This design comes from an exercise in tuning for small area and a short achievable clock period on the open sky130 flow, not from production work. The RTL was checked by simulation tests, not by an equivalence proof against the original design. Not every run is shown, and edits may drop behaviour that the tests do not exercise. No driver is modelled on the clock port, so clock power and skew are understated where the tree is cut down; a real chip needs a root buffer or a tree.

<file path="design/flow/flow/run.sh">
#!/bin/bash
set -euo pipefail
cd "$(dirname "${BASH_SOURCE[0]}")/.."
bash standard.sh SETUP_SLACK_MARGIN=6.2 \
  "BUFFER_PORTS_ARGS=-buffer_cell sky130_fd_sc_hd__buf_1" finish > flow_make.log 2>&1
</file>
<file path="design/flow/standard.sh">
#!/bin/bash
# synth_recipe.tcl (not shown) runs the flow's synth.tcl, then flattens the netlist and writes it again
# the make line also repeats each setting of config.mk as NAME=value (left out here)
make -C /OpenROAD-flow-scripts/flow DESIGN_CONFIG=/design/flow/config.mk WORK_HOME=/design/flow/orfs CLKGATE_MAP_FILE= SYNTH_SCRIPT=/design/flow/synth_recipe.tcl "${@:-finish}"
</file>
<file path="design/flow/config.mk">
export PLATFORM = sky130hd
export DESIGN_NAME = dadda_16_pipelined
export DESIGN_NICKNAME = dadda_16_pipelined
export VERILOG_FILES = /design/flow/design.v
export SDC_FILE = /design/flow/constraint.sdc
export NUM_CORES = 4
export LEC_CHECK = 0
export CAP_MARGIN = 20
export CORE_MARGIN = 2
export CORE_UTILIZATION = 40
export CTS_BUF_LIST = sky130_fd_sc_hd__clkbuf_8 sky130_fd_sc_hd__clkbuf_16
export CTS_CLUSTER_DIAMETER = 100
export CTS_CLUSTER_SIZE = 18
export SLEW_MARGIN = 20
export SYNTH_HIERARCHICAL = 1
export SYNTH_MINIMUM_KEEP_SIZE = 0
</file>
<file path="design/flow/constraint.sdc">
create_clock -name core_clock -period 9.0 [get_ports {clk}]
set_input_delay 1.8000 -clock core_clock [delete_from_list [all_inputs] [get_ports {clk}]]
set_output_delay 1.8000 -clock core_clock [all_outputs]
set_load 0.01 [all_outputs]
</file>
<file path="design/flow/design.v">
module HA(a, b, Sum, Cout);
input a, b;  
output Sum, Cout;  
assign Sum = a ^ b; 
assign Cout = a & b; 
endmodule
module HA_n(na, nb, nSum, nCout);
input na, nb;
output nSum, nCout;
gate_xnor2 x (.a(na), .b(nb), .y(nSum));
gate_or2   o (.a(na), .b(nb), .y(nCout));
endmodule
module gate_xnor2(a, b, y);
input a, b;
output y;
assign y = ~(a ^ b);
endmodule
module gate_or2(a, b, y);
input a, b;
output y;
assign y = a | b;
endmodule
module csa_dadda(A,B,Cin,Y,Cout);
input A,B,Cin;
output Y,Cout;
assign Y = A^B^Cin;
assign Cout = (A&B)|(A&Cin)|(B&Cin);
endmodule
module adder_lo(a, b, s, co);
    input [13:0] a, b;
    output [13:0] s;
    output co;
    wire [13:0] p = a ^ b;
    wire [13:0] g = a & b;
    wire G0 = g[0] | (p[0] & 1'b1);
    wire G1 = g[2] | (p[2] & g[1]);
    wire P1 = p[2] & p[1];
    wire G2 = g[4] | (p[4] & g[3]);
    wire P2 = p[4] & p[3];
    wire G3 = g[6] | (p[6] & g[5]);
    wire P3 = p[6] & p[5];
    wire G4 = g[8] | (p[8] & g[7]);
    wire P4 = p[8] & p[7];
    wire G5 = g[10] | (p[10] & g[9]);
    wire P5 = p[10] & p[9];
    wire G6 = g[12] | (p[12] & g[11]);
    wire P6 = p[12] & p[11];
    wire G7 = G1 | (P1 & G0);
    wire G8 = G3 | (P3 & G2);
    wire P8 = P3 & P2;
    wire G9 = G5 | (P5 & G4);
    wire P9 = P5 & P4;
    wire G10 = G8 | (P8 & G7);
    wire G11 = G9 | (P9 & G10);
    wire G12 = G2 | (P2 & G7);
    wire G13 = G4 | (P4 & G10);
    wire G14 = G6 | (P6 & G11);
    wire G15 = g[1] | (p[1] & G0);
    wire G16 = g[3] | (p[3] & G7);
    wire G17 = g[5] | (p[5] & G12);
    wire G18 = g[7] | (p[7] & G10);
    wire G19 = g[9] | (p[9] & G13);
    wire G20 = g[11] | (p[11] & G11);
    wire G21 = g[13] | (p[13] & G14);
    assign s[0] = p[0] ^ 1'b1;
    assign s[1] = p[1] ^ G0;
    assign s[2] = p[2] ^ G15;
    assign s[3] = p[3] ^ G7;
    assign s[4] = p[4] ^ G16;
    assign s[5] = p[5] ^ G12;
    assign s[6] = p[6] ^ G17;
    assign s[7] = p[7] ^ G10;
    assign s[8] = p[8] ^ G18;
    assign s[9] = p[9] ^ G13;
    assign s[10] = p[10] ^ G19;
    assign s[11] = p[11] ^ G11;
    assign s[12] = p[12] ^ G20;
    assign s[13] = p[13] ^ G14;
    assign co = G21;
endmodule
module adder_hi(a, b, ci, s);
    input [17:0] a, b;
    input ci;
    output [17:0] s;
    wire [17:0] p = a ^ b;
    wire [17:0] g = a & b;
    wire G0 = g[0] | (p[0] & ci);
    wire G1 = g[2] | (p[2] & g[1]);
    wire P1 = p[2] & p[1];
    wire G2 = g[4] | (p[4] & g[3]);
    wire P2 = p[4] & p[3];
    wire G3 = g[6] | (p[6] & g[5]);
    wire P3 = p[6] & p[5];
    wire G4 = g[8] | (p[8] & g[7]);
    wire P4 = p[8] & p[7];
    wire G5 = g[10] | (p[10] & g[9]);
    wire P5 = p[10] & p[9];
    wire G6 = g[12] | (p[12] & g[11]);
    wire P6 = p[12] & p[11];
    wire G7 = g[14] | (p[14] & g[13]);
    wire P7 = p[14] & p[13];
    wire G8 = g[16] | (p[16] & g[15]);
    wire P8 = p[16] & p[15];
    wire G9 = G1 | (P1 & G0);
    wire G10 = G3 | (P3 & G2);
    wire P10 = P3 & P2;
    wire G11 = G5 | (P5 & G4);
    wire P11 = P5 & P4;
    wire G12 = G7 | (P7 & G6);
    wire P12 = P7 & P6;
    wire G13 = G10 | (P10 & G9);
    wire G14 = G12 | (P12 & G11);
    wire P14 = P12 & P11;
    wire G15 = G14 | (P14 & G13);
    wire G16 = G11 | (P11 & G13);
    wire G17 = G2 | (P2 & G9);
    wire G18 = G4 | (P4 & G13);
    wire G19 = G6 | (P6 & G16);
    wire G20 = G8 | (P8 & G15);
    wire G21 = g[1] | (p[1] & G0);
    wire G22 = g[3] | (p[3] & G9);
    wire G23 = g[5] | (p[5] & G17);
    wire G24 = g[7] | (p[7] & G13);
    wire G25 = g[9] | (p[9] & G18);
    wire G26 = g[11] | (p[11] & G16);
    wire G27 = g[13] | (p[13] & G19);
    wire G28 = g[15] | (p[15] & G15);
    wire G29 = g[17] | (p[17] & G20);
    assign s[0] = p[0] ^ ci;
    assign s[1] = p[1] ^ G0;
    assign s[2] = p[2] ^ G21;
    assign s[3] = p[3] ^ G9;
    assign s[4] = p[4] ^ G22;
    assign s[5] = p[5] ^ G17;
    assign s[6] = p[6] ^ G23;
    assign s[7] = p[7] ^ G13;
    assign s[8] = p[8] ^ G24;
    assign s[9] = p[9] ^ G18;
    assign s[10] = p[10] ^ G25;
    assign s[11] = p[11] ^ G16;
    assign s[12] = p[12] ^ G26;
    assign s[13] = p[13] ^ G19;
    assign s[14] = p[14] ^ G27;
    assign s[15] = p[15] ^ G15;
    assign s[16] = p[16] ^ G28;
    assign s[17] = p[17] ^ G20;
endmodule
module dadda_16_pipelined(clk, rst, A, B, Y_reg);
    input clk, rst;
    input [15:0] A;
    input [15:0] B;
    output reg [31:0] Y_reg;
    reg [15:0] a1, a2, a3, a4, a5;
    reg [15:0] b1, b2, b3, b4, b5;
    always @(posedge clk) begin
        a1 <= A; a2 <= a1; a3 <= a2; a4 <= a3; a5 <= a4;
        b1 <= B; b2 <= b1; b3 <= b2; b4 <= b3; b5 <= b4;
    end
    reg [2:0] hold;
    always @(posedge clk) begin
        if (!rst) hold <= 3'd7;
        else if (hold != 3'd0) hold <= hold - 3'd1;
    end
    wire ok = rst & (hold == 3'd0);
    wire [255:0] npp;
    genvar i, j;
    generate
        for (i = 0; i < 16; i = i + 1) begin : g_i
            for (j = 0; j < 16; j = j + 1) begin : g_j
                assign npp[i*16+j] = ~(a5[j] & b5[i]);
            end
        end
    endgenerate
    wire n0, n1, n2, n3, n4, n5, n6, n7, n8, n9, n10, n11, n12, n13, n14, n15;
    wire n16, n17, n18, n19, n20, n21, n22, n23, n24, n25, n26, n27, n28, n29, n30, n31;
    wire n32, n33, n34, n35, n36, n37, n38, n39, n40, n41, n42, n43, n44, n45, n46, n47;
    wire n48, n49, n50, n51, n52, n53, n54, n55, n56, n57, n58, n59, n60, n61, n62, n63;
    wire n64, n65, n66, n67, n68, n69, n70, n71, n72, n73, n74, n75, n76, n77, n78, n79;
    wire n80, n81, n82, n83, n84, n85, n86, n87, n88, n89, n90, n91, n92, n93, n94, n95;
    wire n96, n97, n98, n99, n100, n101, n102, n103, n104, n105, n106, n107, n108, n109, n110, n111;
    wire n112, n113, n114, n115, n116, n117, n118, n119, n120, n121, n122, n123, n124, n125, n126, n127;
    wire n128, n129, n130, n131, n132, n133, n134, n135, n136, n137, n138, n139, n140, n141, n142, n143;
    wire n144, n145, n146, n147, n148, n149, n150, n151, n152, n153, n154, n155, n156, n157, n158, n159;
    wire n160, n161, n162, n163, n164, n165, n166, n167, n168, n169, n170, n171, n172, n173, n174, n175;
    wire n176, n177, n178, n179, n180, n181, n182, n183, n184, n185, n186, n187, n188, n189, n190, n191;
    wire n192, n193, n194, n195, n196, n197, n198, n199, n200, n201, n202, n203, n204, n205, n206, n207;
    wire n208, n209, n210, n211, n212, n213, n214, n215, n216, n217, n218, n219, n220, n221, n222, n223;
    wire n224, n225, n226, n227, n228, n229, n230, n231, n232, n233, n234, n235, n236, n237, n238, n239;
    wire n240, n241, n242, n243, n244, n245, n246, n247, n248, n249, n250, n251, n252, n253, n254, n255;
    wire n256, n257, n258, n259, n260, n261, n262, n263, n264, n265, n266, n267, n268, n269, n270, n271;
    wire n272, n273, n274, n275, n276, n277, n278, n279, n280, n281, n282, n283, n284, n285, n286, n287;
    wire n288, n289, n290, n291, n292, n293, n294, n295, n296, n297, n298, n299, n300, n301, n302, n303;
    wire n304, n305, n306, n307, n308, n309, n310, n311, n312, n313, n314, n315, n316, n317, n318, n319;
    wire n320, n321, n322, n323, n324, n325, n326, n327, n328, n329, n330, n331, n332, n333, n334, n335;
    wire n336, n337, n338, n339, n340, n341, n342, n343, n344, n345, n346, n347, n348, n349, n350, n351;
    wire n352, n353, n354, n355, n356, n357, n358, n359, n360, n361, n362, n363, n364, n365, n366, n367;
    wire n368, n369, n370, n371, n372, n373, n374, n375, n376, n377, n378, n379, n380, n381, n382, n383;
    wire n384, n385, n386, n387, n388, n389, n390, n391, n392, n393, n394, n395, n396, n397, n398, n399;
    wire n400, n401, n402, n403, n404, n405, n406, n407, n408, n409, n410, n411, n412, n413, n414, n415;
    wire n416, n417, n418, n419;
    HA_n ha0 (.na(npp[13]), .nb(npp[28]), .nSum(n0), .nCout(n1));
    csa_dadda fa0 (.A(npp[14]), .B(npp[29]), .Cin(npp[44]), .Y(n2), .Cout(n3));
    HA_n ha1 (.na(npp[59]), .nb(npp[74]), .nSum(n4), .nCout(n5));
    csa_dadda fa1 (.A(npp[15]), .B(npp[30]), .Cin(npp[45]), .Y(n6), .Cout(n7));
    csa_dadda fa2 (.A(npp[60]), .B(npp[75]), .Cin(npp[90]), .Y(n8), .Cout(n9));
    HA_n ha2 (.na(npp[105]), .nb(npp[120]), .nSum(n10), .nCout(n11));
    csa_dadda fa3 (.A(npp[31]), .B(npp[46]), .Cin(npp[61]), .Y(n12), .Cout(n13));
    csa_dadda fa4 (.A(npp[76]), .B(npp[91]), .Cin(npp[106]), .Y(n14), .Cout(n15));
    HA_n ha3 (.na(npp[121]), .nb(npp[136]), .nSum(n16), .nCout(n17));
    csa_dadda fa5 (.A(npp[47]), .B(npp[62]), .Cin(npp[77]), .Y(n18), .Cout(n19));
    csa_dadda fa6 (.A(npp[92]), .B(npp[107]), .Cin(npp[122]), .Y(n20), .Cout(n21));
    csa_dadda fa7 (.A(npp[63]), .B(npp[78]), .Cin(npp[93]), .Y(n22), .Cout(n23));
    HA_n ha4 (.na(npp[9]), .nb(npp[24]), .nSum(n24), .nCout(n25));
    csa_dadda fa8 (.A(npp[10]), .B(npp[25]), .Cin(npp[40]), .Y(n26), .Cout(n27));
    HA_n ha5 (.na(npp[55]), .nb(npp[70]), .nSum(n28), .nCout(n29));
    csa_dadda fa9 (.A(npp[11]), .B(npp[26]), .Cin(npp[41]), .Y(n30), .Cout(n31));
    csa_dadda fa10 (.A(npp[56]), .B(npp[71]), .Cin(npp[86]), .Y(n32), .Cout(n33));
    HA_n ha6 (.na(npp[101]), .nb(npp[116]), .nSum(n34), .nCout(n35));
    csa_dadda fa11 (.A(npp[12]), .B(npp[27]), .Cin(npp[42]), .Y(n36), .Cout(n37));
    csa_dadda fa12 (.A(npp[57]), .B(npp[72]), .Cin(npp[87]), .Y(n38), .Cout(n39));
    csa_dadda fa13 (.A(npp[102]), .B(npp[117]), .Cin(npp[132]), .Y(n40), .Cout(n41));
    HA_n ha7 (.na(npp[147]), .nb(npp[162]), .nSum(n42), .nCout(n43));
    csa_dadda fa14 (.A(npp[43]), .B(npp[58]), .Cin(npp[73]), .Y(n44), .Cout(n45));
    csa_dadda fa15 (.A(npp[88]), .B(npp[103]), .Cin(npp[118]), .Y(n46), .Cout(n47));
    csa_dadda fa16 (.A(npp[133]), .B(npp[148]), .Cin(npp[163]), .Y(n48), .Cout(n49));
    csa_dadda fa17 (.A(npp[178]), .B(npp[193]), .Cin(npp[208]), .Y(n50), .Cout(n51));
    csa_dadda fa18 (.A(npp[89]), .B(npp[104]), .Cin(npp[119]), .Y(n52), .Cout(n53));
    csa_dadda fa19 (.A(npp[134]), .B(npp[149]), .Cin(npp[164]), .Y(n54), .Cout(n55));
    csa_dadda fa20 (.A(npp[179]), .B(npp[194]), .Cin(npp[209]), .Y(n56), .Cout(n57));
    csa_dadda fa21 (.A(npp[224]), .B(n2), .Cin(n4), .Y(n58), .Cout(n59));
    csa_dadda fa22 (.A(npp[135]), .B(npp[150]), .Cin(npp[165]), .Y(n60), .Cout(n61));
    csa_dadda fa23 (.A(npp[180]), .B(npp[195]), .Cin(npp[210]), .Y(n62), .Cout(n63));
    csa_dadda fa24 (.A(npp[225]), .B(npp[240]), .Cin(n6), .Y(n64), .Cout(n65));
    csa_dadda fa25 (.A(n8), .B(n10), .Cin(n3), .Y(n66), .Cout(n67));
    csa_dadda fa26 (.A(npp[151]), .B(npp[166]), .Cin(npp[181]), .Y(n68), .Cout(n69));
    csa_dadda fa27 (.A(npp[196]), .B(npp[211]), .Cin(npp[226]), .Y(n70), .Cout(n71));
    csa_dadda fa28 (.A(npp[241]), .B(n12), .Cin(n14), .Y(n72), .Cout(n73));
    csa_dadda fa29 (.A(n16), .B(n7), .Cin(n9), .Y(n74), .Cout(n75));
    csa_dadda fa30 (.A(npp[137]), .B(npp[152]), .Cin(npp[167]), .Y(n76), .Cout(n77));
    csa_dadda fa31 (.A(npp[182]), .B(npp[197]), .Cin(npp[212]), .Y(n78), .Cout(n79));
    csa_dadda fa32 (.A(npp[227]), .B(npp[242]), .Cin(n18), .Y(n80), .Cout(n81));
    csa_dadda fa33 (.A(n20), .B(n13), .Cin(n15), .Y(n82), .Cout(n83));
    csa_dadda fa34 (.A(npp[108]), .B(npp[123]), .Cin(npp[138]), .Y(n84), .Cout(n85));
    csa_dadda fa35 (.A(npp[153]), .B(npp[168]), .Cin(npp[183]), .Y(n86), .Cout(n87));
    csa_dadda fa36 (.A(npp[198]), .B(npp[213]), .Cin(npp[228]), .Y(n88), .Cout(n89));
    csa_dadda fa37 (.A(npp[243]), .B(n22), .Cin(n19), .Y(n90), .Cout(n91));
    csa_dadda fa38 (.A(npp[79]), .B(npp[94]), .Cin(npp[109]), .Y(n92), .Cout(n93));
    csa_dadda fa39 (.A(npp[124]), .B(npp[139]), .Cin(npp[154]), .Y(n94), .Cout(n95));
    csa_dadda fa40 (.A(npp[169]), .B(npp[184]), .Cin(npp[199]), .Y(n96), .Cout(n97));
    csa_dadda fa41 (.A(npp[214]), .B(npp[229]), .Cin(npp[244]), .Y(n98), .Cout(n99));
    csa_dadda fa42 (.A(npp[95]), .B(npp[110]), .Cin(npp[125]), .Y(n100), .Cout(n101));
    csa_dadda fa43 (.A(npp[140]), .B(npp[155]), .Cin(npp[170]), .Y(n102), .Cout(n103));
    csa_dadda fa44 (.A(npp[185]), .B(npp[200]), .Cin(npp[215]), .Y(n104), .Cout(n105));
    csa_dadda fa45 (.A(npp[111]), .B(npp[126]), .Cin(npp[141]), .Y(n106), .Cout(n107));
    csa_dadda fa46 (.A(npp[156]), .B(npp[171]), .Cin(npp[186]), .Y(n108), .Cout(n109));
    csa_dadda fa47 (.A(npp[127]), .B(npp[142]), .Cin(npp[157]), .Y(n110), .Cout(n111));
    HA_n ha8 (.na(npp[6]), .nb(npp[21]), .nSum(n112), .nCout(n113));
    csa_dadda fa48 (.A(npp[7]), .B(npp[22]), .Cin(npp[37]), .Y(n114), .Cout(n115));
    HA_n ha9 (.na(npp[52]), .nb(npp[67]), .nSum(n116), .nCout(n117));
    csa_dadda fa49 (.A(npp[8]), .B(npp[23]), .Cin(npp[38]), .Y(n118), .Cout(n119));
    csa_dadda fa50 (.A(npp[53]), .B(npp[68]), .Cin(npp[83]), .Y(n120), .Cout(n121));
    HA_n ha10 (.na(npp[98]), .nb(npp[113]), .nSum(n122), .nCout(n123));
    csa_dadda fa51 (.A(npp[39]), .B(npp[54]), .Cin(npp[69]), .Y(n124), .Cout(n125));
    csa_dadda fa52 (.A(npp[84]), .B(npp[99]), .Cin(npp[114]), .Y(n126), .Cout(n127));
    csa_dadda fa53 (.A(npp[129]), .B(npp[144]), .Cin(n24), .Y(n128), .Cout(n129));
    csa_dadda fa54 (.A(npp[85]), .B(npp[100]), .Cin(npp[115]), .Y(n130), .Cout(n131));
    csa_dadda fa55 (.A(npp[130]), .B(npp[145]), .Cin(npp[160]), .Y(n132), .Cout(n133));
    csa_dadda fa56 (.A(n26), .B(n28), .Cin(n25), .Y(n134), .Cout(n135));
    csa_dadda fa57 (.A(npp[131]), .B(npp[146]), .Cin(npp[161]), .Y(n136), .Cout(n137));
    csa_dadda fa58 (.A(npp[176]), .B(n30), .Cin(n32), .Y(n138), .Cout(n139));
    csa_dadda fa59 (.A(n34), .B(n27), .Cin(n29), .Y(n140), .Cout(n141));
    csa_dadda fa60 (.A(npp[177]), .B(npp[192]), .Cin(n36), .Y(n142), .Cout(n143));
    csa_dadda fa61 (.A(n38), .B(n40), .Cin(n42), .Y(n144), .Cout(n145));
    csa_dadda fa62 (.A(n31), .B(n33), .Cin(n35), .Y(n146), .Cout(n147));
    csa_dadda fa63 (.A(n0), .B(n44), .Cin(n46), .Y(n148), .Cout(n149));
    csa_dadda fa64 (.A(n48), .B(n50), .Cin(n37), .Y(n150), .Cout(n151));
    csa_dadda fa65 (.A(n39), .B(n41), .Cin(n43), .Y(n152), .Cout(n153));
    csa_dadda fa66 (.A(n1), .B(n52), .Cin(n54), .Y(n154), .Cout(n155));
    csa_dadda fa67 (.A(n56), .B(n58), .Cin(n45), .Y(n156), .Cout(n157));
    csa_dadda fa68 (.A(n47), .B(n49), .Cin(n51), .Y(n158), .Cout(n159));
    csa_dadda fa69 (.A(n5), .B(n60), .Cin(n62), .Y(n160), .Cout(n161));
    csa_dadda fa70 (.A(n64), .B(n66), .Cin(n53), .Y(n162), .Cout(n163));
    csa_dadda fa71 (.A(n55), .B(n57), .Cin(n59), .Y(n164), .Cout(n165));
    csa_dadda fa72 (.A(n11), .B(n68), .Cin(n70), .Y(n166), .Cout(n167));
    csa_dadda fa73 (.A(n72), .B(n74), .Cin(n61), .Y(n168), .Cout(n169));
    csa_dadda fa74 (.A(n63), .B(n65), .Cin(n67), .Y(n170), .Cout(n171));
    csa_dadda fa75 (.A(n17), .B(n76), .Cin(n78), .Y(n172), .Cout(n173));
    csa_dadda fa76 (.A(n80), .B(n82), .Cin(n69), .Y(n174), .Cout(n175));
    csa_dadda fa77 (.A(n71), .B(n73), .Cin(n75), .Y(n176), .Cout(n177));
    csa_dadda fa78 (.A(n21), .B(n84), .Cin(n86), .Y(n178), .Cout(n179));
    csa_dadda fa79 (.A(n88), .B(n90), .Cin(n77), .Y(n180), .Cout(n181));
    csa_dadda fa80 (.A(n79), .B(n81), .Cin(n83), .Y(n182), .Cout(n183));
    csa_dadda fa81 (.A(n23), .B(n92), .Cin(n94), .Y(n184), .Cout(n185));
    csa_dadda fa82 (.A(n96), .B(n98), .Cin(n85), .Y(n186), .Cout(n187));
    csa_dadda fa83 (.A(n87), .B(n89), .Cin(n91), .Y(n188), .Cout(n189));
    csa_dadda fa84 (.A(npp[230]), .B(npp[245]), .Cin(n100), .Y(n190), .Cout(n191));
    csa_dadda fa85 (.A(n102), .B(n104), .Cin(n93), .Y(n192), .Cout(n193));
    csa_dadda fa86 (.A(n95), .B(n97), .Cin(n99), .Y(n194), .Cout(n195));
    csa_dadda fa87 (.A(npp[201]), .B(npp[216]), .Cin(npp[231]), .Y(n196), .Cout(n197));
    csa_dadda fa88 (.A(npp[246]), .B(n106), .Cin(n108), .Y(n198), .Cout(n199));
    csa_dadda fa89 (.A(n101), .B(n103), .Cin(n105), .Y(n200), .Cout(n201));
    csa_dadda fa90 (.A(npp[172]), .B(npp[187]), .Cin(npp[202]), .Y(n202), .Cout(n203));
    csa_dadda fa91 (.A(npp[217]), .B(npp[232]), .Cin(npp[247]), .Y(n204), .Cout(n205));
    csa_dadda fa92 (.A(n110), .B(n107), .Cin(n109), .Y(n206), .Cout(n207));
    csa_dadda fa93 (.A(npp[143]), .B(npp[158]), .Cin(npp[173]), .Y(n208), .Cout(n209));
    csa_dadda fa94 (.A(npp[188]), .B(npp[203]), .Cin(npp[218]), .Y(n210), .Cout(n211));
    csa_dadda fa95 (.A(npp[233]), .B(npp[248]), .Cin(n111), .Y(n212), .Cout(n213));
    csa_dadda fa96 (.A(npp[159]), .B(npp[174]), .Cin(npp[189]), .Y(n214), .Cout(n215));
    csa_dadda fa97 (.A(npp[204]), .B(npp[219]), .Cin(npp[234]), .Y(n216), .Cout(n217));
    csa_dadda fa98 (.A(npp[175]), .B(npp[190]), .Cin(npp[205]), .Y(n218), .Cout(n219));
    HA_n ha11 (.na(npp[4]), .nb(npp[19]), .nSum(n220), .nCout(n221));
    csa_dadda fa99 (.A(npp[5]), .B(npp[20]), .Cin(npp[35]), .Y(n222), .Cout(n223));
    HA_n ha12 (.na(npp[50]), .nb(npp[65]), .nSum(n224), .nCout(n225));
    csa_dadda fa100 (.A(npp[36]), .B(npp[51]), .Cin(npp[66]), .Y(n226), .Cout(n227));
    csa_dadda fa101 (.A(npp[81]), .B(npp[96]), .Cin(n112), .Y(n228), .Cout(n229));
    csa_dadda fa102 (.A(npp[82]), .B(npp[97]), .Cin(npp[112]), .Y(n230), .Cout(n231));
    csa_dadda fa103 (.A(n114), .B(n116), .Cin(n113), .Y(n232), .Cout(n233));
    csa_dadda fa104 (.A(npp[128]), .B(n118), .Cin(n120), .Y(n234), .Cout(n235));
    csa_dadda fa105 (.A(n122), .B(n115), .Cin(n117), .Y(n236), .Cout(n237));
    csa_dadda fa106 (.A(n124), .B(n126), .Cin(n128), .Y(n238), .Cout(n239));
    csa_dadda fa107 (.A(n119), .B(n121), .Cin(n123), .Y(n240), .Cout(n241));
    csa_dadda fa108 (.A(n130), .B(n132), .Cin(n134), .Y(n242), .Cout(n243));
    csa_dadda fa109 (.A(n125), .B(n127), .Cin(n129), .Y(n244), .Cout(n245));
    csa_dadda fa110 (.A(n136), .B(n138), .Cin(n140), .Y(n246), .Cout(n247));
    csa_dadda fa111 (.A(n131), .B(n133), .Cin(n135), .Y(n248), .Cout(n249));
    csa_dadda fa112 (.A(n142), .B(n144), .Cin(n146), .Y(n250), .Cout(n251));
    csa_dadda fa113 (.A(n137), .B(n139), .Cin(n141), .Y(n252), .Cout(n253));
    csa_dadda fa114 (.A(n148), .B(n150), .Cin(n152), .Y(n254), .Cout(n255));
    csa_dadda fa115 (.A(n143), .B(n145), .Cin(n147), .Y(n256), .Cout(n257));
    csa_dadda fa116 (.A(n154), .B(n156), .Cin(n158), .Y(n258), .Cout(n259));
    csa_dadda fa117 (.A(n149), .B(n151), .Cin(n153), .Y(n260), .Cout(n261));
    csa_dadda fa118 (.A(n160), .B(n162), .Cin(n164), .Y(n262), .Cout(n263));
    csa_dadda fa119 (.A(n155), .B(n157), .Cin(n159), .Y(n264), .Cout(n265));
    csa_dadda fa120 (.A(n166), .B(n168), .Cin(n170), .Y(n266), .Cout(n267));
    csa_dadda fa121 (.A(n161), .B(n163), .Cin(n165), .Y(n268), .Cout(n269));
    csa_dadda fa122 (.A(n172), .B(n174), .Cin(n176), .Y(n270), .Cout(n271));
    csa_dadda fa123 (.A(n167), .B(n169), .Cin(n171), .Y(n272), .Cout(n273));
    csa_dadda fa124 (.A(n178), .B(n180), .Cin(n182), .Y(n274), .Cout(n275));
    csa_dadda fa125 (.A(n173), .B(n175), .Cin(n177), .Y(n276), .Cout(n277));
    csa_dadda fa126 (.A(n184), .B(n186), .Cin(n188), .Y(n278), .Cout(n279));
    csa_dadda fa127 (.A(n179), .B(n181), .Cin(n183), .Y(n280), .Cout(n281));
    csa_dadda fa128 (.A(n190), .B(n192), .Cin(n194), .Y(n282), .Cout(n283));
    csa_dadda fa129 (.A(n185), .B(n187), .Cin(n189), .Y(n284), .Cout(n285));
    csa_dadda fa130 (.A(n196), .B(n198), .Cin(n200), .Y(n286), .Cout(n287));
    csa_dadda fa131 (.A(n191), .B(n193), .Cin(n195), .Y(n288), .Cout(n289));
    csa_dadda fa132 (.A(n202), .B(n204), .Cin(n206), .Y(n290), .Cout(n291));
    csa_dadda fa133 (.A(n197), .B(n199), .Cin(n201), .Y(n292), .Cout(n293));
    csa_dadda fa134 (.A(n208), .B(n210), .Cin(n212), .Y(n294), .Cout(n295));
    csa_dadda fa135 (.A(n203), .B(n205), .Cin(n207), .Y(n296), .Cout(n297));
    csa_dadda fa136 (.A(npp[249]), .B(n214), .Cin(n216), .Y(n298), .Cout(n299));
    csa_dadda fa137 (.A(n209), .B(n211), .Cin(n213), .Y(n300), .Cout(n301));
    csa_dadda fa138 (.A(npp[220]), .B(npp[235]), .Cin(npp[250]), .Y(n302), .Cout(n303));
    csa_dadda fa139 (.A(n218), .B(n215), .Cin(n217), .Y(n304), .Cout(n305));
    csa_dadda fa140 (.A(npp[191]), .B(npp[206]), .Cin(npp[221]), .Y(n306), .Cout(n307));
    csa_dadda fa141 (.A(npp[236]), .B(npp[251]), .Cin(n219), .Y(n308), .Cout(n309));
    csa_dadda fa142 (.A(npp[207]), .B(npp[222]), .Cin(npp[237]), .Y(n310), .Cout(n311));
    HA_n ha13 (.na(npp[3]), .nb(npp[18]), .nSum(n312), .nCout(n313));
    csa_dadda fa143 (.A(npp[34]), .B(npp[49]), .Cin(npp[64]), .Y(n314), .Cout(n315));
    csa_dadda fa144 (.A(npp[80]), .B(n222), .Cin(n224), .Y(n316), .Cout(n317));
    csa_dadda fa145 (.A(n226), .B(n228), .Cin(n223), .Y(n318), .Cout(n319));
    csa_dadda fa146 (.A(n230), .B(n232), .Cin(n227), .Y(n320), .Cout(n321));
    csa_dadda fa147 (.A(n234), .B(n236), .Cin(n231), .Y(n322), .Cout(n323));
    csa_dadda fa148 (.A(n238), .B(n240), .Cin(n235), .Y(n324), .Cout(n325));
    csa_dadda fa149 (.A(n242), .B(n244), .Cin(n239), .Y(n326), .Cout(n327));
    csa_dadda fa150 (.A(n246), .B(n248), .Cin(n243), .Y(n328), .Cout(n329));
    csa_dadda fa151 (.A(n250), .B(n252), .Cin(n247), .Y(n330), .Cout(n331));
    csa_dadda fa152 (.A(n254), .B(n256), .Cin(n251), .Y(n332), .Cout(n333));
    csa_dadda fa160 (.A(n286), .B(n288), .Cin(n283), .Y(n348), .Cout(n349));
    csa_dadda fa161 (.A(n290), .B(n292), .Cin(n287), .Y(n350), .Cout(n351));
    csa_dadda fa162 (.A(n294), .B(n296), .Cin(n291), .Y(n352), .Cout(n353));
    csa_dadda fa163 (.A(n298), .B(n300), .Cin(n295), .Y(n354), .Cout(n355));
    csa_dadda fa164 (.A(n302), .B(n304), .Cin(n299), .Y(n356), .Cout(n357));
    csa_dadda fa165 (.A(n306), .B(n308), .Cin(n303), .Y(n358), .Cout(n359));
    csa_dadda fa166 (.A(npp[252]), .B(n310), .Cin(n307), .Y(n360), .Cout(n361));
    csa_dadda fa167 (.A(npp[223]), .B(npp[238]), .Cin(npp[253]), .Y(n362), .Cout(n363));
    HA_n ha14 (.na(npp[2]), .nb(npp[17]), .nSum(n364), .nCout(n365));
    csa_dadda fa168 (.A(npp[33]), .B(npp[48]), .Cin(n312), .Y(n366), .Cout(n367));
    csa_dadda fa169 (.A(n220), .B(n314), .Cin(n313), .Y(n368), .Cout(n369));
    csa_dadda fa170 (.A(n221), .B(n316), .Cin(n315), .Y(n370), .Cout(n371));
    csa_dadda fa171 (.A(n225), .B(n318), .Cin(n317), .Y(n372), .Cout(n373));
    csa_dadda fa172 (.A(n229), .B(n320), .Cin(n319), .Y(n374), .Cout(n375));
    csa_dadda fa173 (.A(n233), .B(n322), .Cin(n321), .Y(n376), .Cout(n377));
    csa_dadda fa191 (.A(n305), .B(n358), .Cin(n357), .Y(n412), .Cout(n413));
    csa_dadda fa192 (.A(n309), .B(n360), .Cin(n359), .Y(n414), .Cout(n415));
    csa_dadda fa193 (.A(n311), .B(n362), .Cin(n361), .Y(n416), .Cout(n417));
    csa_dadda fa194 (.A(npp[239]), .B(npp[254]), .Cin(n363), .Y(n418), .Cout(n419));
    reg [84:0] m1;
    always @(posedge clk) m1 <= {n419, npp[255], n417, n418, n415, n416, n413, n414, n412, n377, n375, n376, n373, n374, n371, n372, n369, n370, n367, n368, n365, n366, n364, npp[32], npp[16], npp[1], npp[0], n355, n356, n301, n353, n354, n297, n351, n352, n293, n349, n350, n289, n348, n285, n281, n277, n273, n269, n265, n261, n333, n257, n331, n332, n253, n329, n330, n249, n327, n328, n245, n325, n326, n241, n323, n324, n237, n279, n284, n282, n275, n280, n278, n271, n276, n274, n267, n272, n270, n263, n268, n266, n259, n264, n262, n255, n260, n258};
    csa_dadda fa153 (.A(m1[0]), .B(m1[1]), .Cin(m1[2]), .Y(n334), .Cout(n335));
    csa_dadda fa154 (.A(m1[3]), .B(m1[4]), .Cin(m1[5]), .Y(n336), .Cout(n337));
    csa_dadda fa155 (.A(m1[6]), .B(m1[7]), .Cin(m1[8]), .Y(n338), .Cout(n339));
    csa_dadda fa156 (.A(m1[9]), .B(m1[10]), .Cin(m1[11]), .Y(n340), .Cout(n341));
    csa_dadda fa157 (.A(m1[12]), .B(m1[13]), .Cin(m1[14]), .Y(n342), .Cout(n343));
    csa_dadda fa158 (.A(m1[15]), .B(m1[16]), .Cin(m1[17]), .Y(n344), .Cout(n345));
    csa_dadda fa159 (.A(m1[18]), .B(m1[19]), .Cin(m1[20]), .Y(n346), .Cout(n347));
    csa_dadda fa174 (.A(m1[21]), .B(m1[22]), .Cin(m1[23]), .Y(n378), .Cout(n379));
    csa_dadda fa175 (.A(m1[24]), .B(m1[25]), .Cin(m1[26]), .Y(n380), .Cout(n381));
    csa_dadda fa176 (.A(m1[27]), .B(m1[28]), .Cin(m1[29]), .Y(n382), .Cout(n383));
    csa_dadda fa177 (.A(m1[30]), .B(m1[31]), .Cin(m1[32]), .Y(n384), .Cout(n385));
    csa_dadda fa178 (.A(m1[33]), .B(m1[34]), .Cin(m1[35]), .Y(n386), .Cout(n387));
    csa_dadda fa179 (.A(m1[36]), .B(n334), .Cin(m1[37]), .Y(n388), .Cout(n389));
    csa_dadda fa180 (.A(m1[38]), .B(n336), .Cin(n335), .Y(n390), .Cout(n391));
    csa_dadda fa181 (.A(m1[39]), .B(n338), .Cin(n337), .Y(n392), .Cout(n393));
    csa_dadda fa182 (.A(m1[40]), .B(n340), .Cin(n339), .Y(n394), .Cout(n395));
    csa_dadda fa183 (.A(m1[41]), .B(n342), .Cin(n341), .Y(n396), .Cout(n397));
    csa_dadda fa184 (.A(m1[42]), .B(n344), .Cin(n343), .Y(n398), .Cout(n399));
    csa_dadda fa185 (.A(m1[43]), .B(n346), .Cin(n345), .Y(n400), .Cout(n401));
    csa_dadda fa186 (.A(m1[44]), .B(m1[45]), .Cin(n347), .Y(n402), .Cout(n403));
    csa_dadda fa187 (.A(m1[46]), .B(m1[47]), .Cin(m1[48]), .Y(n404), .Cout(n405));
    csa_dadda fa188 (.A(m1[49]), .B(m1[50]), .Cin(m1[51]), .Y(n406), .Cout(n407));
    csa_dadda fa189 (.A(m1[52]), .B(m1[53]), .Cin(m1[54]), .Y(n408), .Cout(n409));
    csa_dadda fa190 (.A(m1[55]), .B(m1[56]), .Cin(m1[57]), .Y(n410), .Cout(n411));
    wire [31:0] nr0 = {1'b1, m1[83], m1[81], m1[79], m1[77], m1[76], n410, n408, n406, n404, n402, n400, n398, n396, n394, n392, n390, n388, n386, n384, n382, n380, n378, m1[73], m1[71], m1[69], m1[67], m1[65], m1[63], m1[61], m1[59], m1[58]};
    wire [31:0] nr1 = {1'b1, m1[84], m1[82], m1[80], m1[78], n411, n409, n407, n405, n403, n401, n399, n397, n395, n393, n391, n389, n387, n385, n383, n381, n379, m1[75], m1[74], m1[72], m1[70], m1[68], m1[66], m1[64], m1[62], m1[60], 1'b1};
    wire [13:0] nlo;
    wire c_lo;
    adder_lo add_lo (.a(nr0[13:0]), .b(nr1[13:0]), .s(nlo), .co(c_lo));
    reg [13:0] nlo_q;
    reg c_lo_q;
    reg [17:0] nr0_q, nr1_q;
    always @(posedge clk) begin
        nlo_q <= nlo;
        c_lo_q <= c_lo;
        nr0_q <= nr0[31:14];
        nr1_q <= nr1[31:14];
    end
    wire [17:0] nhi;
    adder_hi add_hi (.a(nr0_q), .b(nr1_q), .ci(c_lo_q), .s(nhi));
    always @(posedge clk) Y_reg <= ok ? ~{nhi, nlo_q} : 32'd0;
endmodule
</file>
Figure 1. Supply network (run 1).
Pins as bars on the die edge. Tap cells in gray.
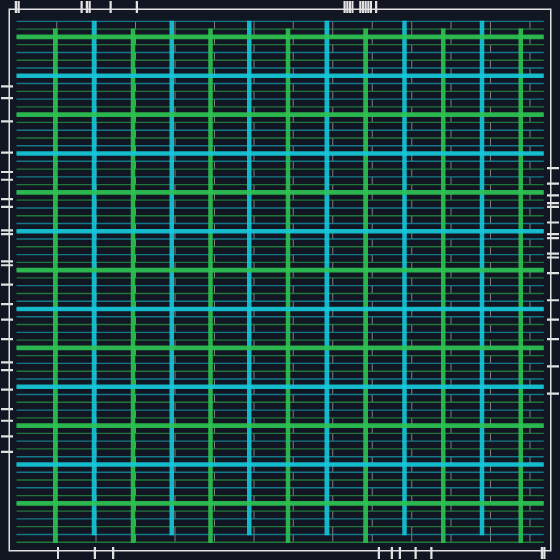
| color | net |
|---|---|
| cyan | VDD |
| green | VSS |
tap cells: 448
rows: 67
met4 straps: 13
met1 rails: 68

Figure 2. Cells colored by class (run 1).
Scale bar: 50 µm. Fill, decap, tap and diode cells in gray.
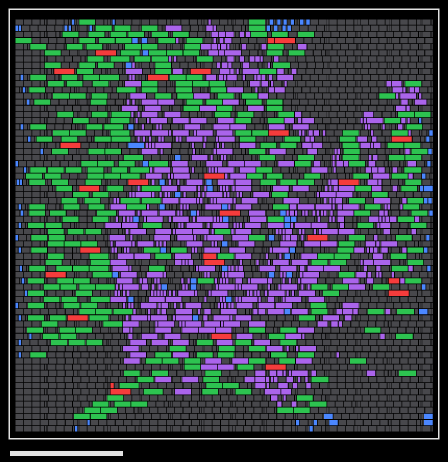
| color | class | cells | share of their area |
|---|---|---|---|
| green | flops | 329 | 46% |
| purple | combinational and other logic | 686 | 46% |
| blue | other buffers and delay cells | 102 | 4.2% |
| red | clock drivers and dummy loads | 26 | 4.0% |

Figure 3. Clock distribution (run 1).
Scale bar: 50 µm.
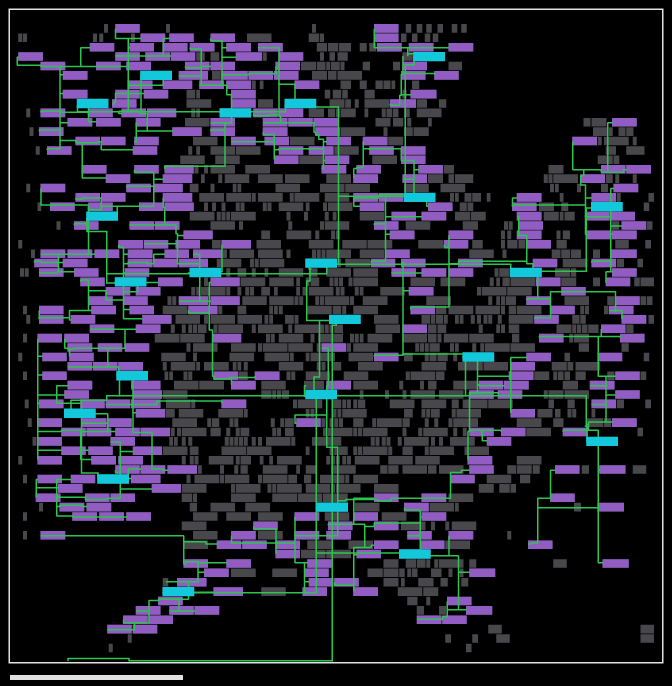
[purple] flip-flops | count: 329
[cyan] clock drivers | count: 22
[green] clock wires | length: 3550 µm
flops lie: all over the die

==> reports/results.txt, run 1 <==
outcome = finished clean
number of flops mapped to enable cells by yosys = 0
flop2flop setup slack = 6250 ps
post-synthesis simple-gate area fraction = 10.41%
width of the die = 188.9 µm
Compound-Gate Fraction of Synth Area = 2.131%
Total Wirelength = 24330 µm
Min Clock Period, post-route = 2764 ps
clk tree area frac = 3.895%
Post-DP HPWL = 17010 µm
commonest cells after routing, fill and taps aside = dfxtp_1 (289), nand2_1 (264), fa_1 (211)
Worst Reg-to-Reg Cells = 6
#FFs+latches synth = 329
Worst Hold Endpoint = a5[9]
Post-synth top flop = dfxtp_1
commonest non-fill, non-tap cell in the layout = dfxtp_1
drc violations = 0
hold_buf cts = 0
final RePlAce weighted congestion = 0.8644
IO Port Bufs = 65
Filler cells = 3042
Seq area share = 43.99%
Die Span Y = 188.9 µm
CTS root buffer = clkbuf_16
post-synth cell types = 45
main combinational cell family by area after synthesis = adder cells
met2 GRT Util = 23.26%
die area = 35700 µm²
grt met3 use = 3.299%
Setup crit start kind = flip-flop
Storage cell area = 6711 µm²
max reg flops = 85
run 1: per-stage QoR:
step	setup WS (ps)	instances
floorplan	6178	1082
global placement	5859	1528
detailed placement	5800	1528
CTS	6194	1554
global route	6177	1591
finish	6236	1591
run 1: modules after synthesis (local to each module, per instance), excerpt:
module              cells inside  times used  area (µm²)  flip-flops and latches
adder_lo                      70           1       580.6                       0
adder_hi                      86           1       760.7                       0
dadda_16_pipelined           699           1        8210                     329
gate_xnor2                     1          15       8.758                       0
gate_or2                       1          15       6.256                       0
csa_dadda                      1         195       20.02                       0
run 1: worst max-delay path by stage:
stage / start / to / slack, ps / cells past startpoint
6_report: Y_reg[28] / Y_reg[28] / 6240 / 1
2_1_floorplan: b5[4] / m1[31] / 6180 / 7
3_5_place_dp: b5[3] / m1[31] / 5800 / 5
3_3_place_gp: b5[3] / m1[31] / 5860 / 5
4_1_cts: Y_reg[12] / Y_reg[12] / 6190 / 1
5_1_grt: a5[11] / m1[34] / 6180 / 5
run 1: what timing repair did:
item / 4_1_cts / 5_1_grt
setup buffers: 0 / 37
resized for setup: 93 / 17
endpoints found under the setup margin: 77 / 31
## Run 2: what changed since run 1
--- a/design/flow/design.v
+++ b/design/flow/design.v
@@ -27,11 +27,11 @@
 assign Cout = (A&B)|(A&Cin)|(B&Cin);
 endmodule
 module adder_lo(a, b, s, co);
-    input [13:0] a, b;
-    output [13:0] s;
+    input [16:0] a, b;
+    output [16:0] s;
     output co;
-    wire [13:0] p = a ^ b;
-    wire [13:0] g = a & b;
+    wire [16:0] p = a ^ b;
+    wire [16:0] g = a & b;
     wire G0 = g[0] | (p[0] & 1'b1);
     wire G1 = g[2] | (p[2] & g[1]);
     wire P1 = p[2] & p[1];
@@ -45,58 +45,6 @@
     wire P5 = p[10] & p[9];
     wire G6 = g[12] | (p[12] & g[11]);
     wire P6 = p[12] & p[11];
-    wire G7 = G1 | (P1 & G0);
-    wire G8 = G3 | (P3 & G2);
-    wire P8 = P3 & P2;
-    wire G9 = G5 | (P5 & G4);
-    wire P9 = P5 & P4;
-    wire G10 = G8 | (P8 & G7);
-    wire G11 = G9 | (P9 & G10);
-    wire G12 = G2 | (P2 & G7);
-    wire G13 = G4 | (P4 & G10);
-    wire G14 = G6 | (P6 & G11);
-    wire G15 = g[1] | (p[1] & G0);
-    wire G16 = g[3] | (p[3] & G7);
-    wire G17 = g[5] | (p[5] & G12);
-    wire G18 = g[7] | (p[7] & G10);
-    wire G19 = g[9] | (p[9] & G13);
-    wire G20 = g[11] | (p[11] & G11);
-    wire G21 = g[13] | (p[13] & G14);
-    assign s[0] = p[0] ^ 1'b1;
-    assign s[1] = p[1] ^ G0;
-    assign s[2] = p[2] ^ G15;
-    assign s[3] = p[3] ^ G7;
-    assign s[4] = p[4] ^ G16;
-    assign s[5] = p[5] ^ G12;
-    assign s[6] = p[6] ^ G17;
-    assign s[7] = p[7] ^ G10;
-    assign s[8] = p[8] ^ G18;
-    assign s[9] = p[9] ^ G13;
-    assign s[10] = p[10] ^ G19;
-    assign s[11] = p[11] ^ G11;
-    assign s[12] = p[12] ^ G20;
-    assign s[13] = p[13] ^ G14;
-    assign co = G21;
-endmodule
-module adder_hi(a, b, ci, s);
-    input [17:0] a, b;
-    input ci;
-    output [17:0] s;
-    wire [17:0] p = a ^ b;
-    wire [17:0] g = a & b;
-    wire G0 = g[0] | (p[0] & ci);
-    wire G1 = g[2] | (p[2] & g[1]);
-    wire P1 = p[2] & p[1];
-    wire G2 = g[4] | (p[4] & g[3]);
-    wire P2 = p[4] & p[3];
-    wire G3 = g[6] | (p[6] & g[5]);
-    wire P3 = p[6] & p[5];
-    wire G4 = g[8] | (p[8] & g[7]);
-    wire P4 = p[8] & p[7];
-    wire G5 = g[10] | (p[10] & g[9]);
-    wire P5 = p[10] & p[9];
-    wire G6 = g[12] | (p[12] & g[11]);
-    wire P6 = p[12] & p[11];
     wire G7 = g[14] | (p[14] & g[13]);
     wire P7 = p[14] & p[13];
     wire G8 = g[16] | (p[16] & g[15]);
@@ -125,8 +73,7 @@
     wire G26 = g[11] | (p[11] & G16);
     wire G27 = g[13] | (p[13] & G19);
     wire G28 = g[15] | (p[15] & G15);
-    wire G29 = g[17] | (p[17] & G20);
-    assign s[0] = p[0] ^ ci;
+    assign s[0] = p[0] ^ 1'b1;
     assign s[1] = p[1] ^ G0;
     assign s[2] = p[2] ^ G21;
     assign s[3] = p[3] ^ G9;
@@ -143,7 +90,66 @@
     assign s[14] = p[14] ^ G27;
     assign s[15] = p[15] ^ G15;
     assign s[16] = p[16] ^ G28;
-    assign s[17] = p[17] ^ G20;
+    assign co = G20;
+endmodule
+module adder_hi(a, b, ci, s);
+    input [14:0] a, b;
+    input ci;
+    output [14:0] s;
+    wire [14:0] p = a ^ b;
+    wire [14:0] g = a & b;
+    wire G0 = g[0] | (p[0] & ci);
+    wire G1 = g[2] | (p[2] & g[1]);
+    wire P1 = p[2] & p[1];
+    wire G2 = g[4] | (p[4] & g[3]);
+    wire P2 = p[4] & p[3];
+    wire G3 = g[6] | (p[6] & g[5]);
+    wire P3 = p[6] & p[5];
+    wire G4 = g[8] | (p[8] & g[7]);
+    wire P4 = p[8] & p[7];
+    wire G5 = g[10] | (p[10] & g[9]);
+    wire P5 = p[10] & p[9];
+    wire G6 = g[12] | (p[12] & g[11]);
+    wire P6 = p[12] & p[11];
+    wire G7 = g[14] | (p[14] & g[13]);
+    wire P7 = p[14] & p[13];
+    wire G8 = G1 | (P1 & G0);
+    wire G9 = G3 | (P3 & G2);
+    wire P9 = P3 & P2;
+    wire G10 = G5 | (P5 & G4);
+    wire P10 = P5 & P4;
+    wire G11 = G7 | (P7 & G6);
+    wire P11 = P7 & P6;
+    wire G12 = G9 | (P9 & G8);
+    wire G13 = G11 | (P11 & G10);
+    wire P13 = P11 & P10;
+    wire G14 = G13 | (P13 & G12);
+    wire G15 = G10 | (P10 & G12);
+    wire G16 = G2 | (P2 & G8);
+    wire G17 = G4 | (P4 & G12);
+    wire G18 = G6 | (P6 & G15);
+    wire G19 = g[1] | (p[1] & G0);
+    wire G20 = g[3] | (p[3] & G8);
+    wire G21 = g[5] | (p[5] & G16);
+    wire G22 = g[7] | (p[7] & G12);
+    wire G23 = g[9] | (p[9] & G17);
+    wire G24 = g[11] | (p[11] & G15);
+    wire G25 = g[13] | (p[13] & G18);
+    assign s[0] = p[0] ^ ci;
+    assign s[1] = p[1] ^ G0;
+    assign s[2] = p[2] ^ G19;
+    assign s[3] = p[3] ^ G8;
+    assign s[4] = p[4] ^ G20;
+    assign s[5] = p[5] ^ G16;
+    assign s[6] = p[6] ^ G21;
+    assign s[7] = p[7] ^ G12;
+    assign s[8] = p[8] ^ G22;
+    assign s[9] = p[9] ^ G17;
+    assign s[10] = p[10] ^ G23;
+    assign s[11] = p[11] ^ G15;
+    assign s[12] = p[12] ^ G24;
+    assign s[13] = p[13] ^ G18;
+    assign s[14] = p[14] ^ G25;
 endmodule
 module dadda_16_pipelined(clk, rst, A, B, Y_reg);
     input clk, rst;
@@ -412,19 +418,19 @@
     csa_dadda fa190 (.A(m1[55]), .B(m1[56]), .Cin(m1[57]), .Y(n410), .Cout(n411));
     wire [31:0] nr0 = {1'b1, m1[83], m1[81], m1[79], m1[77], m1[76], n410, n408, n406, n404, n402, n400, n398, n396, n394, n392, n390, n388, n386, n384, n382, n380, n378, m1[73], m1[71], m1[69], m1[67], m1[65], m1[63], m1[61], m1[59], m1[58]};
     wire [31:0] nr1 = {1'b1, m1[84], m1[82], m1[80], m1[78], n411, n409, n407, n405, n403, n401, n399, n397, n395, n393, n391, n389, n387, n385, n383, n381, n379, m1[75], m1[74], m1[72], m1[70], m1[68], m1[66], m1[64], m1[62], m1[60], 1'b1};
-    wire [13:0] nlo;
+    wire [16:0] nlo;
     wire c_lo;
-    adder_lo add_lo (.a(nr0[13:0]), .b(nr1[13:0]), .s(nlo), .co(c_lo));
-    reg [13:0] nlo_q;
+    adder_lo add_lo (.a(nr0[16:0]), .b(nr1[16:0]), .s(nlo), .co(c_lo));
+    reg [16:0] nlo_q;
     reg c_lo_q;
-    reg [17:0] nr0_q, nr1_q;
+    reg [14:0] nr0_q, nr1_q;
     always @(posedge clk) begin
         nlo_q <= nlo;
         c_lo_q <= c_lo;
-        nr0_q <= nr0[31:14];
-        nr1_q <= nr1[31:14];
+        nr0_q <= nr0[31:17];
+        nr1_q <= nr1[31:17];
     end
-    wire [17:0] nhi;
+    wire [14:0] nhi;
     adder_hi add_hi (.a(nr0_q), .b(nr1_q), .ci(c_lo_q), .s(nhi));
     always @(posedge clk) Y_reg <= ok ? ~{nhi, nlo_q} : 32'd0;
 endmodule
==> run 2 against run 1 <==
Compared with the run above:
- still clean on timing, DRC and antenna
- area after synthesis shrank 0.94%
- sequential cell count fell by 3
- wire length down 3.6%
- global-route usage rose by 0.070 points
- largest cell class unchanged
- synthesized cell count down 1.2%
- cell area shrank 1.1%
- non-clock buffer count shrank 12
==> reports/results.txt, run 2 <==
max reg flops = 85 (unchanged)
outcome = finished clean
width of the die = 188.1 µm (-0.46%)
number of flops mapped to enable cells by yosys = 0 (unchanged)
number of global-route vias before repair = 7673
crit path capture type = primary output
drc violations = 0 (unchanged)
main combinational cell family by area after synthesis = adder cells
commonest cells after routing, fill and taps aside = dfxtp_1 (288), nand2_1 (266), fa_1 (211)
post-synth top area cell = dfxtp_1
setup ws final = 6227 ps (-9.580 ps)
Post-DP HPWL = 16860 µm (-0.89%)
Worst Hold Endpoint = a5[5]
Min Clock Period, post-route = 2773 ps (+9.580 ps)
CTS root buffer = clkbuf_16
flop2flop setup slack = 6250 ps (about the same)
post-synth cell types = 40 (-11%)
grt met3 use = 2.340% (-0.96 points)
#FFs+latches synth = 326 (-0.91%)
Post-Place Worst Slack = 5835 ps (+34.31 ps)
post-synthesis simple-gate area fraction = 10.60% (+0.19 points)
Layout Cells excl Fill = 1565 (-1.6%)
commonest cells in the netlist = dfxtp_1 (326), nand2_1 (266), fa_1 (211), buf_2 (32), ha_1 (31)
IO Port Bufs = 65 (unchanged)
Die Span Y = 188.1 µm (-0.46%)
final RePlAce weighted congestion = 0.8310 (-3.9%)
commonest non-fill, non-tap cell in the layout = dfxtp_1
Post-synth top flop = dfxtp_1
Setup crit start kind = flip-flop
hold_buf cts = 0 (unchanged)
Worst Reg-to-Reg Cells = 5 (-1)
## run 2: cell count changes in the layout (fill, tap and decap cells not counted), moves of 3 or more
cell | previous run | this run
inv_1 | 35 | 29
clkbuf_2 | 3 | 0
clkbuf_4 | 3 | 0
dfxtp_4 | 30 | 26
buf_6 | 6 | 10
buf_4 | 33 | 21
o21a_1 | 3 | 0
## run 2: layout make-up
cell class | instances | area (µm²)
Clock buffer | 22 | 550.5
Clock inverter | 3 | 47.55
Fill cell | 3043 | 18360
Inverter | 29 | 108.9
Multi-Input combinational cell | 647 | 6618
Sequential cell | 326 | 6639
Tap cell | 448 | 560.5
Timing Repair Buffer | 90 | 564.3
## run 2: worst max-delay path by stage
stage,to,cells past startpoint,from
detailed placement,m1[34],5,a5[5]
global route,m1[34],6,b5[13]
finish,Y_reg[28],1,Y_reg[28]
global placement,m1[34],5,a5[5]
CTS,m1[34],6,b5[11]
floorplan,m1[31],7,b5[4]
## run 2: timing repair
item / in CTS / in global routing
gates resized for setup: 91 / 29
setup endpoints to repair: 82 / 29
pin swaps: 0 / 3
setup buffers: 0 / 21
Figure 4. Routed metal, one color a layer (run 2).
Scale bar: 50 µm.
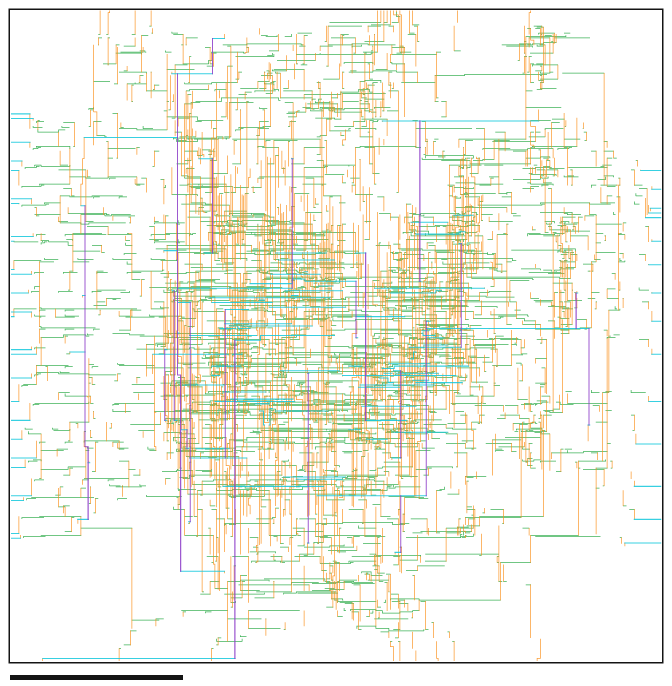
| color | layer | wire length |
|---|---|---|
| orange | metal 2 | 11600 µm |
| purple | metal 4 | 891 µm |
| green | metal 1 | 9660 µm |
| cyan | metal 3 | 1330 µm |
vias: 7115
WL per Instance: 14.99 µm
Total Wirelength: 23470 µm

Figure 5. Cells colored by class (run 2).
Scale bar: 50 µm. Fill, decap, tap and diode cells in gray.
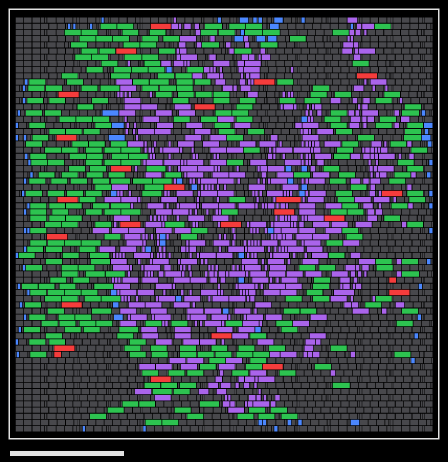
| color | class | cells | share of their area |
|---|---|---|---|
| green | flops | 326 | 46% |
| blue | other buffers and delay cells | 90 | 3.9% |
| purple | combinational and other logic | 676 | 46% |
| red | clock drivers and dummy loads | 25 | 4.1% |

Figure 6. Clock wiring as the flow saved it (run 2).
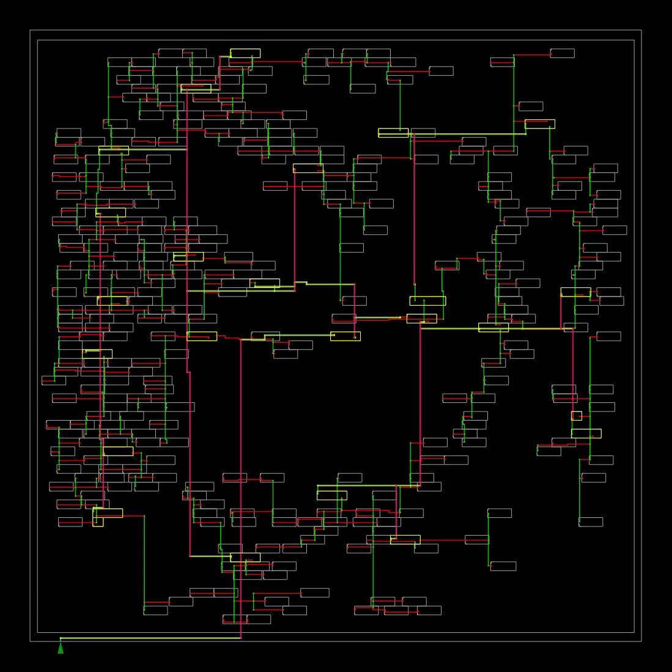
Worst-Skew Late Latency: 540 ps
CTS Buf Count: 22
CTS sink cnt: 326

Figure 7. Routing view (run 2).
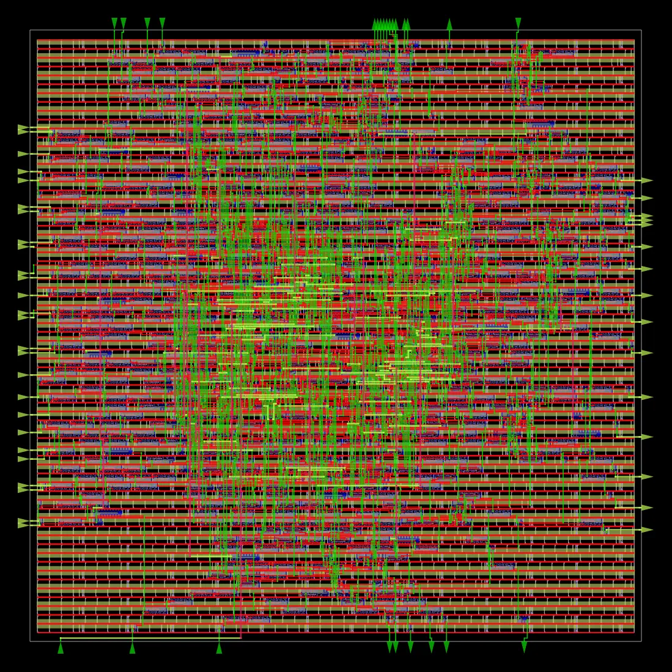
wl on met1: 9661 µm
total track usage: 13.77%
DR WL met2: 11590 µm
met3 WL: 1327 µm
Top Layer Used: met4

## Run 3: what changed since run 2
==> design/flow/flow/run.sh (replaced) <==
#!/bin/bash
set -euo pipefail
cd "$(dirname "${BASH_SOURCE[0]}")/.."
bash standard.sh SETUP_SLACK_MARGIN=6.2 \
  "BUFFER_PORTS_ARGS=-buffer_cell sky130_fd_sc_hd__buf_1" \
  "CTS_ARGS=-sink_clustering_enable -repair_clock_nets -sink_clustering_size 24 -sink_clustering_max_diameter 200 -sink_clustering_levels 1 -buf_list sky130_fd_sc_hd__clkbuf_16" \
  finish > flow_make.log 2>&1
--- a/design/flow/config.mk
+++ b/design/flow/config.mk
@@ -8,9 +8,6 @@
 export CAP_MARGIN = 20
 export CORE_MARGIN = 2
 export CORE_UTILIZATION = 40
-export CTS_BUF_LIST = sky130_fd_sc_hd__clkbuf_8 sky130_fd_sc_hd__clkbuf_16
-export CTS_CLUSTER_DIAMETER = 100
-export CTS_CLUSTER_SIZE = 18
 export SLEW_MARGIN = 20
 export SYNTH_HIERARCHICAL = 1
 export SYNTH_MINIMUM_KEEP_SIZE = 0
==> run 3 against run 2 <==
Compared with the run above:
- critical endpoint is now Y_reg[4]
- core utilization decreased by 0.53 points
- cell count is 0.58% lower
- highest routed layer unchanged
- register-to-register slack is essentially flat
- maximum frequency grew 0.34%
- via count is essentially flat
- critical path depth did not move
- hold slack gained 3.9 ps
- setup slack better by 9.4 ps
- wire length up 0.21%
==> reports/results.txt, run 3 <==
drc violations = 0 (unchanged)
Post-Place Worst Slack = 5835 ps (unchanged)
commonest non-fill, non-tap cell in the layout = dfxtp_1
Post-DP HPWL = 16860 µm (unchanged)
outcome = finished clean
Setup crit start kind = flip-flop
Non-clock buffers = 87 (-3.3%)
clock buffers = 17 (-23%)
Layout Cells excl Fill = 1556 (-0.58%)
setup ws final = 6236 ps (+9.430 ps)
number of global-route vias before repair = 7682 (+0.12%)
final RePlAce weighted congestion = 0.8310 (unchanged)
multi-input logic portion of the cell area = 44.39% (+0.53 points)
Signal inverters = 29 (unchanged)
post-synth top area cell = dfxtp_1
crit path from = Y_reg[4]
TAP cells = 448 (unchanged)
Min Clock Period, post-route = 2764 ps (-9.430 ps)
post-CTS sizing = 80 (-12%)
#MultiIn Comb = 647 (unchanged)
number of flops mapped to enable cells by yosys = 0 (unchanged)
Max-area cell class = flip-flops and latches
commonest cells after routing, fill and taps aside = dfxtp_1 (288), nand2_1 (266), fa_1 (211)
commonest cells in the netlist = dfxtp_1 (326), nand2_1 (266), fa_1 (211), buf_2 (32), ha_1 (31)
area occupied by multi-input gates = 6618 µm² (unchanged)
CTS root buffer = clkbuf_16
IO Port Bufs = 65 (unchanged)
==> run 3: changes by cell type in the layout (fill, tap and decap cells not counted), moves of 4 or more <==
cell | previous run | this run
buf_2 | 23 | 18
clkbuf_16 | 22 | 17
clkbuf_2 | 0 | 5
buf_4 | 21 | 17
==> run 3: path summary, 6_finish.rpt <==
path	end	slack [ps]	cells past startpoint
worst min-delay path	a3[1]	320	0
worst min register to register	a3[1]	320	0
worst max-delay path	Y_reg[4]	6240	1
worst max register to register	m1[34]	6250	6
==> run 3: metal layers <==
| metal | up-vias | GRT usage [%] | part of all wire [%] |
|---|---|---|---|
| li1 | 3297 | - | - |
| met1 | 3534 | 17.04 | 40 |
| met2 | 237 | 23.83 | 50 |
| met5 | - | 0 | 0 |
| met4 | 0 | 5.270 | 3.3 |
| met3 | 50 | 2.340 | 7.1 |
Figure 8. Routing view (run 3).
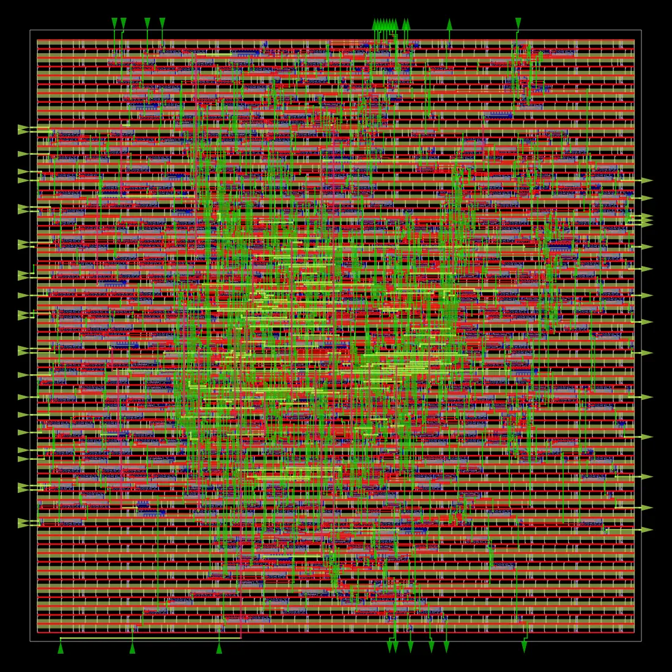
total track usage: 13.71%
DR WL met2: 11650 µm
met3 WL: 1658 µm

Figure 9. Cells colored by class (run 3).
Scale bar: 50 µm. Fill, decap, tap and diode cells in gray.
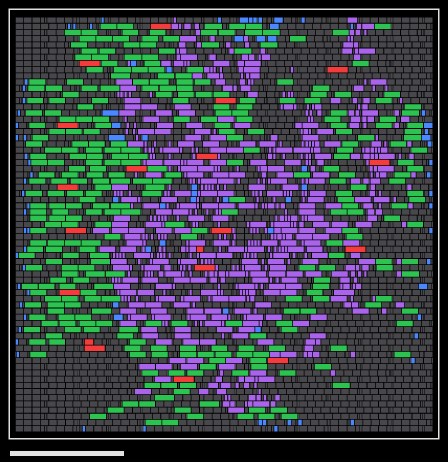
| color | class | cells | share of their area |
|---|---|---|---|
| red | clock drivers and dummy loads | 19 | 3.1% |
| blue | other buffers and delay cells | 87 | 3.7% |
| purple | combinational and other logic | 676 | 47% |
| green | flops | 326 | 46% |
post-layout instance area: 14910 µm²
Seq area share: 44.53%

Figure 10. Supply network (run 3).
Pins as bars on the die edge. Tap cells in gray.
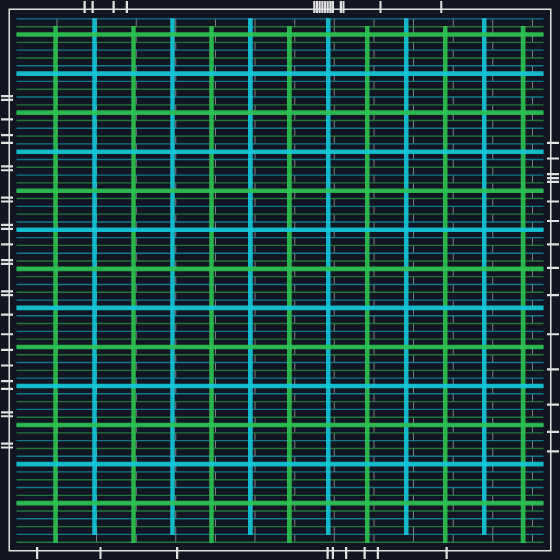
| color | net |
|---|---|
| cyan | VDD |
| green | VSS |
signal pins: 66
tap cells: 448
met4 straps: 13
Die Span Y: 188.1 µm
CORE AREA: 33450 µm²
width of the die: 188.1 µm

Figure 11. Routed metal, one color a layer (run 3).
Scale bar: 50 µm.
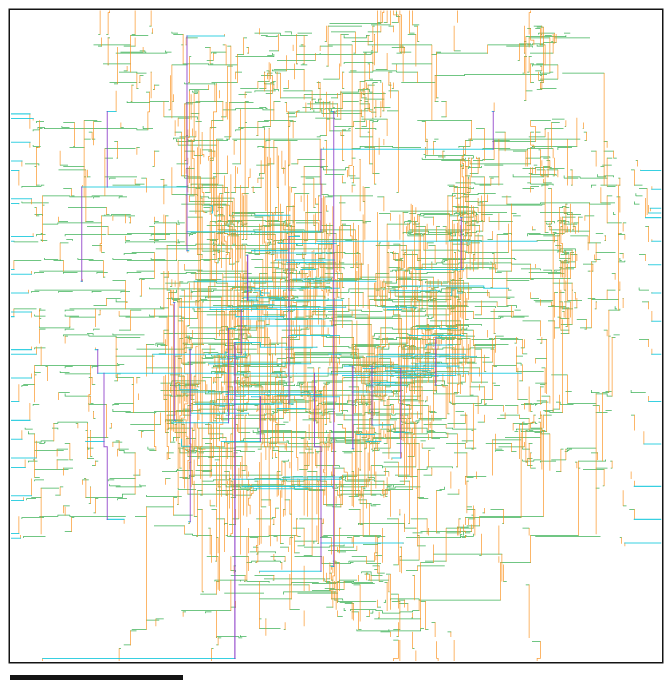
| color | layer | wire length |
|---|---|---|
| cyan | metal 3 | 1660 µm |
| purple | metal 4 | 770 µm |
| orange | metal 2 | 11600 µm |
| green | metal 1 | 9440 µm |
WL per Instance: 15.11 µm
Total Wirelength: 23520 µm
vias: 7118

## Run 4: what changed since run 3
==> design/flow/flow/run.sh (replaced) <==
#!/bin/bash
set -euo pipefail
cd "$(dirname "${BASH_SOURCE[0]}")/.."
bash standard.sh SETUP_SLACK_MARGIN=6.2 \
  "BUFFER_PORTS_ARGS=-buffer_cell sky130_fd_sc_hd__buf_1" \
  "CTS_ARGS=-sink_clustering_enable -repair_clock_nets -sink_clustering_size 28 -sink_clustering_max_diameter 200 -sink_clustering_levels 1 -buf_list sky130_fd_sc_hd__clkbuf_16" \
  finish > flow_make.log 2>&1
==> run 4 against run 3 <==
Compared with the run above:
- register-to-register slack worse by 20 ps
- wire length shrank 1.3%
- maximum frequency about the same
- via count shrank 1.3%
- cell count fell by 0.64%
- clock skew down 10 ps
- largest cell class unchanged
==> reports/results.txt, run 4 <==
post-layout instance area = 14790 µm² (-0.81%)
Post-DP HPWL = 16860 µm (unchanged)
commonest non-fill, non-tap cell in the layout = dfxtp_1
Min Clock Period, post-route = 2765 ps (+1.020 ps)
post-synth top area cell = dfxtp_1
setup ws final = 6235 ps (-1.020 ps)
number of flops mapped to enable cells by yosys = 0 (unchanged)
outcome = finished clean
crit path to = m1[3]
Top Layer Used = met4
Post-Place Worst Slack = 5835 ps (unchanged)
final RePlAce weighted congestion = 0.8310 (unchanged)
Worst Reg-to-Reg Cells = 5 (-1)
flop2flop setup slack = 6230 ps (-20 ps)
worst hold stages = 0 (unchanged)
number of global-route vias before repair = 7611 (-0.92%)
commonest cells after routing, fill and taps aside = dfxtp_1 (289), nand2_1 (266), fa_1 (211)
Die Span Y = 188.1 µm (unchanged)
Worst Hold Endpoint = a3[1]
Layout Cells excl Fill = 1546 (-0.64%)
commonest cells in the netlist = dfxtp_1 (326), nand2_1 (266), fa_1 (211), buf_2 (32), ha_1 (31)
width of the die = 188.1 µm (unchanged)
CORE AREA = 33450 µm² (unchanged)
Setup crit start kind = flip-flop
[run 4: cell families after synthesis]
kind of cell	Yosys count	synth area share (%)
mux	1	0.1108
xor+xnor	31	2.004
compound gates	37	1.856
flops	326	48.16
fa+ha+maj	242	34.03
simple gates	333	10.60
buf+inv	96	3.213
other cells	1	0.02767
[run 4: repair_timing]
| action | CTS | global route |
|---|---|---|
| pin swaps | 0 | 2 |
| resized for setup | 77 | 38 |
| endpoints found under the setup margin | 74 | 36 |
| buffers inserted | 0 | 10 |
[run 4: cell type report]
| class | count | area, µm² |
|---|---|---|
| fillers | 3056 | 18660 |
| flip-flops and latches | 326 | 6638 |
| multi-input cells | 647 | 6618 |
| well taps | 448 | 560.5 |
| repair buffers | 79 | 469.2 |
| clock buffers | 15 | 375.4 |
| inverters | 29 | 108.9 |
| clock inverters | 2 | 20.02 |
[run 4: metal layers]
layer,vias to the layer above,global-route usage (%)
li1,3277,-
met1,3498,17.25
met2,214,23.81
met3,38,2.115
met4,0,4.634
met5,-,0
Figure 12. Clock wiring as the flow saved it (run 4).
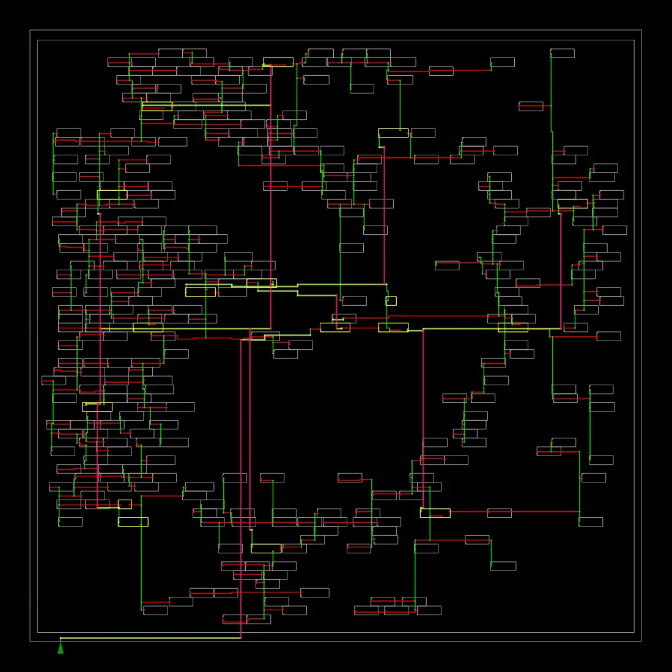
clock buffers: 15

Figure 13. Clock distribution (run 4).
Scale bar: 50 µm.
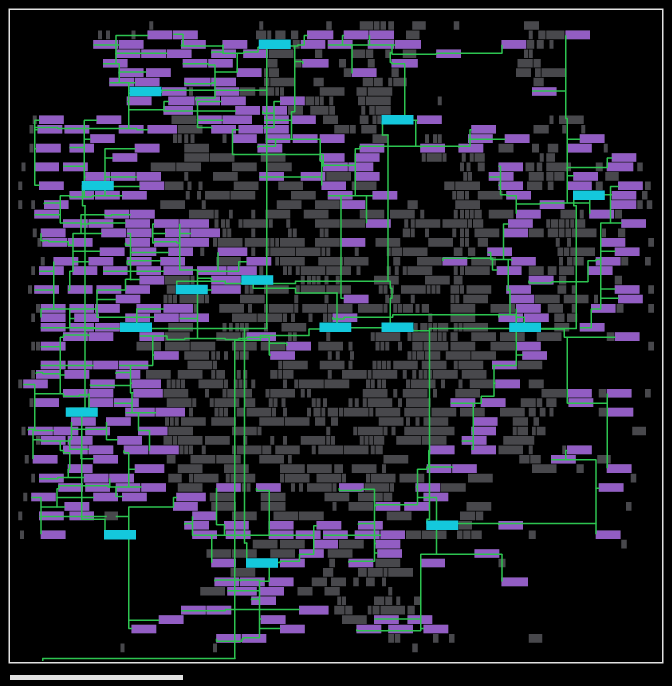
[green] clock wires | length: 3510 µm
[purple] flip-flops | count: 326
[cyan] clock drivers | count: 15
routed clock nets: 16

Figure 14. Routing view (run 4).
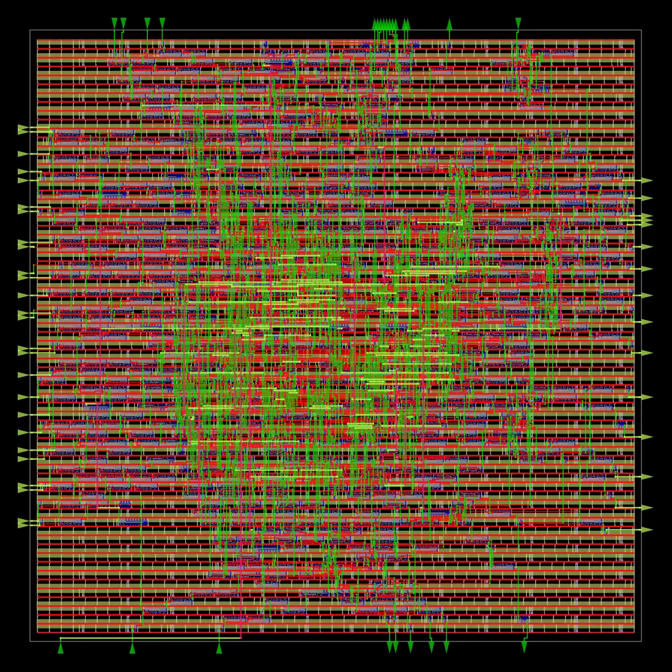
wl on met1: 9721 µm
Total Wirelength: 23220 µm
vias: 7027
DR WL met2: 11400 µm
met3 WL: 1380 µm

Figure 15. Routed metal, one color a layer (run 4).
Scale bar: 50 µm.
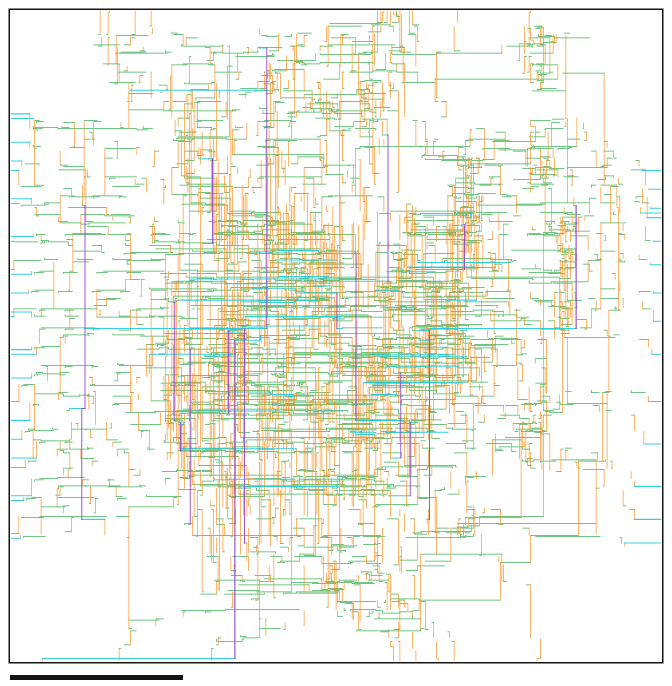
| color | layer | wire length |
|---|---|---|
| green | metal 1 | 9720 µm |
| orange | metal 2 | 11400 µm |
| purple | metal 4 | 716 µm |
| cyan | metal 3 | 1380 µm |
WL per Instance: 15.02 µm
total track usage: 13.64%

## Run 5: large edit since run 4, in outline
design/flow/design.v: 436 -> 436 lines; modules unchanged: 7
  dadda_16_pipelined: edited, 283 -> 283 lines
==> run 5 against run 4 <==
Compared with the run above:
- still clean on timing, DRC and antenna
- clock-buffer cell count unchanged
- clock skew up 22 ps
- critical path depth down 4
- sequential cell count down 1
- synthesized cell count about the same
- hold slack worse by 20 ps
- area after synthesis down 0.15%
- largest cell class is now multi-input gates
- highest routed layer is now met5
==> reports/results.txt, run 5 <==
outcome = finished clean
Post CTS Setup Buffer Count = 0 (unchanged)
vias = 6985 (-0.60%)
Top Layer Used = met5
Min Clock Period, post-route = 2756 ps (-8.550 ps)
met3 WL = 1406 µm (+1.9%)
met1 usage = 18.16% (+0.90 points)
total track usage = 13.73% (+0.096 points)
Post-DP HPWL = 16390 µm (-2.8%)
crit-path max FO = 1
placed cell area = 14020 µm²
final RePlAce weighted congestion = 0.8477 (+2.0%)
Post-Place Worst Slack = 5946 ps (+111.0 ps)
family with the most delay on the worst path = flip-flops
Setup crit start kind = flip-flop
vias per cell = 4.565
commonest non-fill, non-tap cell in the layout = dfxtp_1
post-layout instance area = 14540 µm² (-1.7%)
Total Wirelength = 22790 µm (-1.9%)
number of global-route vias before repair = 7826 (+2.8%)
GR peak layer = met2
WL per Instance = 14.90 µm (-0.83%)
setup ws final = 6244 ps (+8.550 ps)
CORE AREA = 33450 µm² (unchanged)
wl on met1 = 10110 µm (+4.0%)
Layout Cells excl Fill = 1530 (-1.0%)
commonest cells after routing, fill and taps aside = dfxtp_1 (286), nand2_1 (266), fa_1 (211)
## run 5: cell count changes after synthesis, sizes merged
cell,change
dfxtp,-1
## run 5: timing repair
action,CTS,global route
hold buffers,0,0
endpoints found under the setup margin,42,34
gates resized for setup,40,45
## run 5: cell type report
cell class,instances,area (µm²)
sequential,325,6590
timing repair buffer,65,292.8
multi-input combinational,647,6598
tap,448,560.5
clock buffer,15,375.4
inverter,29,108.9
clock inverter,1,16.27
fill,3081,18910
## run 5: final timing paths
path | start | endpoint | slack, ps | cells after the start
max | Y_reg[30] | Y_reg[30] | 6240 | 1
min | a4[1] | a5[1] | 310 | 0
max reg2reg | a5[3] | m1[35] | 6270 | 5
min reg2reg | a4[1] | a5[1] | 310 | 0
## run 5: logic make-up after synthesis
logic type	synth area share [%]
simple gates	10.61
flops	48.08
fa+ha+maj	34.08
buf+inv	3.218
compound gates	1.858
xor+xnor	2.006
other cells	0.02771
mux	0.1109
Figure 16. Clock wiring as the flow saved it (run 5).
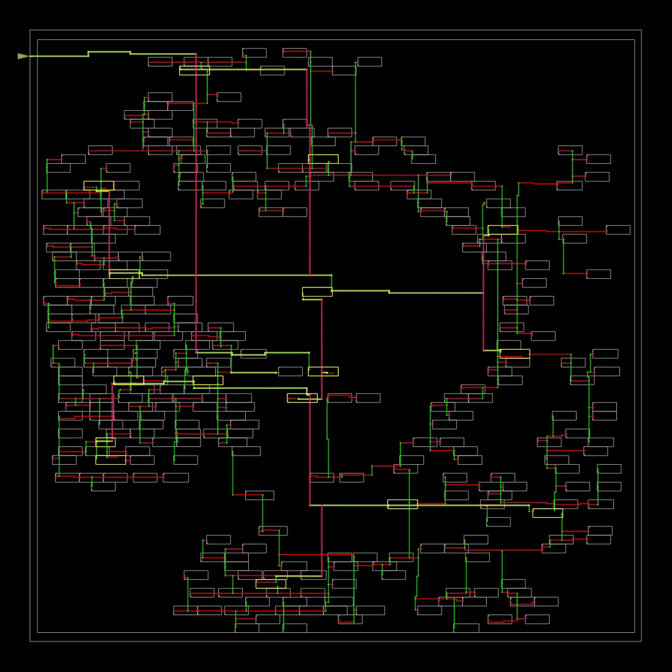
CTS sink cnt: 325
final clock skew: 34.31 ps

Figure 17. Supply network (run 5).
Pins as bars on the die edge. Tap cells in gray.
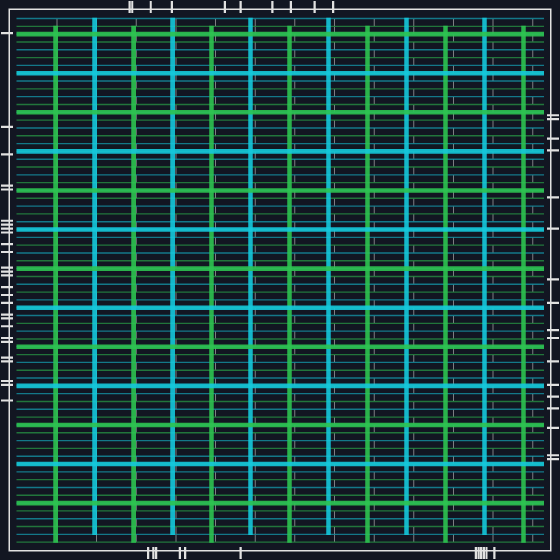
| color | net |
|---|---|
| green | VSS |
| cyan | VDD |
met5 straps: 13
rows: 67
met1 rails: 68
tap cells: 448
width of the die: 187.9 µm
Die Span Y: 187.9 µm

Figure 18. Cells colored by class (run 5).
Scale bar: 50 µm. Fill, decap, tap and diode cells in gray.
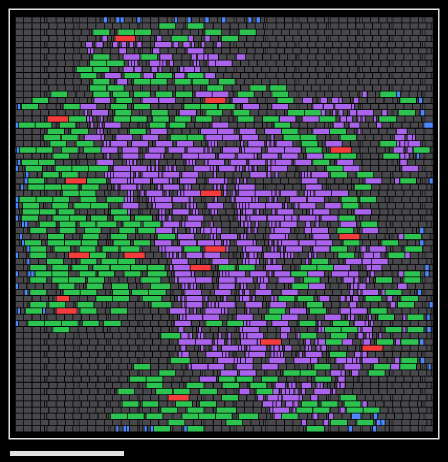
| color | class | cells | share of their area |
|---|---|---|---|
| red | clock drivers and dummy loads | 16 | 2.8% |
| green | flops | 325 | 47% |
| blue | other buffers and delay cells | 65 | 2.1% |
| purple | combinational and other logic | 676 | 48% |

Figure 19. Routed metal, one color a layer (run 5).
Scale bar: 50 µm.
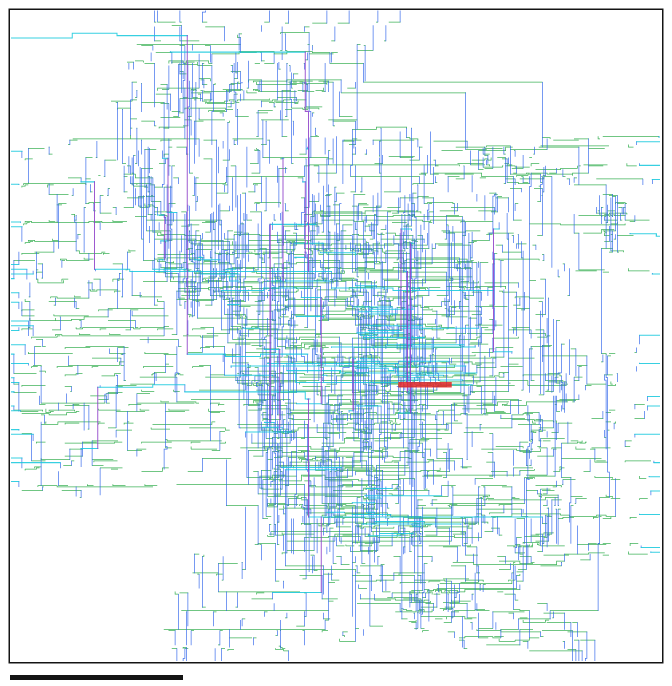
| color | layer | wire length |
|---|---|---|
| red | metal 5 | 13.8 µm |
| green | metal 1 | 10100 µm |
| cyan | metal 3 | 1410 µm |
| blue | metal 2 | 10600 µm |
| purple | metal 4 | 623 µm |

## Run 6: what changed since run 5
==> design/flow/flow/run.sh (replaced) <==
#!/bin/bash
set -euo pipefail
cd "$(dirname "${BASH_SOURCE[0]}")/.."
VARS=(SETUP_SLACK_MARGIN=6.3
  "BUFFER_PORTS_ARGS=-buffer_cell sky130_fd_sc_hd__buf_1"
  "CTS_ARGS=-sink_clustering_enable -repair_clock_nets -sink_clustering_size 28 -sink_clustering_max_diameter 200 -sink_clustering_levels 1 -buf_list sky130_fd_sc_hd__clkbuf_16")
bash standard.sh "${VARS[@]}" cts > flow_make_cts.log 2>&1
RES="orfs/results/${FLOW_PLATFORM:-sky130hd}/dadda_16_pipelined/base" CLKNET=clk \
  openroad -no_init -exit flow/drop_root.tcl > drop_root.log 2>&1
bash standard.sh "${VARS[@]}" finish > flow_make.log 2>&1
==> design/flow/flow/drop_root.tcl (new file) <==
# Shortens the clock tree that clock_tree_synthesis built: the clock port drives the H-tree's
# first-level buffers directly and the root buffer, which only drove those, is removed.
# Every flip-flop keeps the same number of buffers on its clock path (first-level buffer, leaf
# buffer).  If the tree is not of that form the layout is left as it is.
set res $::env(RES)
read_db $res/4_cts.odb
set block [ord::get_db_block]
set clk [$block findNet $::env(CLKNET)]
set roots {}
foreach it [$clk getITerms] {
  if {[$it isInputSignal]} { lappend roots [$it getInst] }
}
if {[llength $roots] != 1} { puts "clock port drives [llength $roots] cells: tree left as it is"; exit 0 }
set root [lindex $roots 0]
set rootin ""; set rootout ""
foreach it [$root getITerms] {
  if {[$it isOutputSignal]} { set rootout $it }
  if {[$it isInputSignal] && [$it getNet] ne "NULL" && [[$it getNet] getName] eq [$clk getName]} { set rootin $it }
}
set onet [$rootout getNet]
set mids {}
set ok 1
foreach it [$onet getITerms] {
  if {![$it isInputSignal]} { continue }
  set inst [$it getInst]
  if {[string match "*clkbuf*" [[$inst getMaster] getName]]} { lappend mids $it } else { set ok 0 }
}
if {!$ok || [llength $mids] == 0 || [llength $mids] > 4} { puts "root drives [llength $mids] buffers (ok=$ok): tree left as it is"; exit 0 }
foreach it $mids { $it disconnect; $it connect $clk }
foreach it [$root getITerms] { if {[$it getNet] ne "NULL"} { $it disconnect } }
puts "removed root [$root getName]; clock port now drives [llength $mids] buffers"
odb::dbInst_destroy $root
odb::dbNet_destroy $onet
write_db $res/4_cts.odb
==> run 6 against run 5 <==
Compared with the run above:
- still clean on timing, DRC and antenna
- sequential share of layout area down 0.14 points
- critical path depth up 4
- maximum frequency up 4.1%
- die area unchanged
- non-clock buffer count up 10
- area after synthesis unchanged
==> reports/results.txt, run 6 <==
outcome = finished clean
number of global-route vias before repair = 7861 (+0.45%)
Post CTS Setup Buffer Count = 0 (unchanged)
Hold Path Origin = a4[1]
Layout Cells excl Fill = 1540 (+0.65%)
crit path capture type = flip-flop
R2R Path Start = a5[1]
Min Clock Period, post-route = 2648 ps (-108.6 ps)
Critical Path Most Common Cell = fa_1
commonest cells in the netlist = dfxtp_1 (325), nand2_1 (266), fa_1 (211), buf_2 (32), ha_1 (31)
final clock skew = 29.46 ps (-4.847 ps)
family with the most delay on the worst path = adder cells
Post-Place Cells = 1514
width of the die = 187.9 µm (unchanged)
hold_buf cts = 0 (unchanged)
area of the mapped netlist = 13530 µm²
Final Max Tran Viols = 0
post-synthesis mux area share = 0.1110% (unchanged)
Setup crit start kind = flip-flop
main combinational cell family by area after synthesis = adder cells
largest net degree at the start of global routing = 33
post-synthesis simple-gate area fraction = 10.61% (unchanged)
setup ws final = 6352 ps (+108.6 ps)
xor/xnor share of the synthesized area = 2.006% (unchanged)
final RePlAce weighted congestion = 0.8273 (-2.4%)
antenna cells = 0
DR pass1 iterations = 5
Filler cells = 3064 (-0.55%)
adder-cell share of the synthesized area = 34.08% (unchanged)
Post-DP HPWL = 16630 µm (+1.5%)
post-layout instance area = 14650 µm² (+0.77%)
crit path from = a5[1]
Compound-Gate Fraction of Synth Area = 1.859% (unchanged)
commonest cells after routing, fill and taps aside = dfxtp_1 (290), nand2_1 (266), fa_1 (211)
row cnt = 67
Post-Place Worst Slack = 5944 ps (-1.890 ps)
sequential element share of the synthesized area = 48.08%
CORE AREA = 33450 µm² (unchanged)
crit-path max FO = 16 (+15)
placed cell area = 14020 µm² (unchanged)
Die Span Y = 187.9 µm (unchanged)
==> run 6: cell counts after synthesis <==
Identical to the previous run, type by type.
==> run 6: worst reg2reg max path, delay by kind of cell (launching register included) <==
kind,cells,cell delay [ps]
adder cells (fa/ha/maj),4,1790
flip-flops,1,600
AND/OR/NAND/NOR,1,140
==> run 6: final timing paths <==
path | endpoint | slack [ps] | cells past startpoint
setup / recovery | m1[35] | 6350 | 5
hold / removal | a5[1] | 300 | 0
setup reg to reg | m1[35] | 6350 | 5
hold reg to reg | a5[1] | 300 | 0
==> run 6: metal layers <==
metal  vias to the layer above  GRT usage, %  part of all wire, %
met5                         -             0                    0
met4                         0         4.331                  2.4
met3                        37         2.564                  6.3
met2                       230         23.39                   48
met1                      3528         17.62                   43
li1                       3255             -                    -
==> run 6: kinds of logic after synthesis <==
kind of cell	Yosys count
flops	325
fa+ha+maj	242
mux	1
other cells	1
compound gates	37
xor+xnor	31
buf+inv	96
simple gates	333
==> run 6: layout make-up <==
cell class	count	area, µm²	area share, %
clock buffer	14	350.3	2.391
clock inverter	2	25.02	0.1708
inverter	29	108.9	0.7429
multi-input combinational	647	6598	45.03
sequential	325	6620	45.18
tap	448	560.5	3.825
timing repair buffer	75	390.4	2.664
Figure 20. Cells colored by class (run 6).
Scale bar: 50 µm. Fill, decap, tap and diode cells in gray.
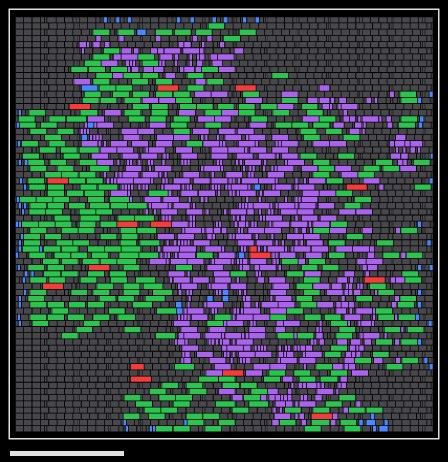
| color | class | cells | share of their area |
|---|---|---|---|
| purple | combinational and other logic | 676 | 48% |
| red | clock drivers and dummy loads | 16 | 2.7% |
| blue | other buffers and delay cells | 75 | 2.8% |
| green | flops | 325 | 47% |

Figure 21. Clock wiring as the flow saved it (run 6).
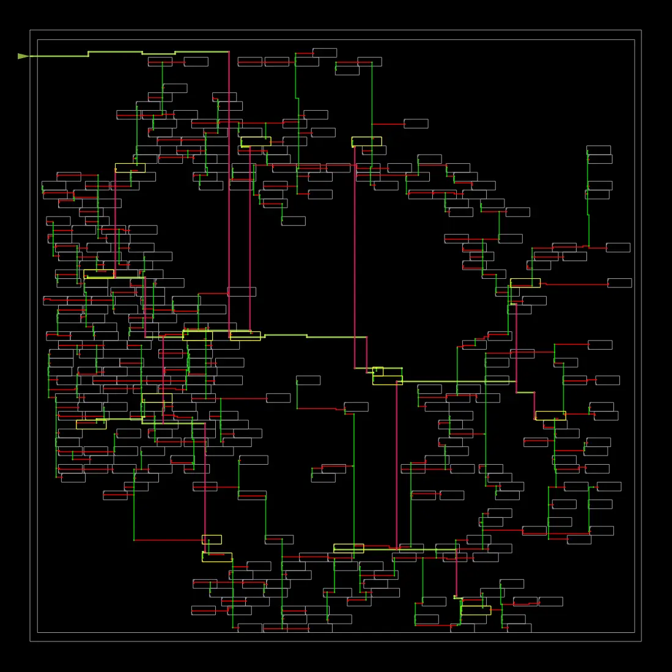
clock buffers: 14

Figure 22. Routing view (run 6).
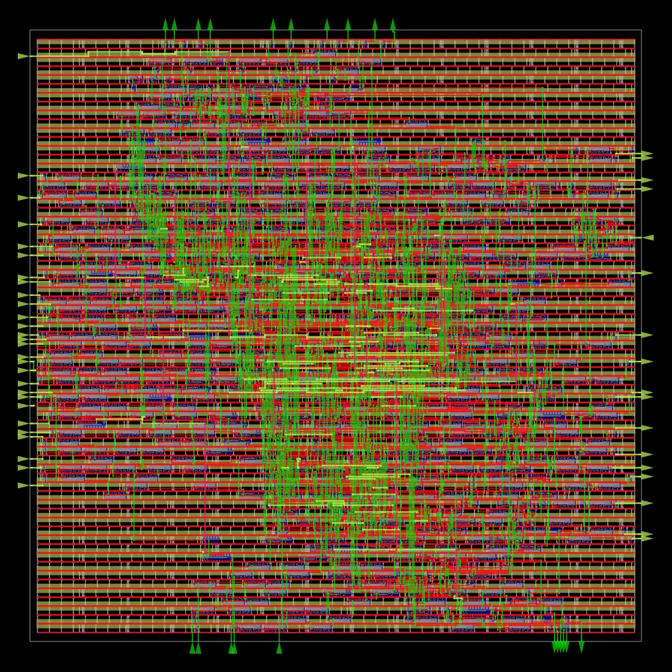
DR WL met2: 11110 µm
total track usage: 13.68%
WL per Instance: 15.04 µm

Figure 23. Routed metal, one color a layer (run 6).
Scale bar: 50 µm.
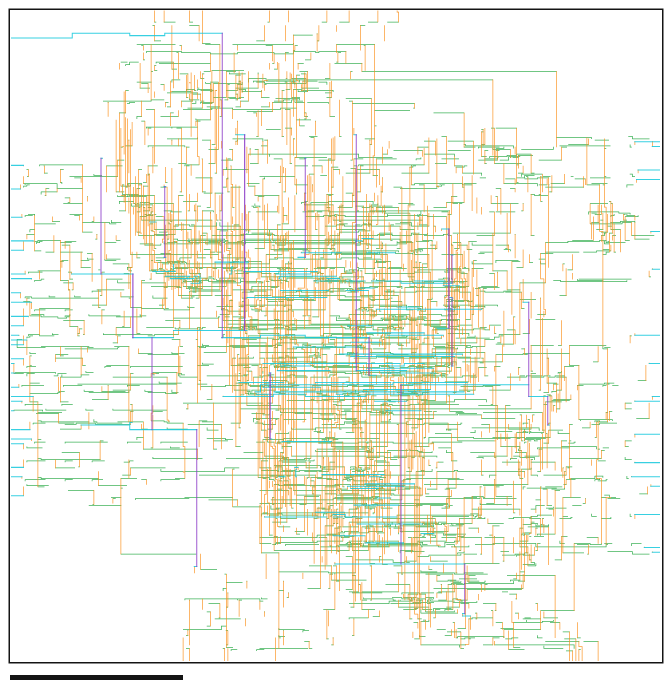
| color | layer | wire length |
|---|---|---|
| cyan | metal 3 | 1460 µm |
| orange | metal 2 | 11100 µm |
| green | metal 1 | 10000 µm |
| purple | metal 4 | 566 µm |
vias: 7050
Total Wirelength: 23160 µm

## Run 7: what changed since run 6
==> design/flow/flow/run.sh (replaced) <==
#!/bin/bash
set -euo pipefail
cd "$(dirname "${BASH_SOURCE[0]}")/.."
VARS=(SETUP_SLACK_MARGIN=6.3
  "BUFFER_PORTS_ARGS=-buffer_cell sky130_fd_sc_hd__buf_1"
  "CTS_ARGS=-sink_clustering_enable -repair_clock_nets -sink_clustering_size 24 -sink_clustering_max_diameter 200 -sink_clustering_levels 1 -buf_list sky130_fd_sc_hd__clkbuf_16")
bash standard.sh "${VARS[@]}" cts > flow_make_cts.log 2>&1
RES="orfs/results/${FLOW_PLATFORM:-sky130hd}/dadda_16_pipelined/base" CLKNET=clk \
  openroad -no_init -exit flow/drop_root.tcl > drop_root.log 2>&1
bash standard.sh "${VARS[@]}" finish > flow_make.log 2>&1
==> run 7 against run 6 <==
Compared with the run above:
- global-route usage increased by 0.056 points
- cell count unchanged
- sequential cell count unchanged
- clock-buffer cell count increased by 2
- highest routed layer unchanged
- setup slack improved by 20 ps
- critical path depth unchanged
- wire length increased by 0.70%
- synthesized cell count unchanged
==> reports/results.txt, run 7 <==
adder-cell share of the synthesized area = 34.08% (unchanged)
Critical Path Most Common Cell = fa_1
Post-Place Cells = 1514 (unchanged)
Post-DP HPWL = 16630 µm (unchanged)
Final Max Tran Viols = 0 (unchanged)
Min Clock Period, post-route = 2628 ps (-19.97 ps)
hold_buf cts = 0 (unchanged)
antenna cells = 0 (unchanged)
commonest cells in the netlist = dfxtp_1 (325), nand2_1 (266), fa_1 (211), buf_2 (32), ha_1 (31)
DR pass1 iterations = 6 (+1)
Compound-Gate Fraction of Synth Area = 1.859% (unchanged)
Top Layer Used = met4
number of global-route vias before repair = 7886 (+0.32%)
WL per Instance = 15.14 µm (+0.70%)
largest net degree at the start of global routing = 33 (unchanged)
met2 GRT Util = 23.49% (+0.10 points)
commonest cells after routing, fill and taps aside = dfxtp_1 (290), nand2_1 (266), fa_1 (211)
vias = 7050 (unchanged)
post-layout instance area = 14670 µm² (+0.15%)
met1 usage = 17.81% (+0.19 points)
sequential element share of the synthesized area = 48.08% (unchanged)
setup ws final = 6372 ps (+19.97 ps)
outcome = finished clean
GR peak layer = met2
CORE AREA = 33450 µm² (unchanged)
xor/xnor share of the synthesized area = 2.006% (unchanged)
width of the die = 187.9 µm (unchanged)
grt met3 use = 2.770% (+0.21 points)
DR WL met2 = 11130 µm (+0.21%)
wl on met1 = 10190 µm (+1.6%)
Post-Place Worst Slack = 5944 ps (unchanged)
area of the mapped netlist = 13530 µm² (unchanged)
Layout Cells excl Fill = 1540 (unchanged)
[run 7: cell counts after synthesis]
Identical to the previous run, type by type.
[run 7: area by class of cell]
class                           count  area, µm²
Clock inverter                      1      16.27
Inverter                           29      108.9
Tap cell                          448      560.5
Clock buffer                       16      400.4
Sequential cell                   325       6620
Multi-Input combinational cell    647       6598
Fill cell                        3066      18770
Timing Repair Buffer               74      370.4
[run 7: cell families after synthesis]
group / after synthesis
muxes: 1
other: 1
buffers and inverters: 96
adders and majority gates: 242
AOI/OAI and AO/OA: 37
xor gates and xnor gates: 31
and+or+nand+nor: 333
DFF: 325
[run 7: final timing paths]
kind | start | slack, ps | depth (start not counted) | end
max | a5[7] | 6370 | 5 | m1[35]
min | a4[3] | 310 | 0 | a5[3]
max reg2reg | a5[7] | 6370 | 5 | m1[35]
min reg2reg | a4[3] | 310 | 0 | a5[3]
Figure 24. Routing view (run 7).
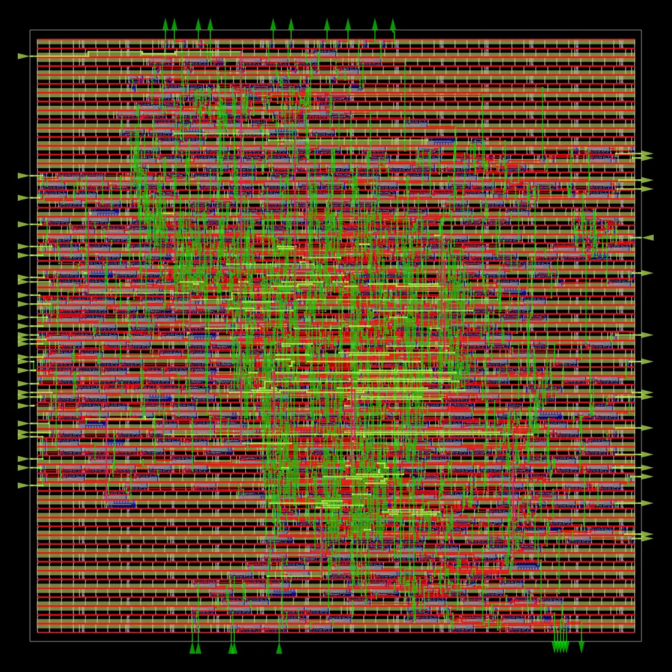
total track usage: 13.74%
met3 WL: 1548 µm
Total Wirelength: 23320 µm

Figure 25. Clock wiring as the flow saved it (run 7).
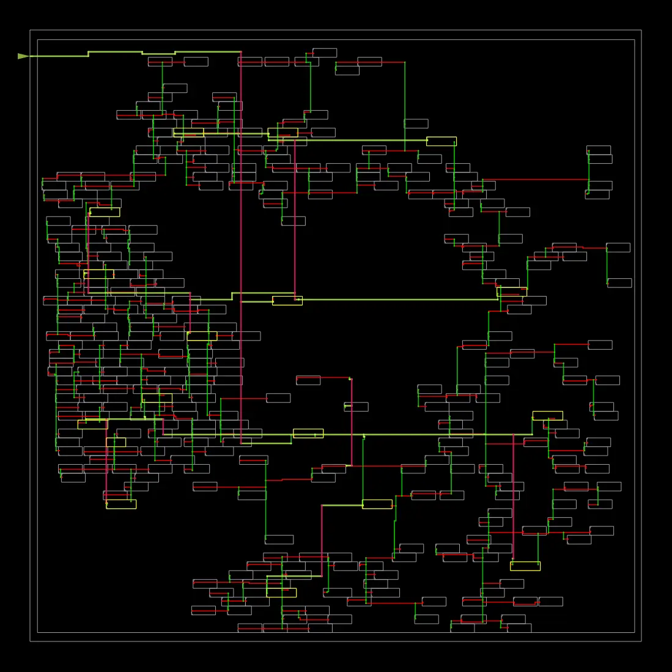
Worst-Skew Late Latency: 390 ps
Seq Cell Count: 325
final clock skew: 30.29 ps

Figure 26. Routed metal, one color a layer (run 7).
Scale bar: 50 µm.
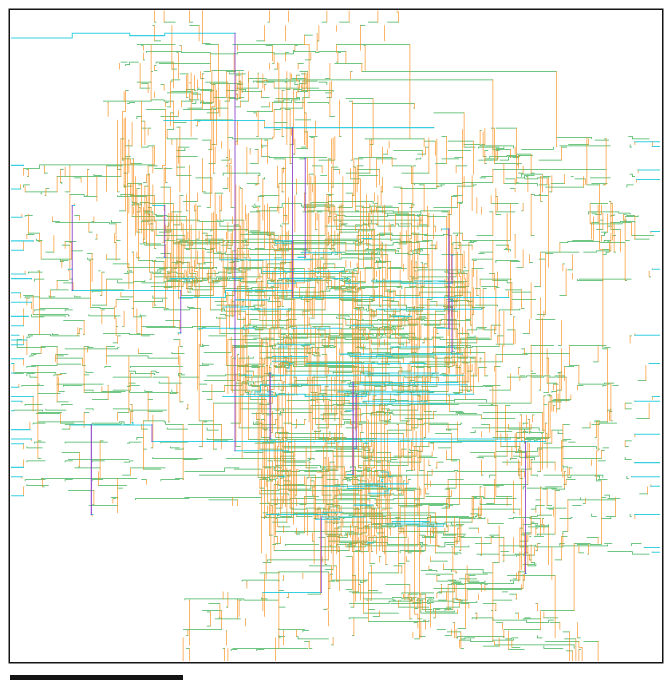
| color | layer | wire length |
|---|---|---|
| cyan | metal 3 | 1550 µm |
| orange | metal 2 | 11100 µm |
| green | metal 1 | 10200 µm |
| purple | metal 4 | 453 µm |

Figure 27. Cells colored by class (run 7).
Scale bar: 50 µm. Fill, decap, tap and diode cells in gray.
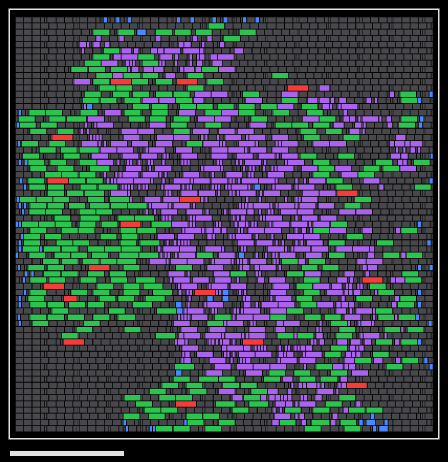
| color | class | cells | share of their area |
|---|---|---|---|
| red | clock drivers and dummy loads | 17 | 3.0% |
| blue | other buffers and delay cells | 74 | 2.6% |
| green | flops | 325 | 47% |
| purple | combinational and other logic | 676 | 48% |
Core Util, Final: 43.87%
row cnt: 67

## Run 8: what changed since run 7
==> design/flow/flow/run.sh (replaced) <==
#!/bin/bash
set -euo pipefail
cd "$(dirname "${BASH_SOURCE[0]}")/.."
VARS=(SETUP_SLACK_MARGIN=6.25
  "BUFFER_PORTS_ARGS=-buffer_cell sky130_fd_sc_hd__buf_1"
  "CTS_ARGS=-sink_clustering_enable -repair_clock_nets -sink_clustering_size 28 -sink_clustering_max_diameter 200 -sink_clustering_levels 1 -buf_list sky130_fd_sc_hd__clkbuf_16")
bash standard.sh "${VARS[@]}" cts > flow_make_cts.log 2>&1
RES="orfs/results/${FLOW_PLATFORM:-sky130hd}/dadda_16_pipelined/base" CLKNET=clk \
  openroad -no_init -exit flow/flatten_ctree.tcl > flatten_ctree.log 2>&1
bash standard.sh "${VARS[@]}" finish > flow_make.log 2>&1
==> design/flow/flow/flatten_ctree.tcl (new file) <==
# Shortens the clock tree that clock_tree_synthesis built: the root buffer (the one cell the
# clock port drives) then drives every leaf buffer directly, and the H-tree's intermediate
# buffers between them are removed, with the dummy-load inverters CTS hung on those buffers'
# nets.  Every flip-flop still gets the clock through the root buffer and one leaf buffer, so
# all flip-flops keep the same number of buffers on their clock path.  If the tree is not of
# that form the layout is left as it is.
set res $::env(RES)
read_db $res/4_cts.odb
set block [ord::get_db_block]
set clk [$block findNet $::env(CLKNET)]
set roots {}
foreach it [$clk getITerms] {
  if {[$it isInputSignal]} { lappend roots [$it getInst] }
}
if {[llength $roots] != 1} { puts "clock port drives [llength $roots] cells: tree left as it is"; exit 0 }
set root [lindex $roots 0]
set rootout ""
foreach it [$root getITerms] { if {[$it isOutputSignal]} { set rootout [$it getNet] } }
puts "root [$root getName] ([[$root getMaster] getName]) drives [$rootout getName]"
set mids {}
foreach it [$rootout getITerms] {
  if {[$it isInputSignal]} {
    set inst [$it getInst]
    if {[string match "*clkbuf*" [[$inst getMaster] getName]]} { lappend mids $inst }
  }
}
set n 0
foreach m $mids {
  set onet ""
  foreach it [$m getITerms] { if {[$it isOutputSignal]} { set onet [$it getNet] } }
  if {$onet eq "" || $onet eq "NULL"} { continue }
  # only a buffer that drives clock buffers (and floating dummy-load inverters) alone
  set ok 1
  set sinks {}
  set dummies {}
  foreach it [$onet getITerms] {
    if {![$it isInputSignal]} { continue }
    set inst [$it getInst]
    set mname [[$inst getMaster] getName]
    if {[string match "*clkbuf*" $mname]} {
      lappend sinks $it
    } elseif {[string match "*__inv_*" $mname] || [string match "*clkinv*" $mname]} {
      set floating 1
      foreach jt [$inst getITerms] { if {[$jt isOutputSignal] && [$jt getNet] ne "NULL"} { set floating 0 } }
      if {$floating} { lappend dummies $inst } else { set ok 0 }
    } else {
      set ok 0
    }
  }
  if {!$ok || [llength $sinks] == 0} { continue }
  foreach d $dummies {
    foreach jt [$d getITerms] { if {[$jt getNet] ne "NULL"} { $jt disconnect } }
    odb::dbInst_destroy $d
  }
  foreach it $sinks { $it disconnect; $it connect $rootout }
  foreach it [$m getITerms] { if {[$it getNet] ne "NULL"} { $it disconnect } }
  odb::dbInst_destroy $m
  odb::dbNet_destroy $onet
  incr n
}
puts "removed $n intermediate clock buffers; root now drives [llength [$rootout getITerms]] pins"
if {$n > 0} { write_db $res/4_cts.odb }
removed: design/flow/flow/drop_root.tcl
==> run 8 against run 7 <==
Compared with the run above:
- still clean on timing, DRC and antenna
- critical path depth is 4 lower
- die area unchanged
- maximum frequency fell by 2.8%
- global-route usage increased by 0.35 points
- hold slack about the same
- clock skew decreased by 12 ps
- critical endpoint is now Y_reg[8]
- largest cell class unchanged
==> reports/results.txt, run 8 <==
met2 GRT Util = 22.25% (-1.2 points)
Final Max Tran Viols = 0 (unchanged)
width of the die = 187.9 µm (unchanged)
Min Clock Period, post-route = 2705 ps (+76.71 ps)
Top Layer Used = met4
largest net degree at the start of global routing = 33 (unchanged)
commonest cells in the netlist = dfxtp_1 (325), nand2_1 (266), fa_1 (211), buf_2 (32), ha_1 (31)
crit path from = Y_reg[8]
vias = 6900 (-2.1%)
outcome = finished clean
Hold Path Origin = a4[3]
met1 usage = 18.59% (+0.77 points)
area of the mapped netlist = 13530 µm² (unchanged)
grt met3 use = 3.481% (+0.71 points)
setup ws final = 6295 ps (-76.71 ps)
DR pass1 iterations = 5 (-1)
met3 WL = 1295 µm (-16%)
Layout Cells excl Fill = 1528 (-0.78%)
Total Wirelength = 22800 µm (-2.2%)
sequential element share of the synthesized area = 48.08% (unchanged)
Post-DP HPWL = 16290 µm (-2.0%)
number of global-route vias before repair = 7590 (-3.8%)
antenna cells = 0 (unchanged)
DR WL met2 = 10410 µm (-6.5%)
Core Util, Final = 43.55% (-0.32 points)
Filler cells = 3062 (-0.13%)
GR peak layer = met2
[run 8: repair_timing]
| action | CTS | global route |
|---|---|---|
| resized for setup | 68 | 40 |
| setup endpoints to repair | 67 | 28 |
| hold buffers | 0 | 0 |
[run 8: cell families after synthesis]
logic type	Yosys count	share of synthesized area, %
multiplexers	1	0.1109
AND/OR/NAND/NOR	333	10.61
buffers and inverters	96	3.218
AO/OA/AOI/OAI	37	1.858
flip-flops	325	48.08
adder cells (fa/ha/maj)	242	34.08
other	1	0.02771
XOR/XNOR	31	2.006
[run 8: worst paths after layout]
check | end | slack [ps] | cells past startpoint
setup / recovery | Y_reg[8] | 6300 | 1
hold / removal | a5[3] | 310 | 0
setup reg to reg | m1[45] | 6320 | 5
hold reg to reg | a5[3] | 310 | 0
[run 8: cell type report]
type | instances | area (µm²) | share of cell area [%]
Tap cell | 448 | 560.5 | 3.848
Timing Repair Buffer | 65 | 334.1 | 2.293
Clock buffer | 13 | 325.3 | 2.233
Clock inverter | 1 | 16.27 | 0.1117
Inverter | 29 | 108.9 | 0.7473
Multi-Input combinational cell | 647 | 6598 | 45.29
Sequential cell | 325 | 6624 | 45.47
Figure 28. Routing view (run 8).
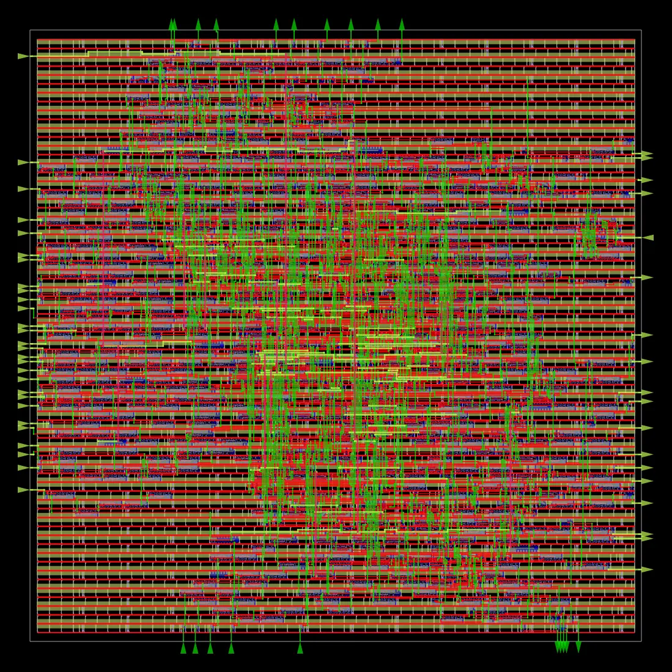
wl on met1: 10530 µm
total track usage: 14.08%
WL per Instance: 14.92 µm

Figure 29. Cells colored by class (run 8).
Scale bar: 50 µm. Fill, decap, tap and diode cells in gray.
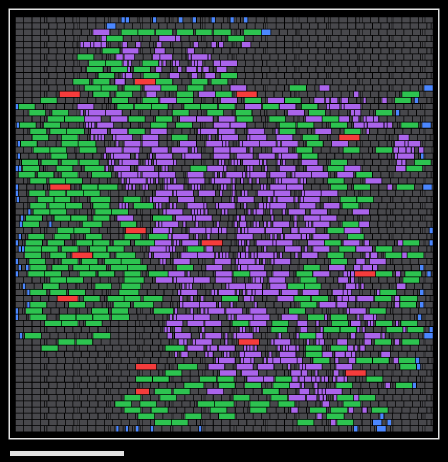
| color | class | cells | share of their area |
|---|---|---|---|
| red | clock drivers and dummy loads | 14 | 2.4% |
| blue | other buffers and delay cells | 65 | 2.4% |
| purple | combinational and other logic | 676 | 48% |
| green | flops | 325 | 47% |
Seq area share: 45.47%
post-layout instance area: 14570 µm²

Figure 30. Clock wiring as the flow saved it (run 8).
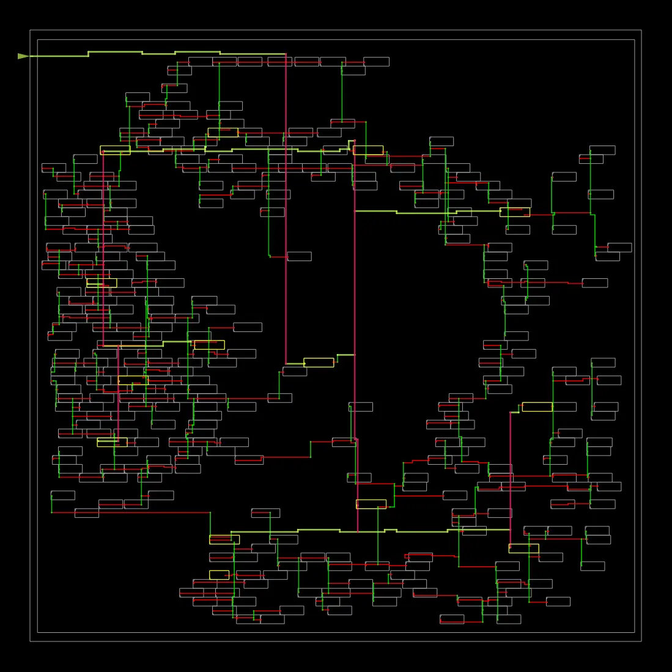
clock buffers: 13
final clock skew: 17.97 ps
Worst-Skew Late Latency: 460 ps

Figure 31. Clock distribution (run 8).
Scale bar: 50 µm.
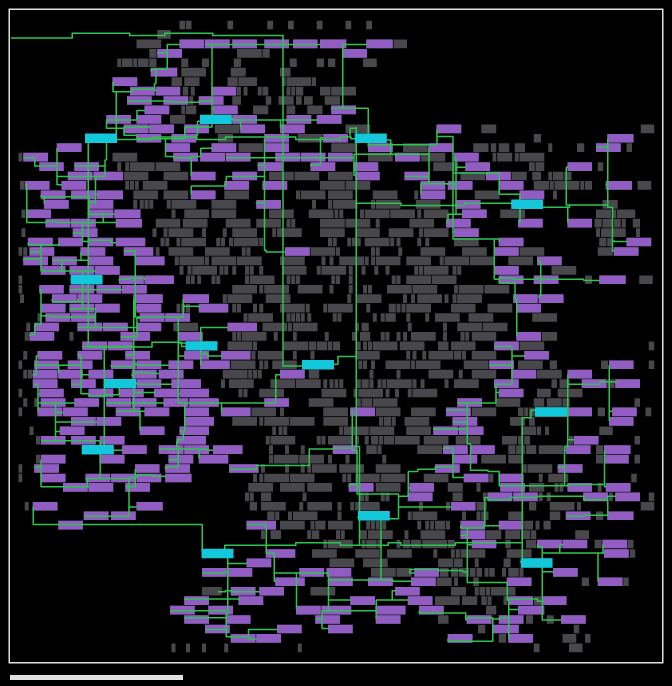
[green] clock wires | length: 3370 µm
[purple] flip-flops | count: 325
[cyan] clock drivers | count: 13
flops lie: all over the die

separate check: timing with driven ports:
How much do the figures lean on ideal ports? The routed layouts below were timed once more, with nothing changed but the port constraints. Step 1: set_driving_cell puts a clkbuf_16 on clk and a buf_2 on each other input, an assumption about the parent block. Step 2 times the ports against the registers' clock, not the clock port: input delays grow and output delays shrink by t, the midpoint of the rising clock arrivals with the driver on. a / b / c = no drivers / after step 1 / after step 2; a / b = the first two.
run | shift t [ns] | slack for setup (ns) | hold slack, ns
run 1 | 0.571 | 6.236 / 6.189 / 6.072 | 0.320 / 0.320 / 0.320
run 2 | 0.581 | 6.227 / 6.176 / 6.054 | 0.319 / 0.319 / 0.319
run 3 | 0.561 | 6.236 / 6.187 / 6.077 | 0.323 / 0.323 / 0.323
run 4 | 0.555 | 6.235 / 6.195 / 6.069 | 0.326 / 0.326 / 0.326
run 5 | 0.546 | 6.244 / 6.190 / 6.076 | 0.305 / 0.305 / 0.305
run 6 | 0.441 | 6.352 / 6.299 / 6.057 | 0.295 / 0.295 / 0.295
run 7 | 0.439 | 6.372 / 6.311 / 6.058 | 0.307 / 0.307 / 0.307
run 8 | 0.502 | 6.295 / 6.244 / 6.093 | 0.306 / 0.306 / 0.306
After both steps every run listed still meets setup and hold. For run 7, which loses most, drivers alone change the setup slack by -0.061 ns; drivers and shift together by -0.314 ns.
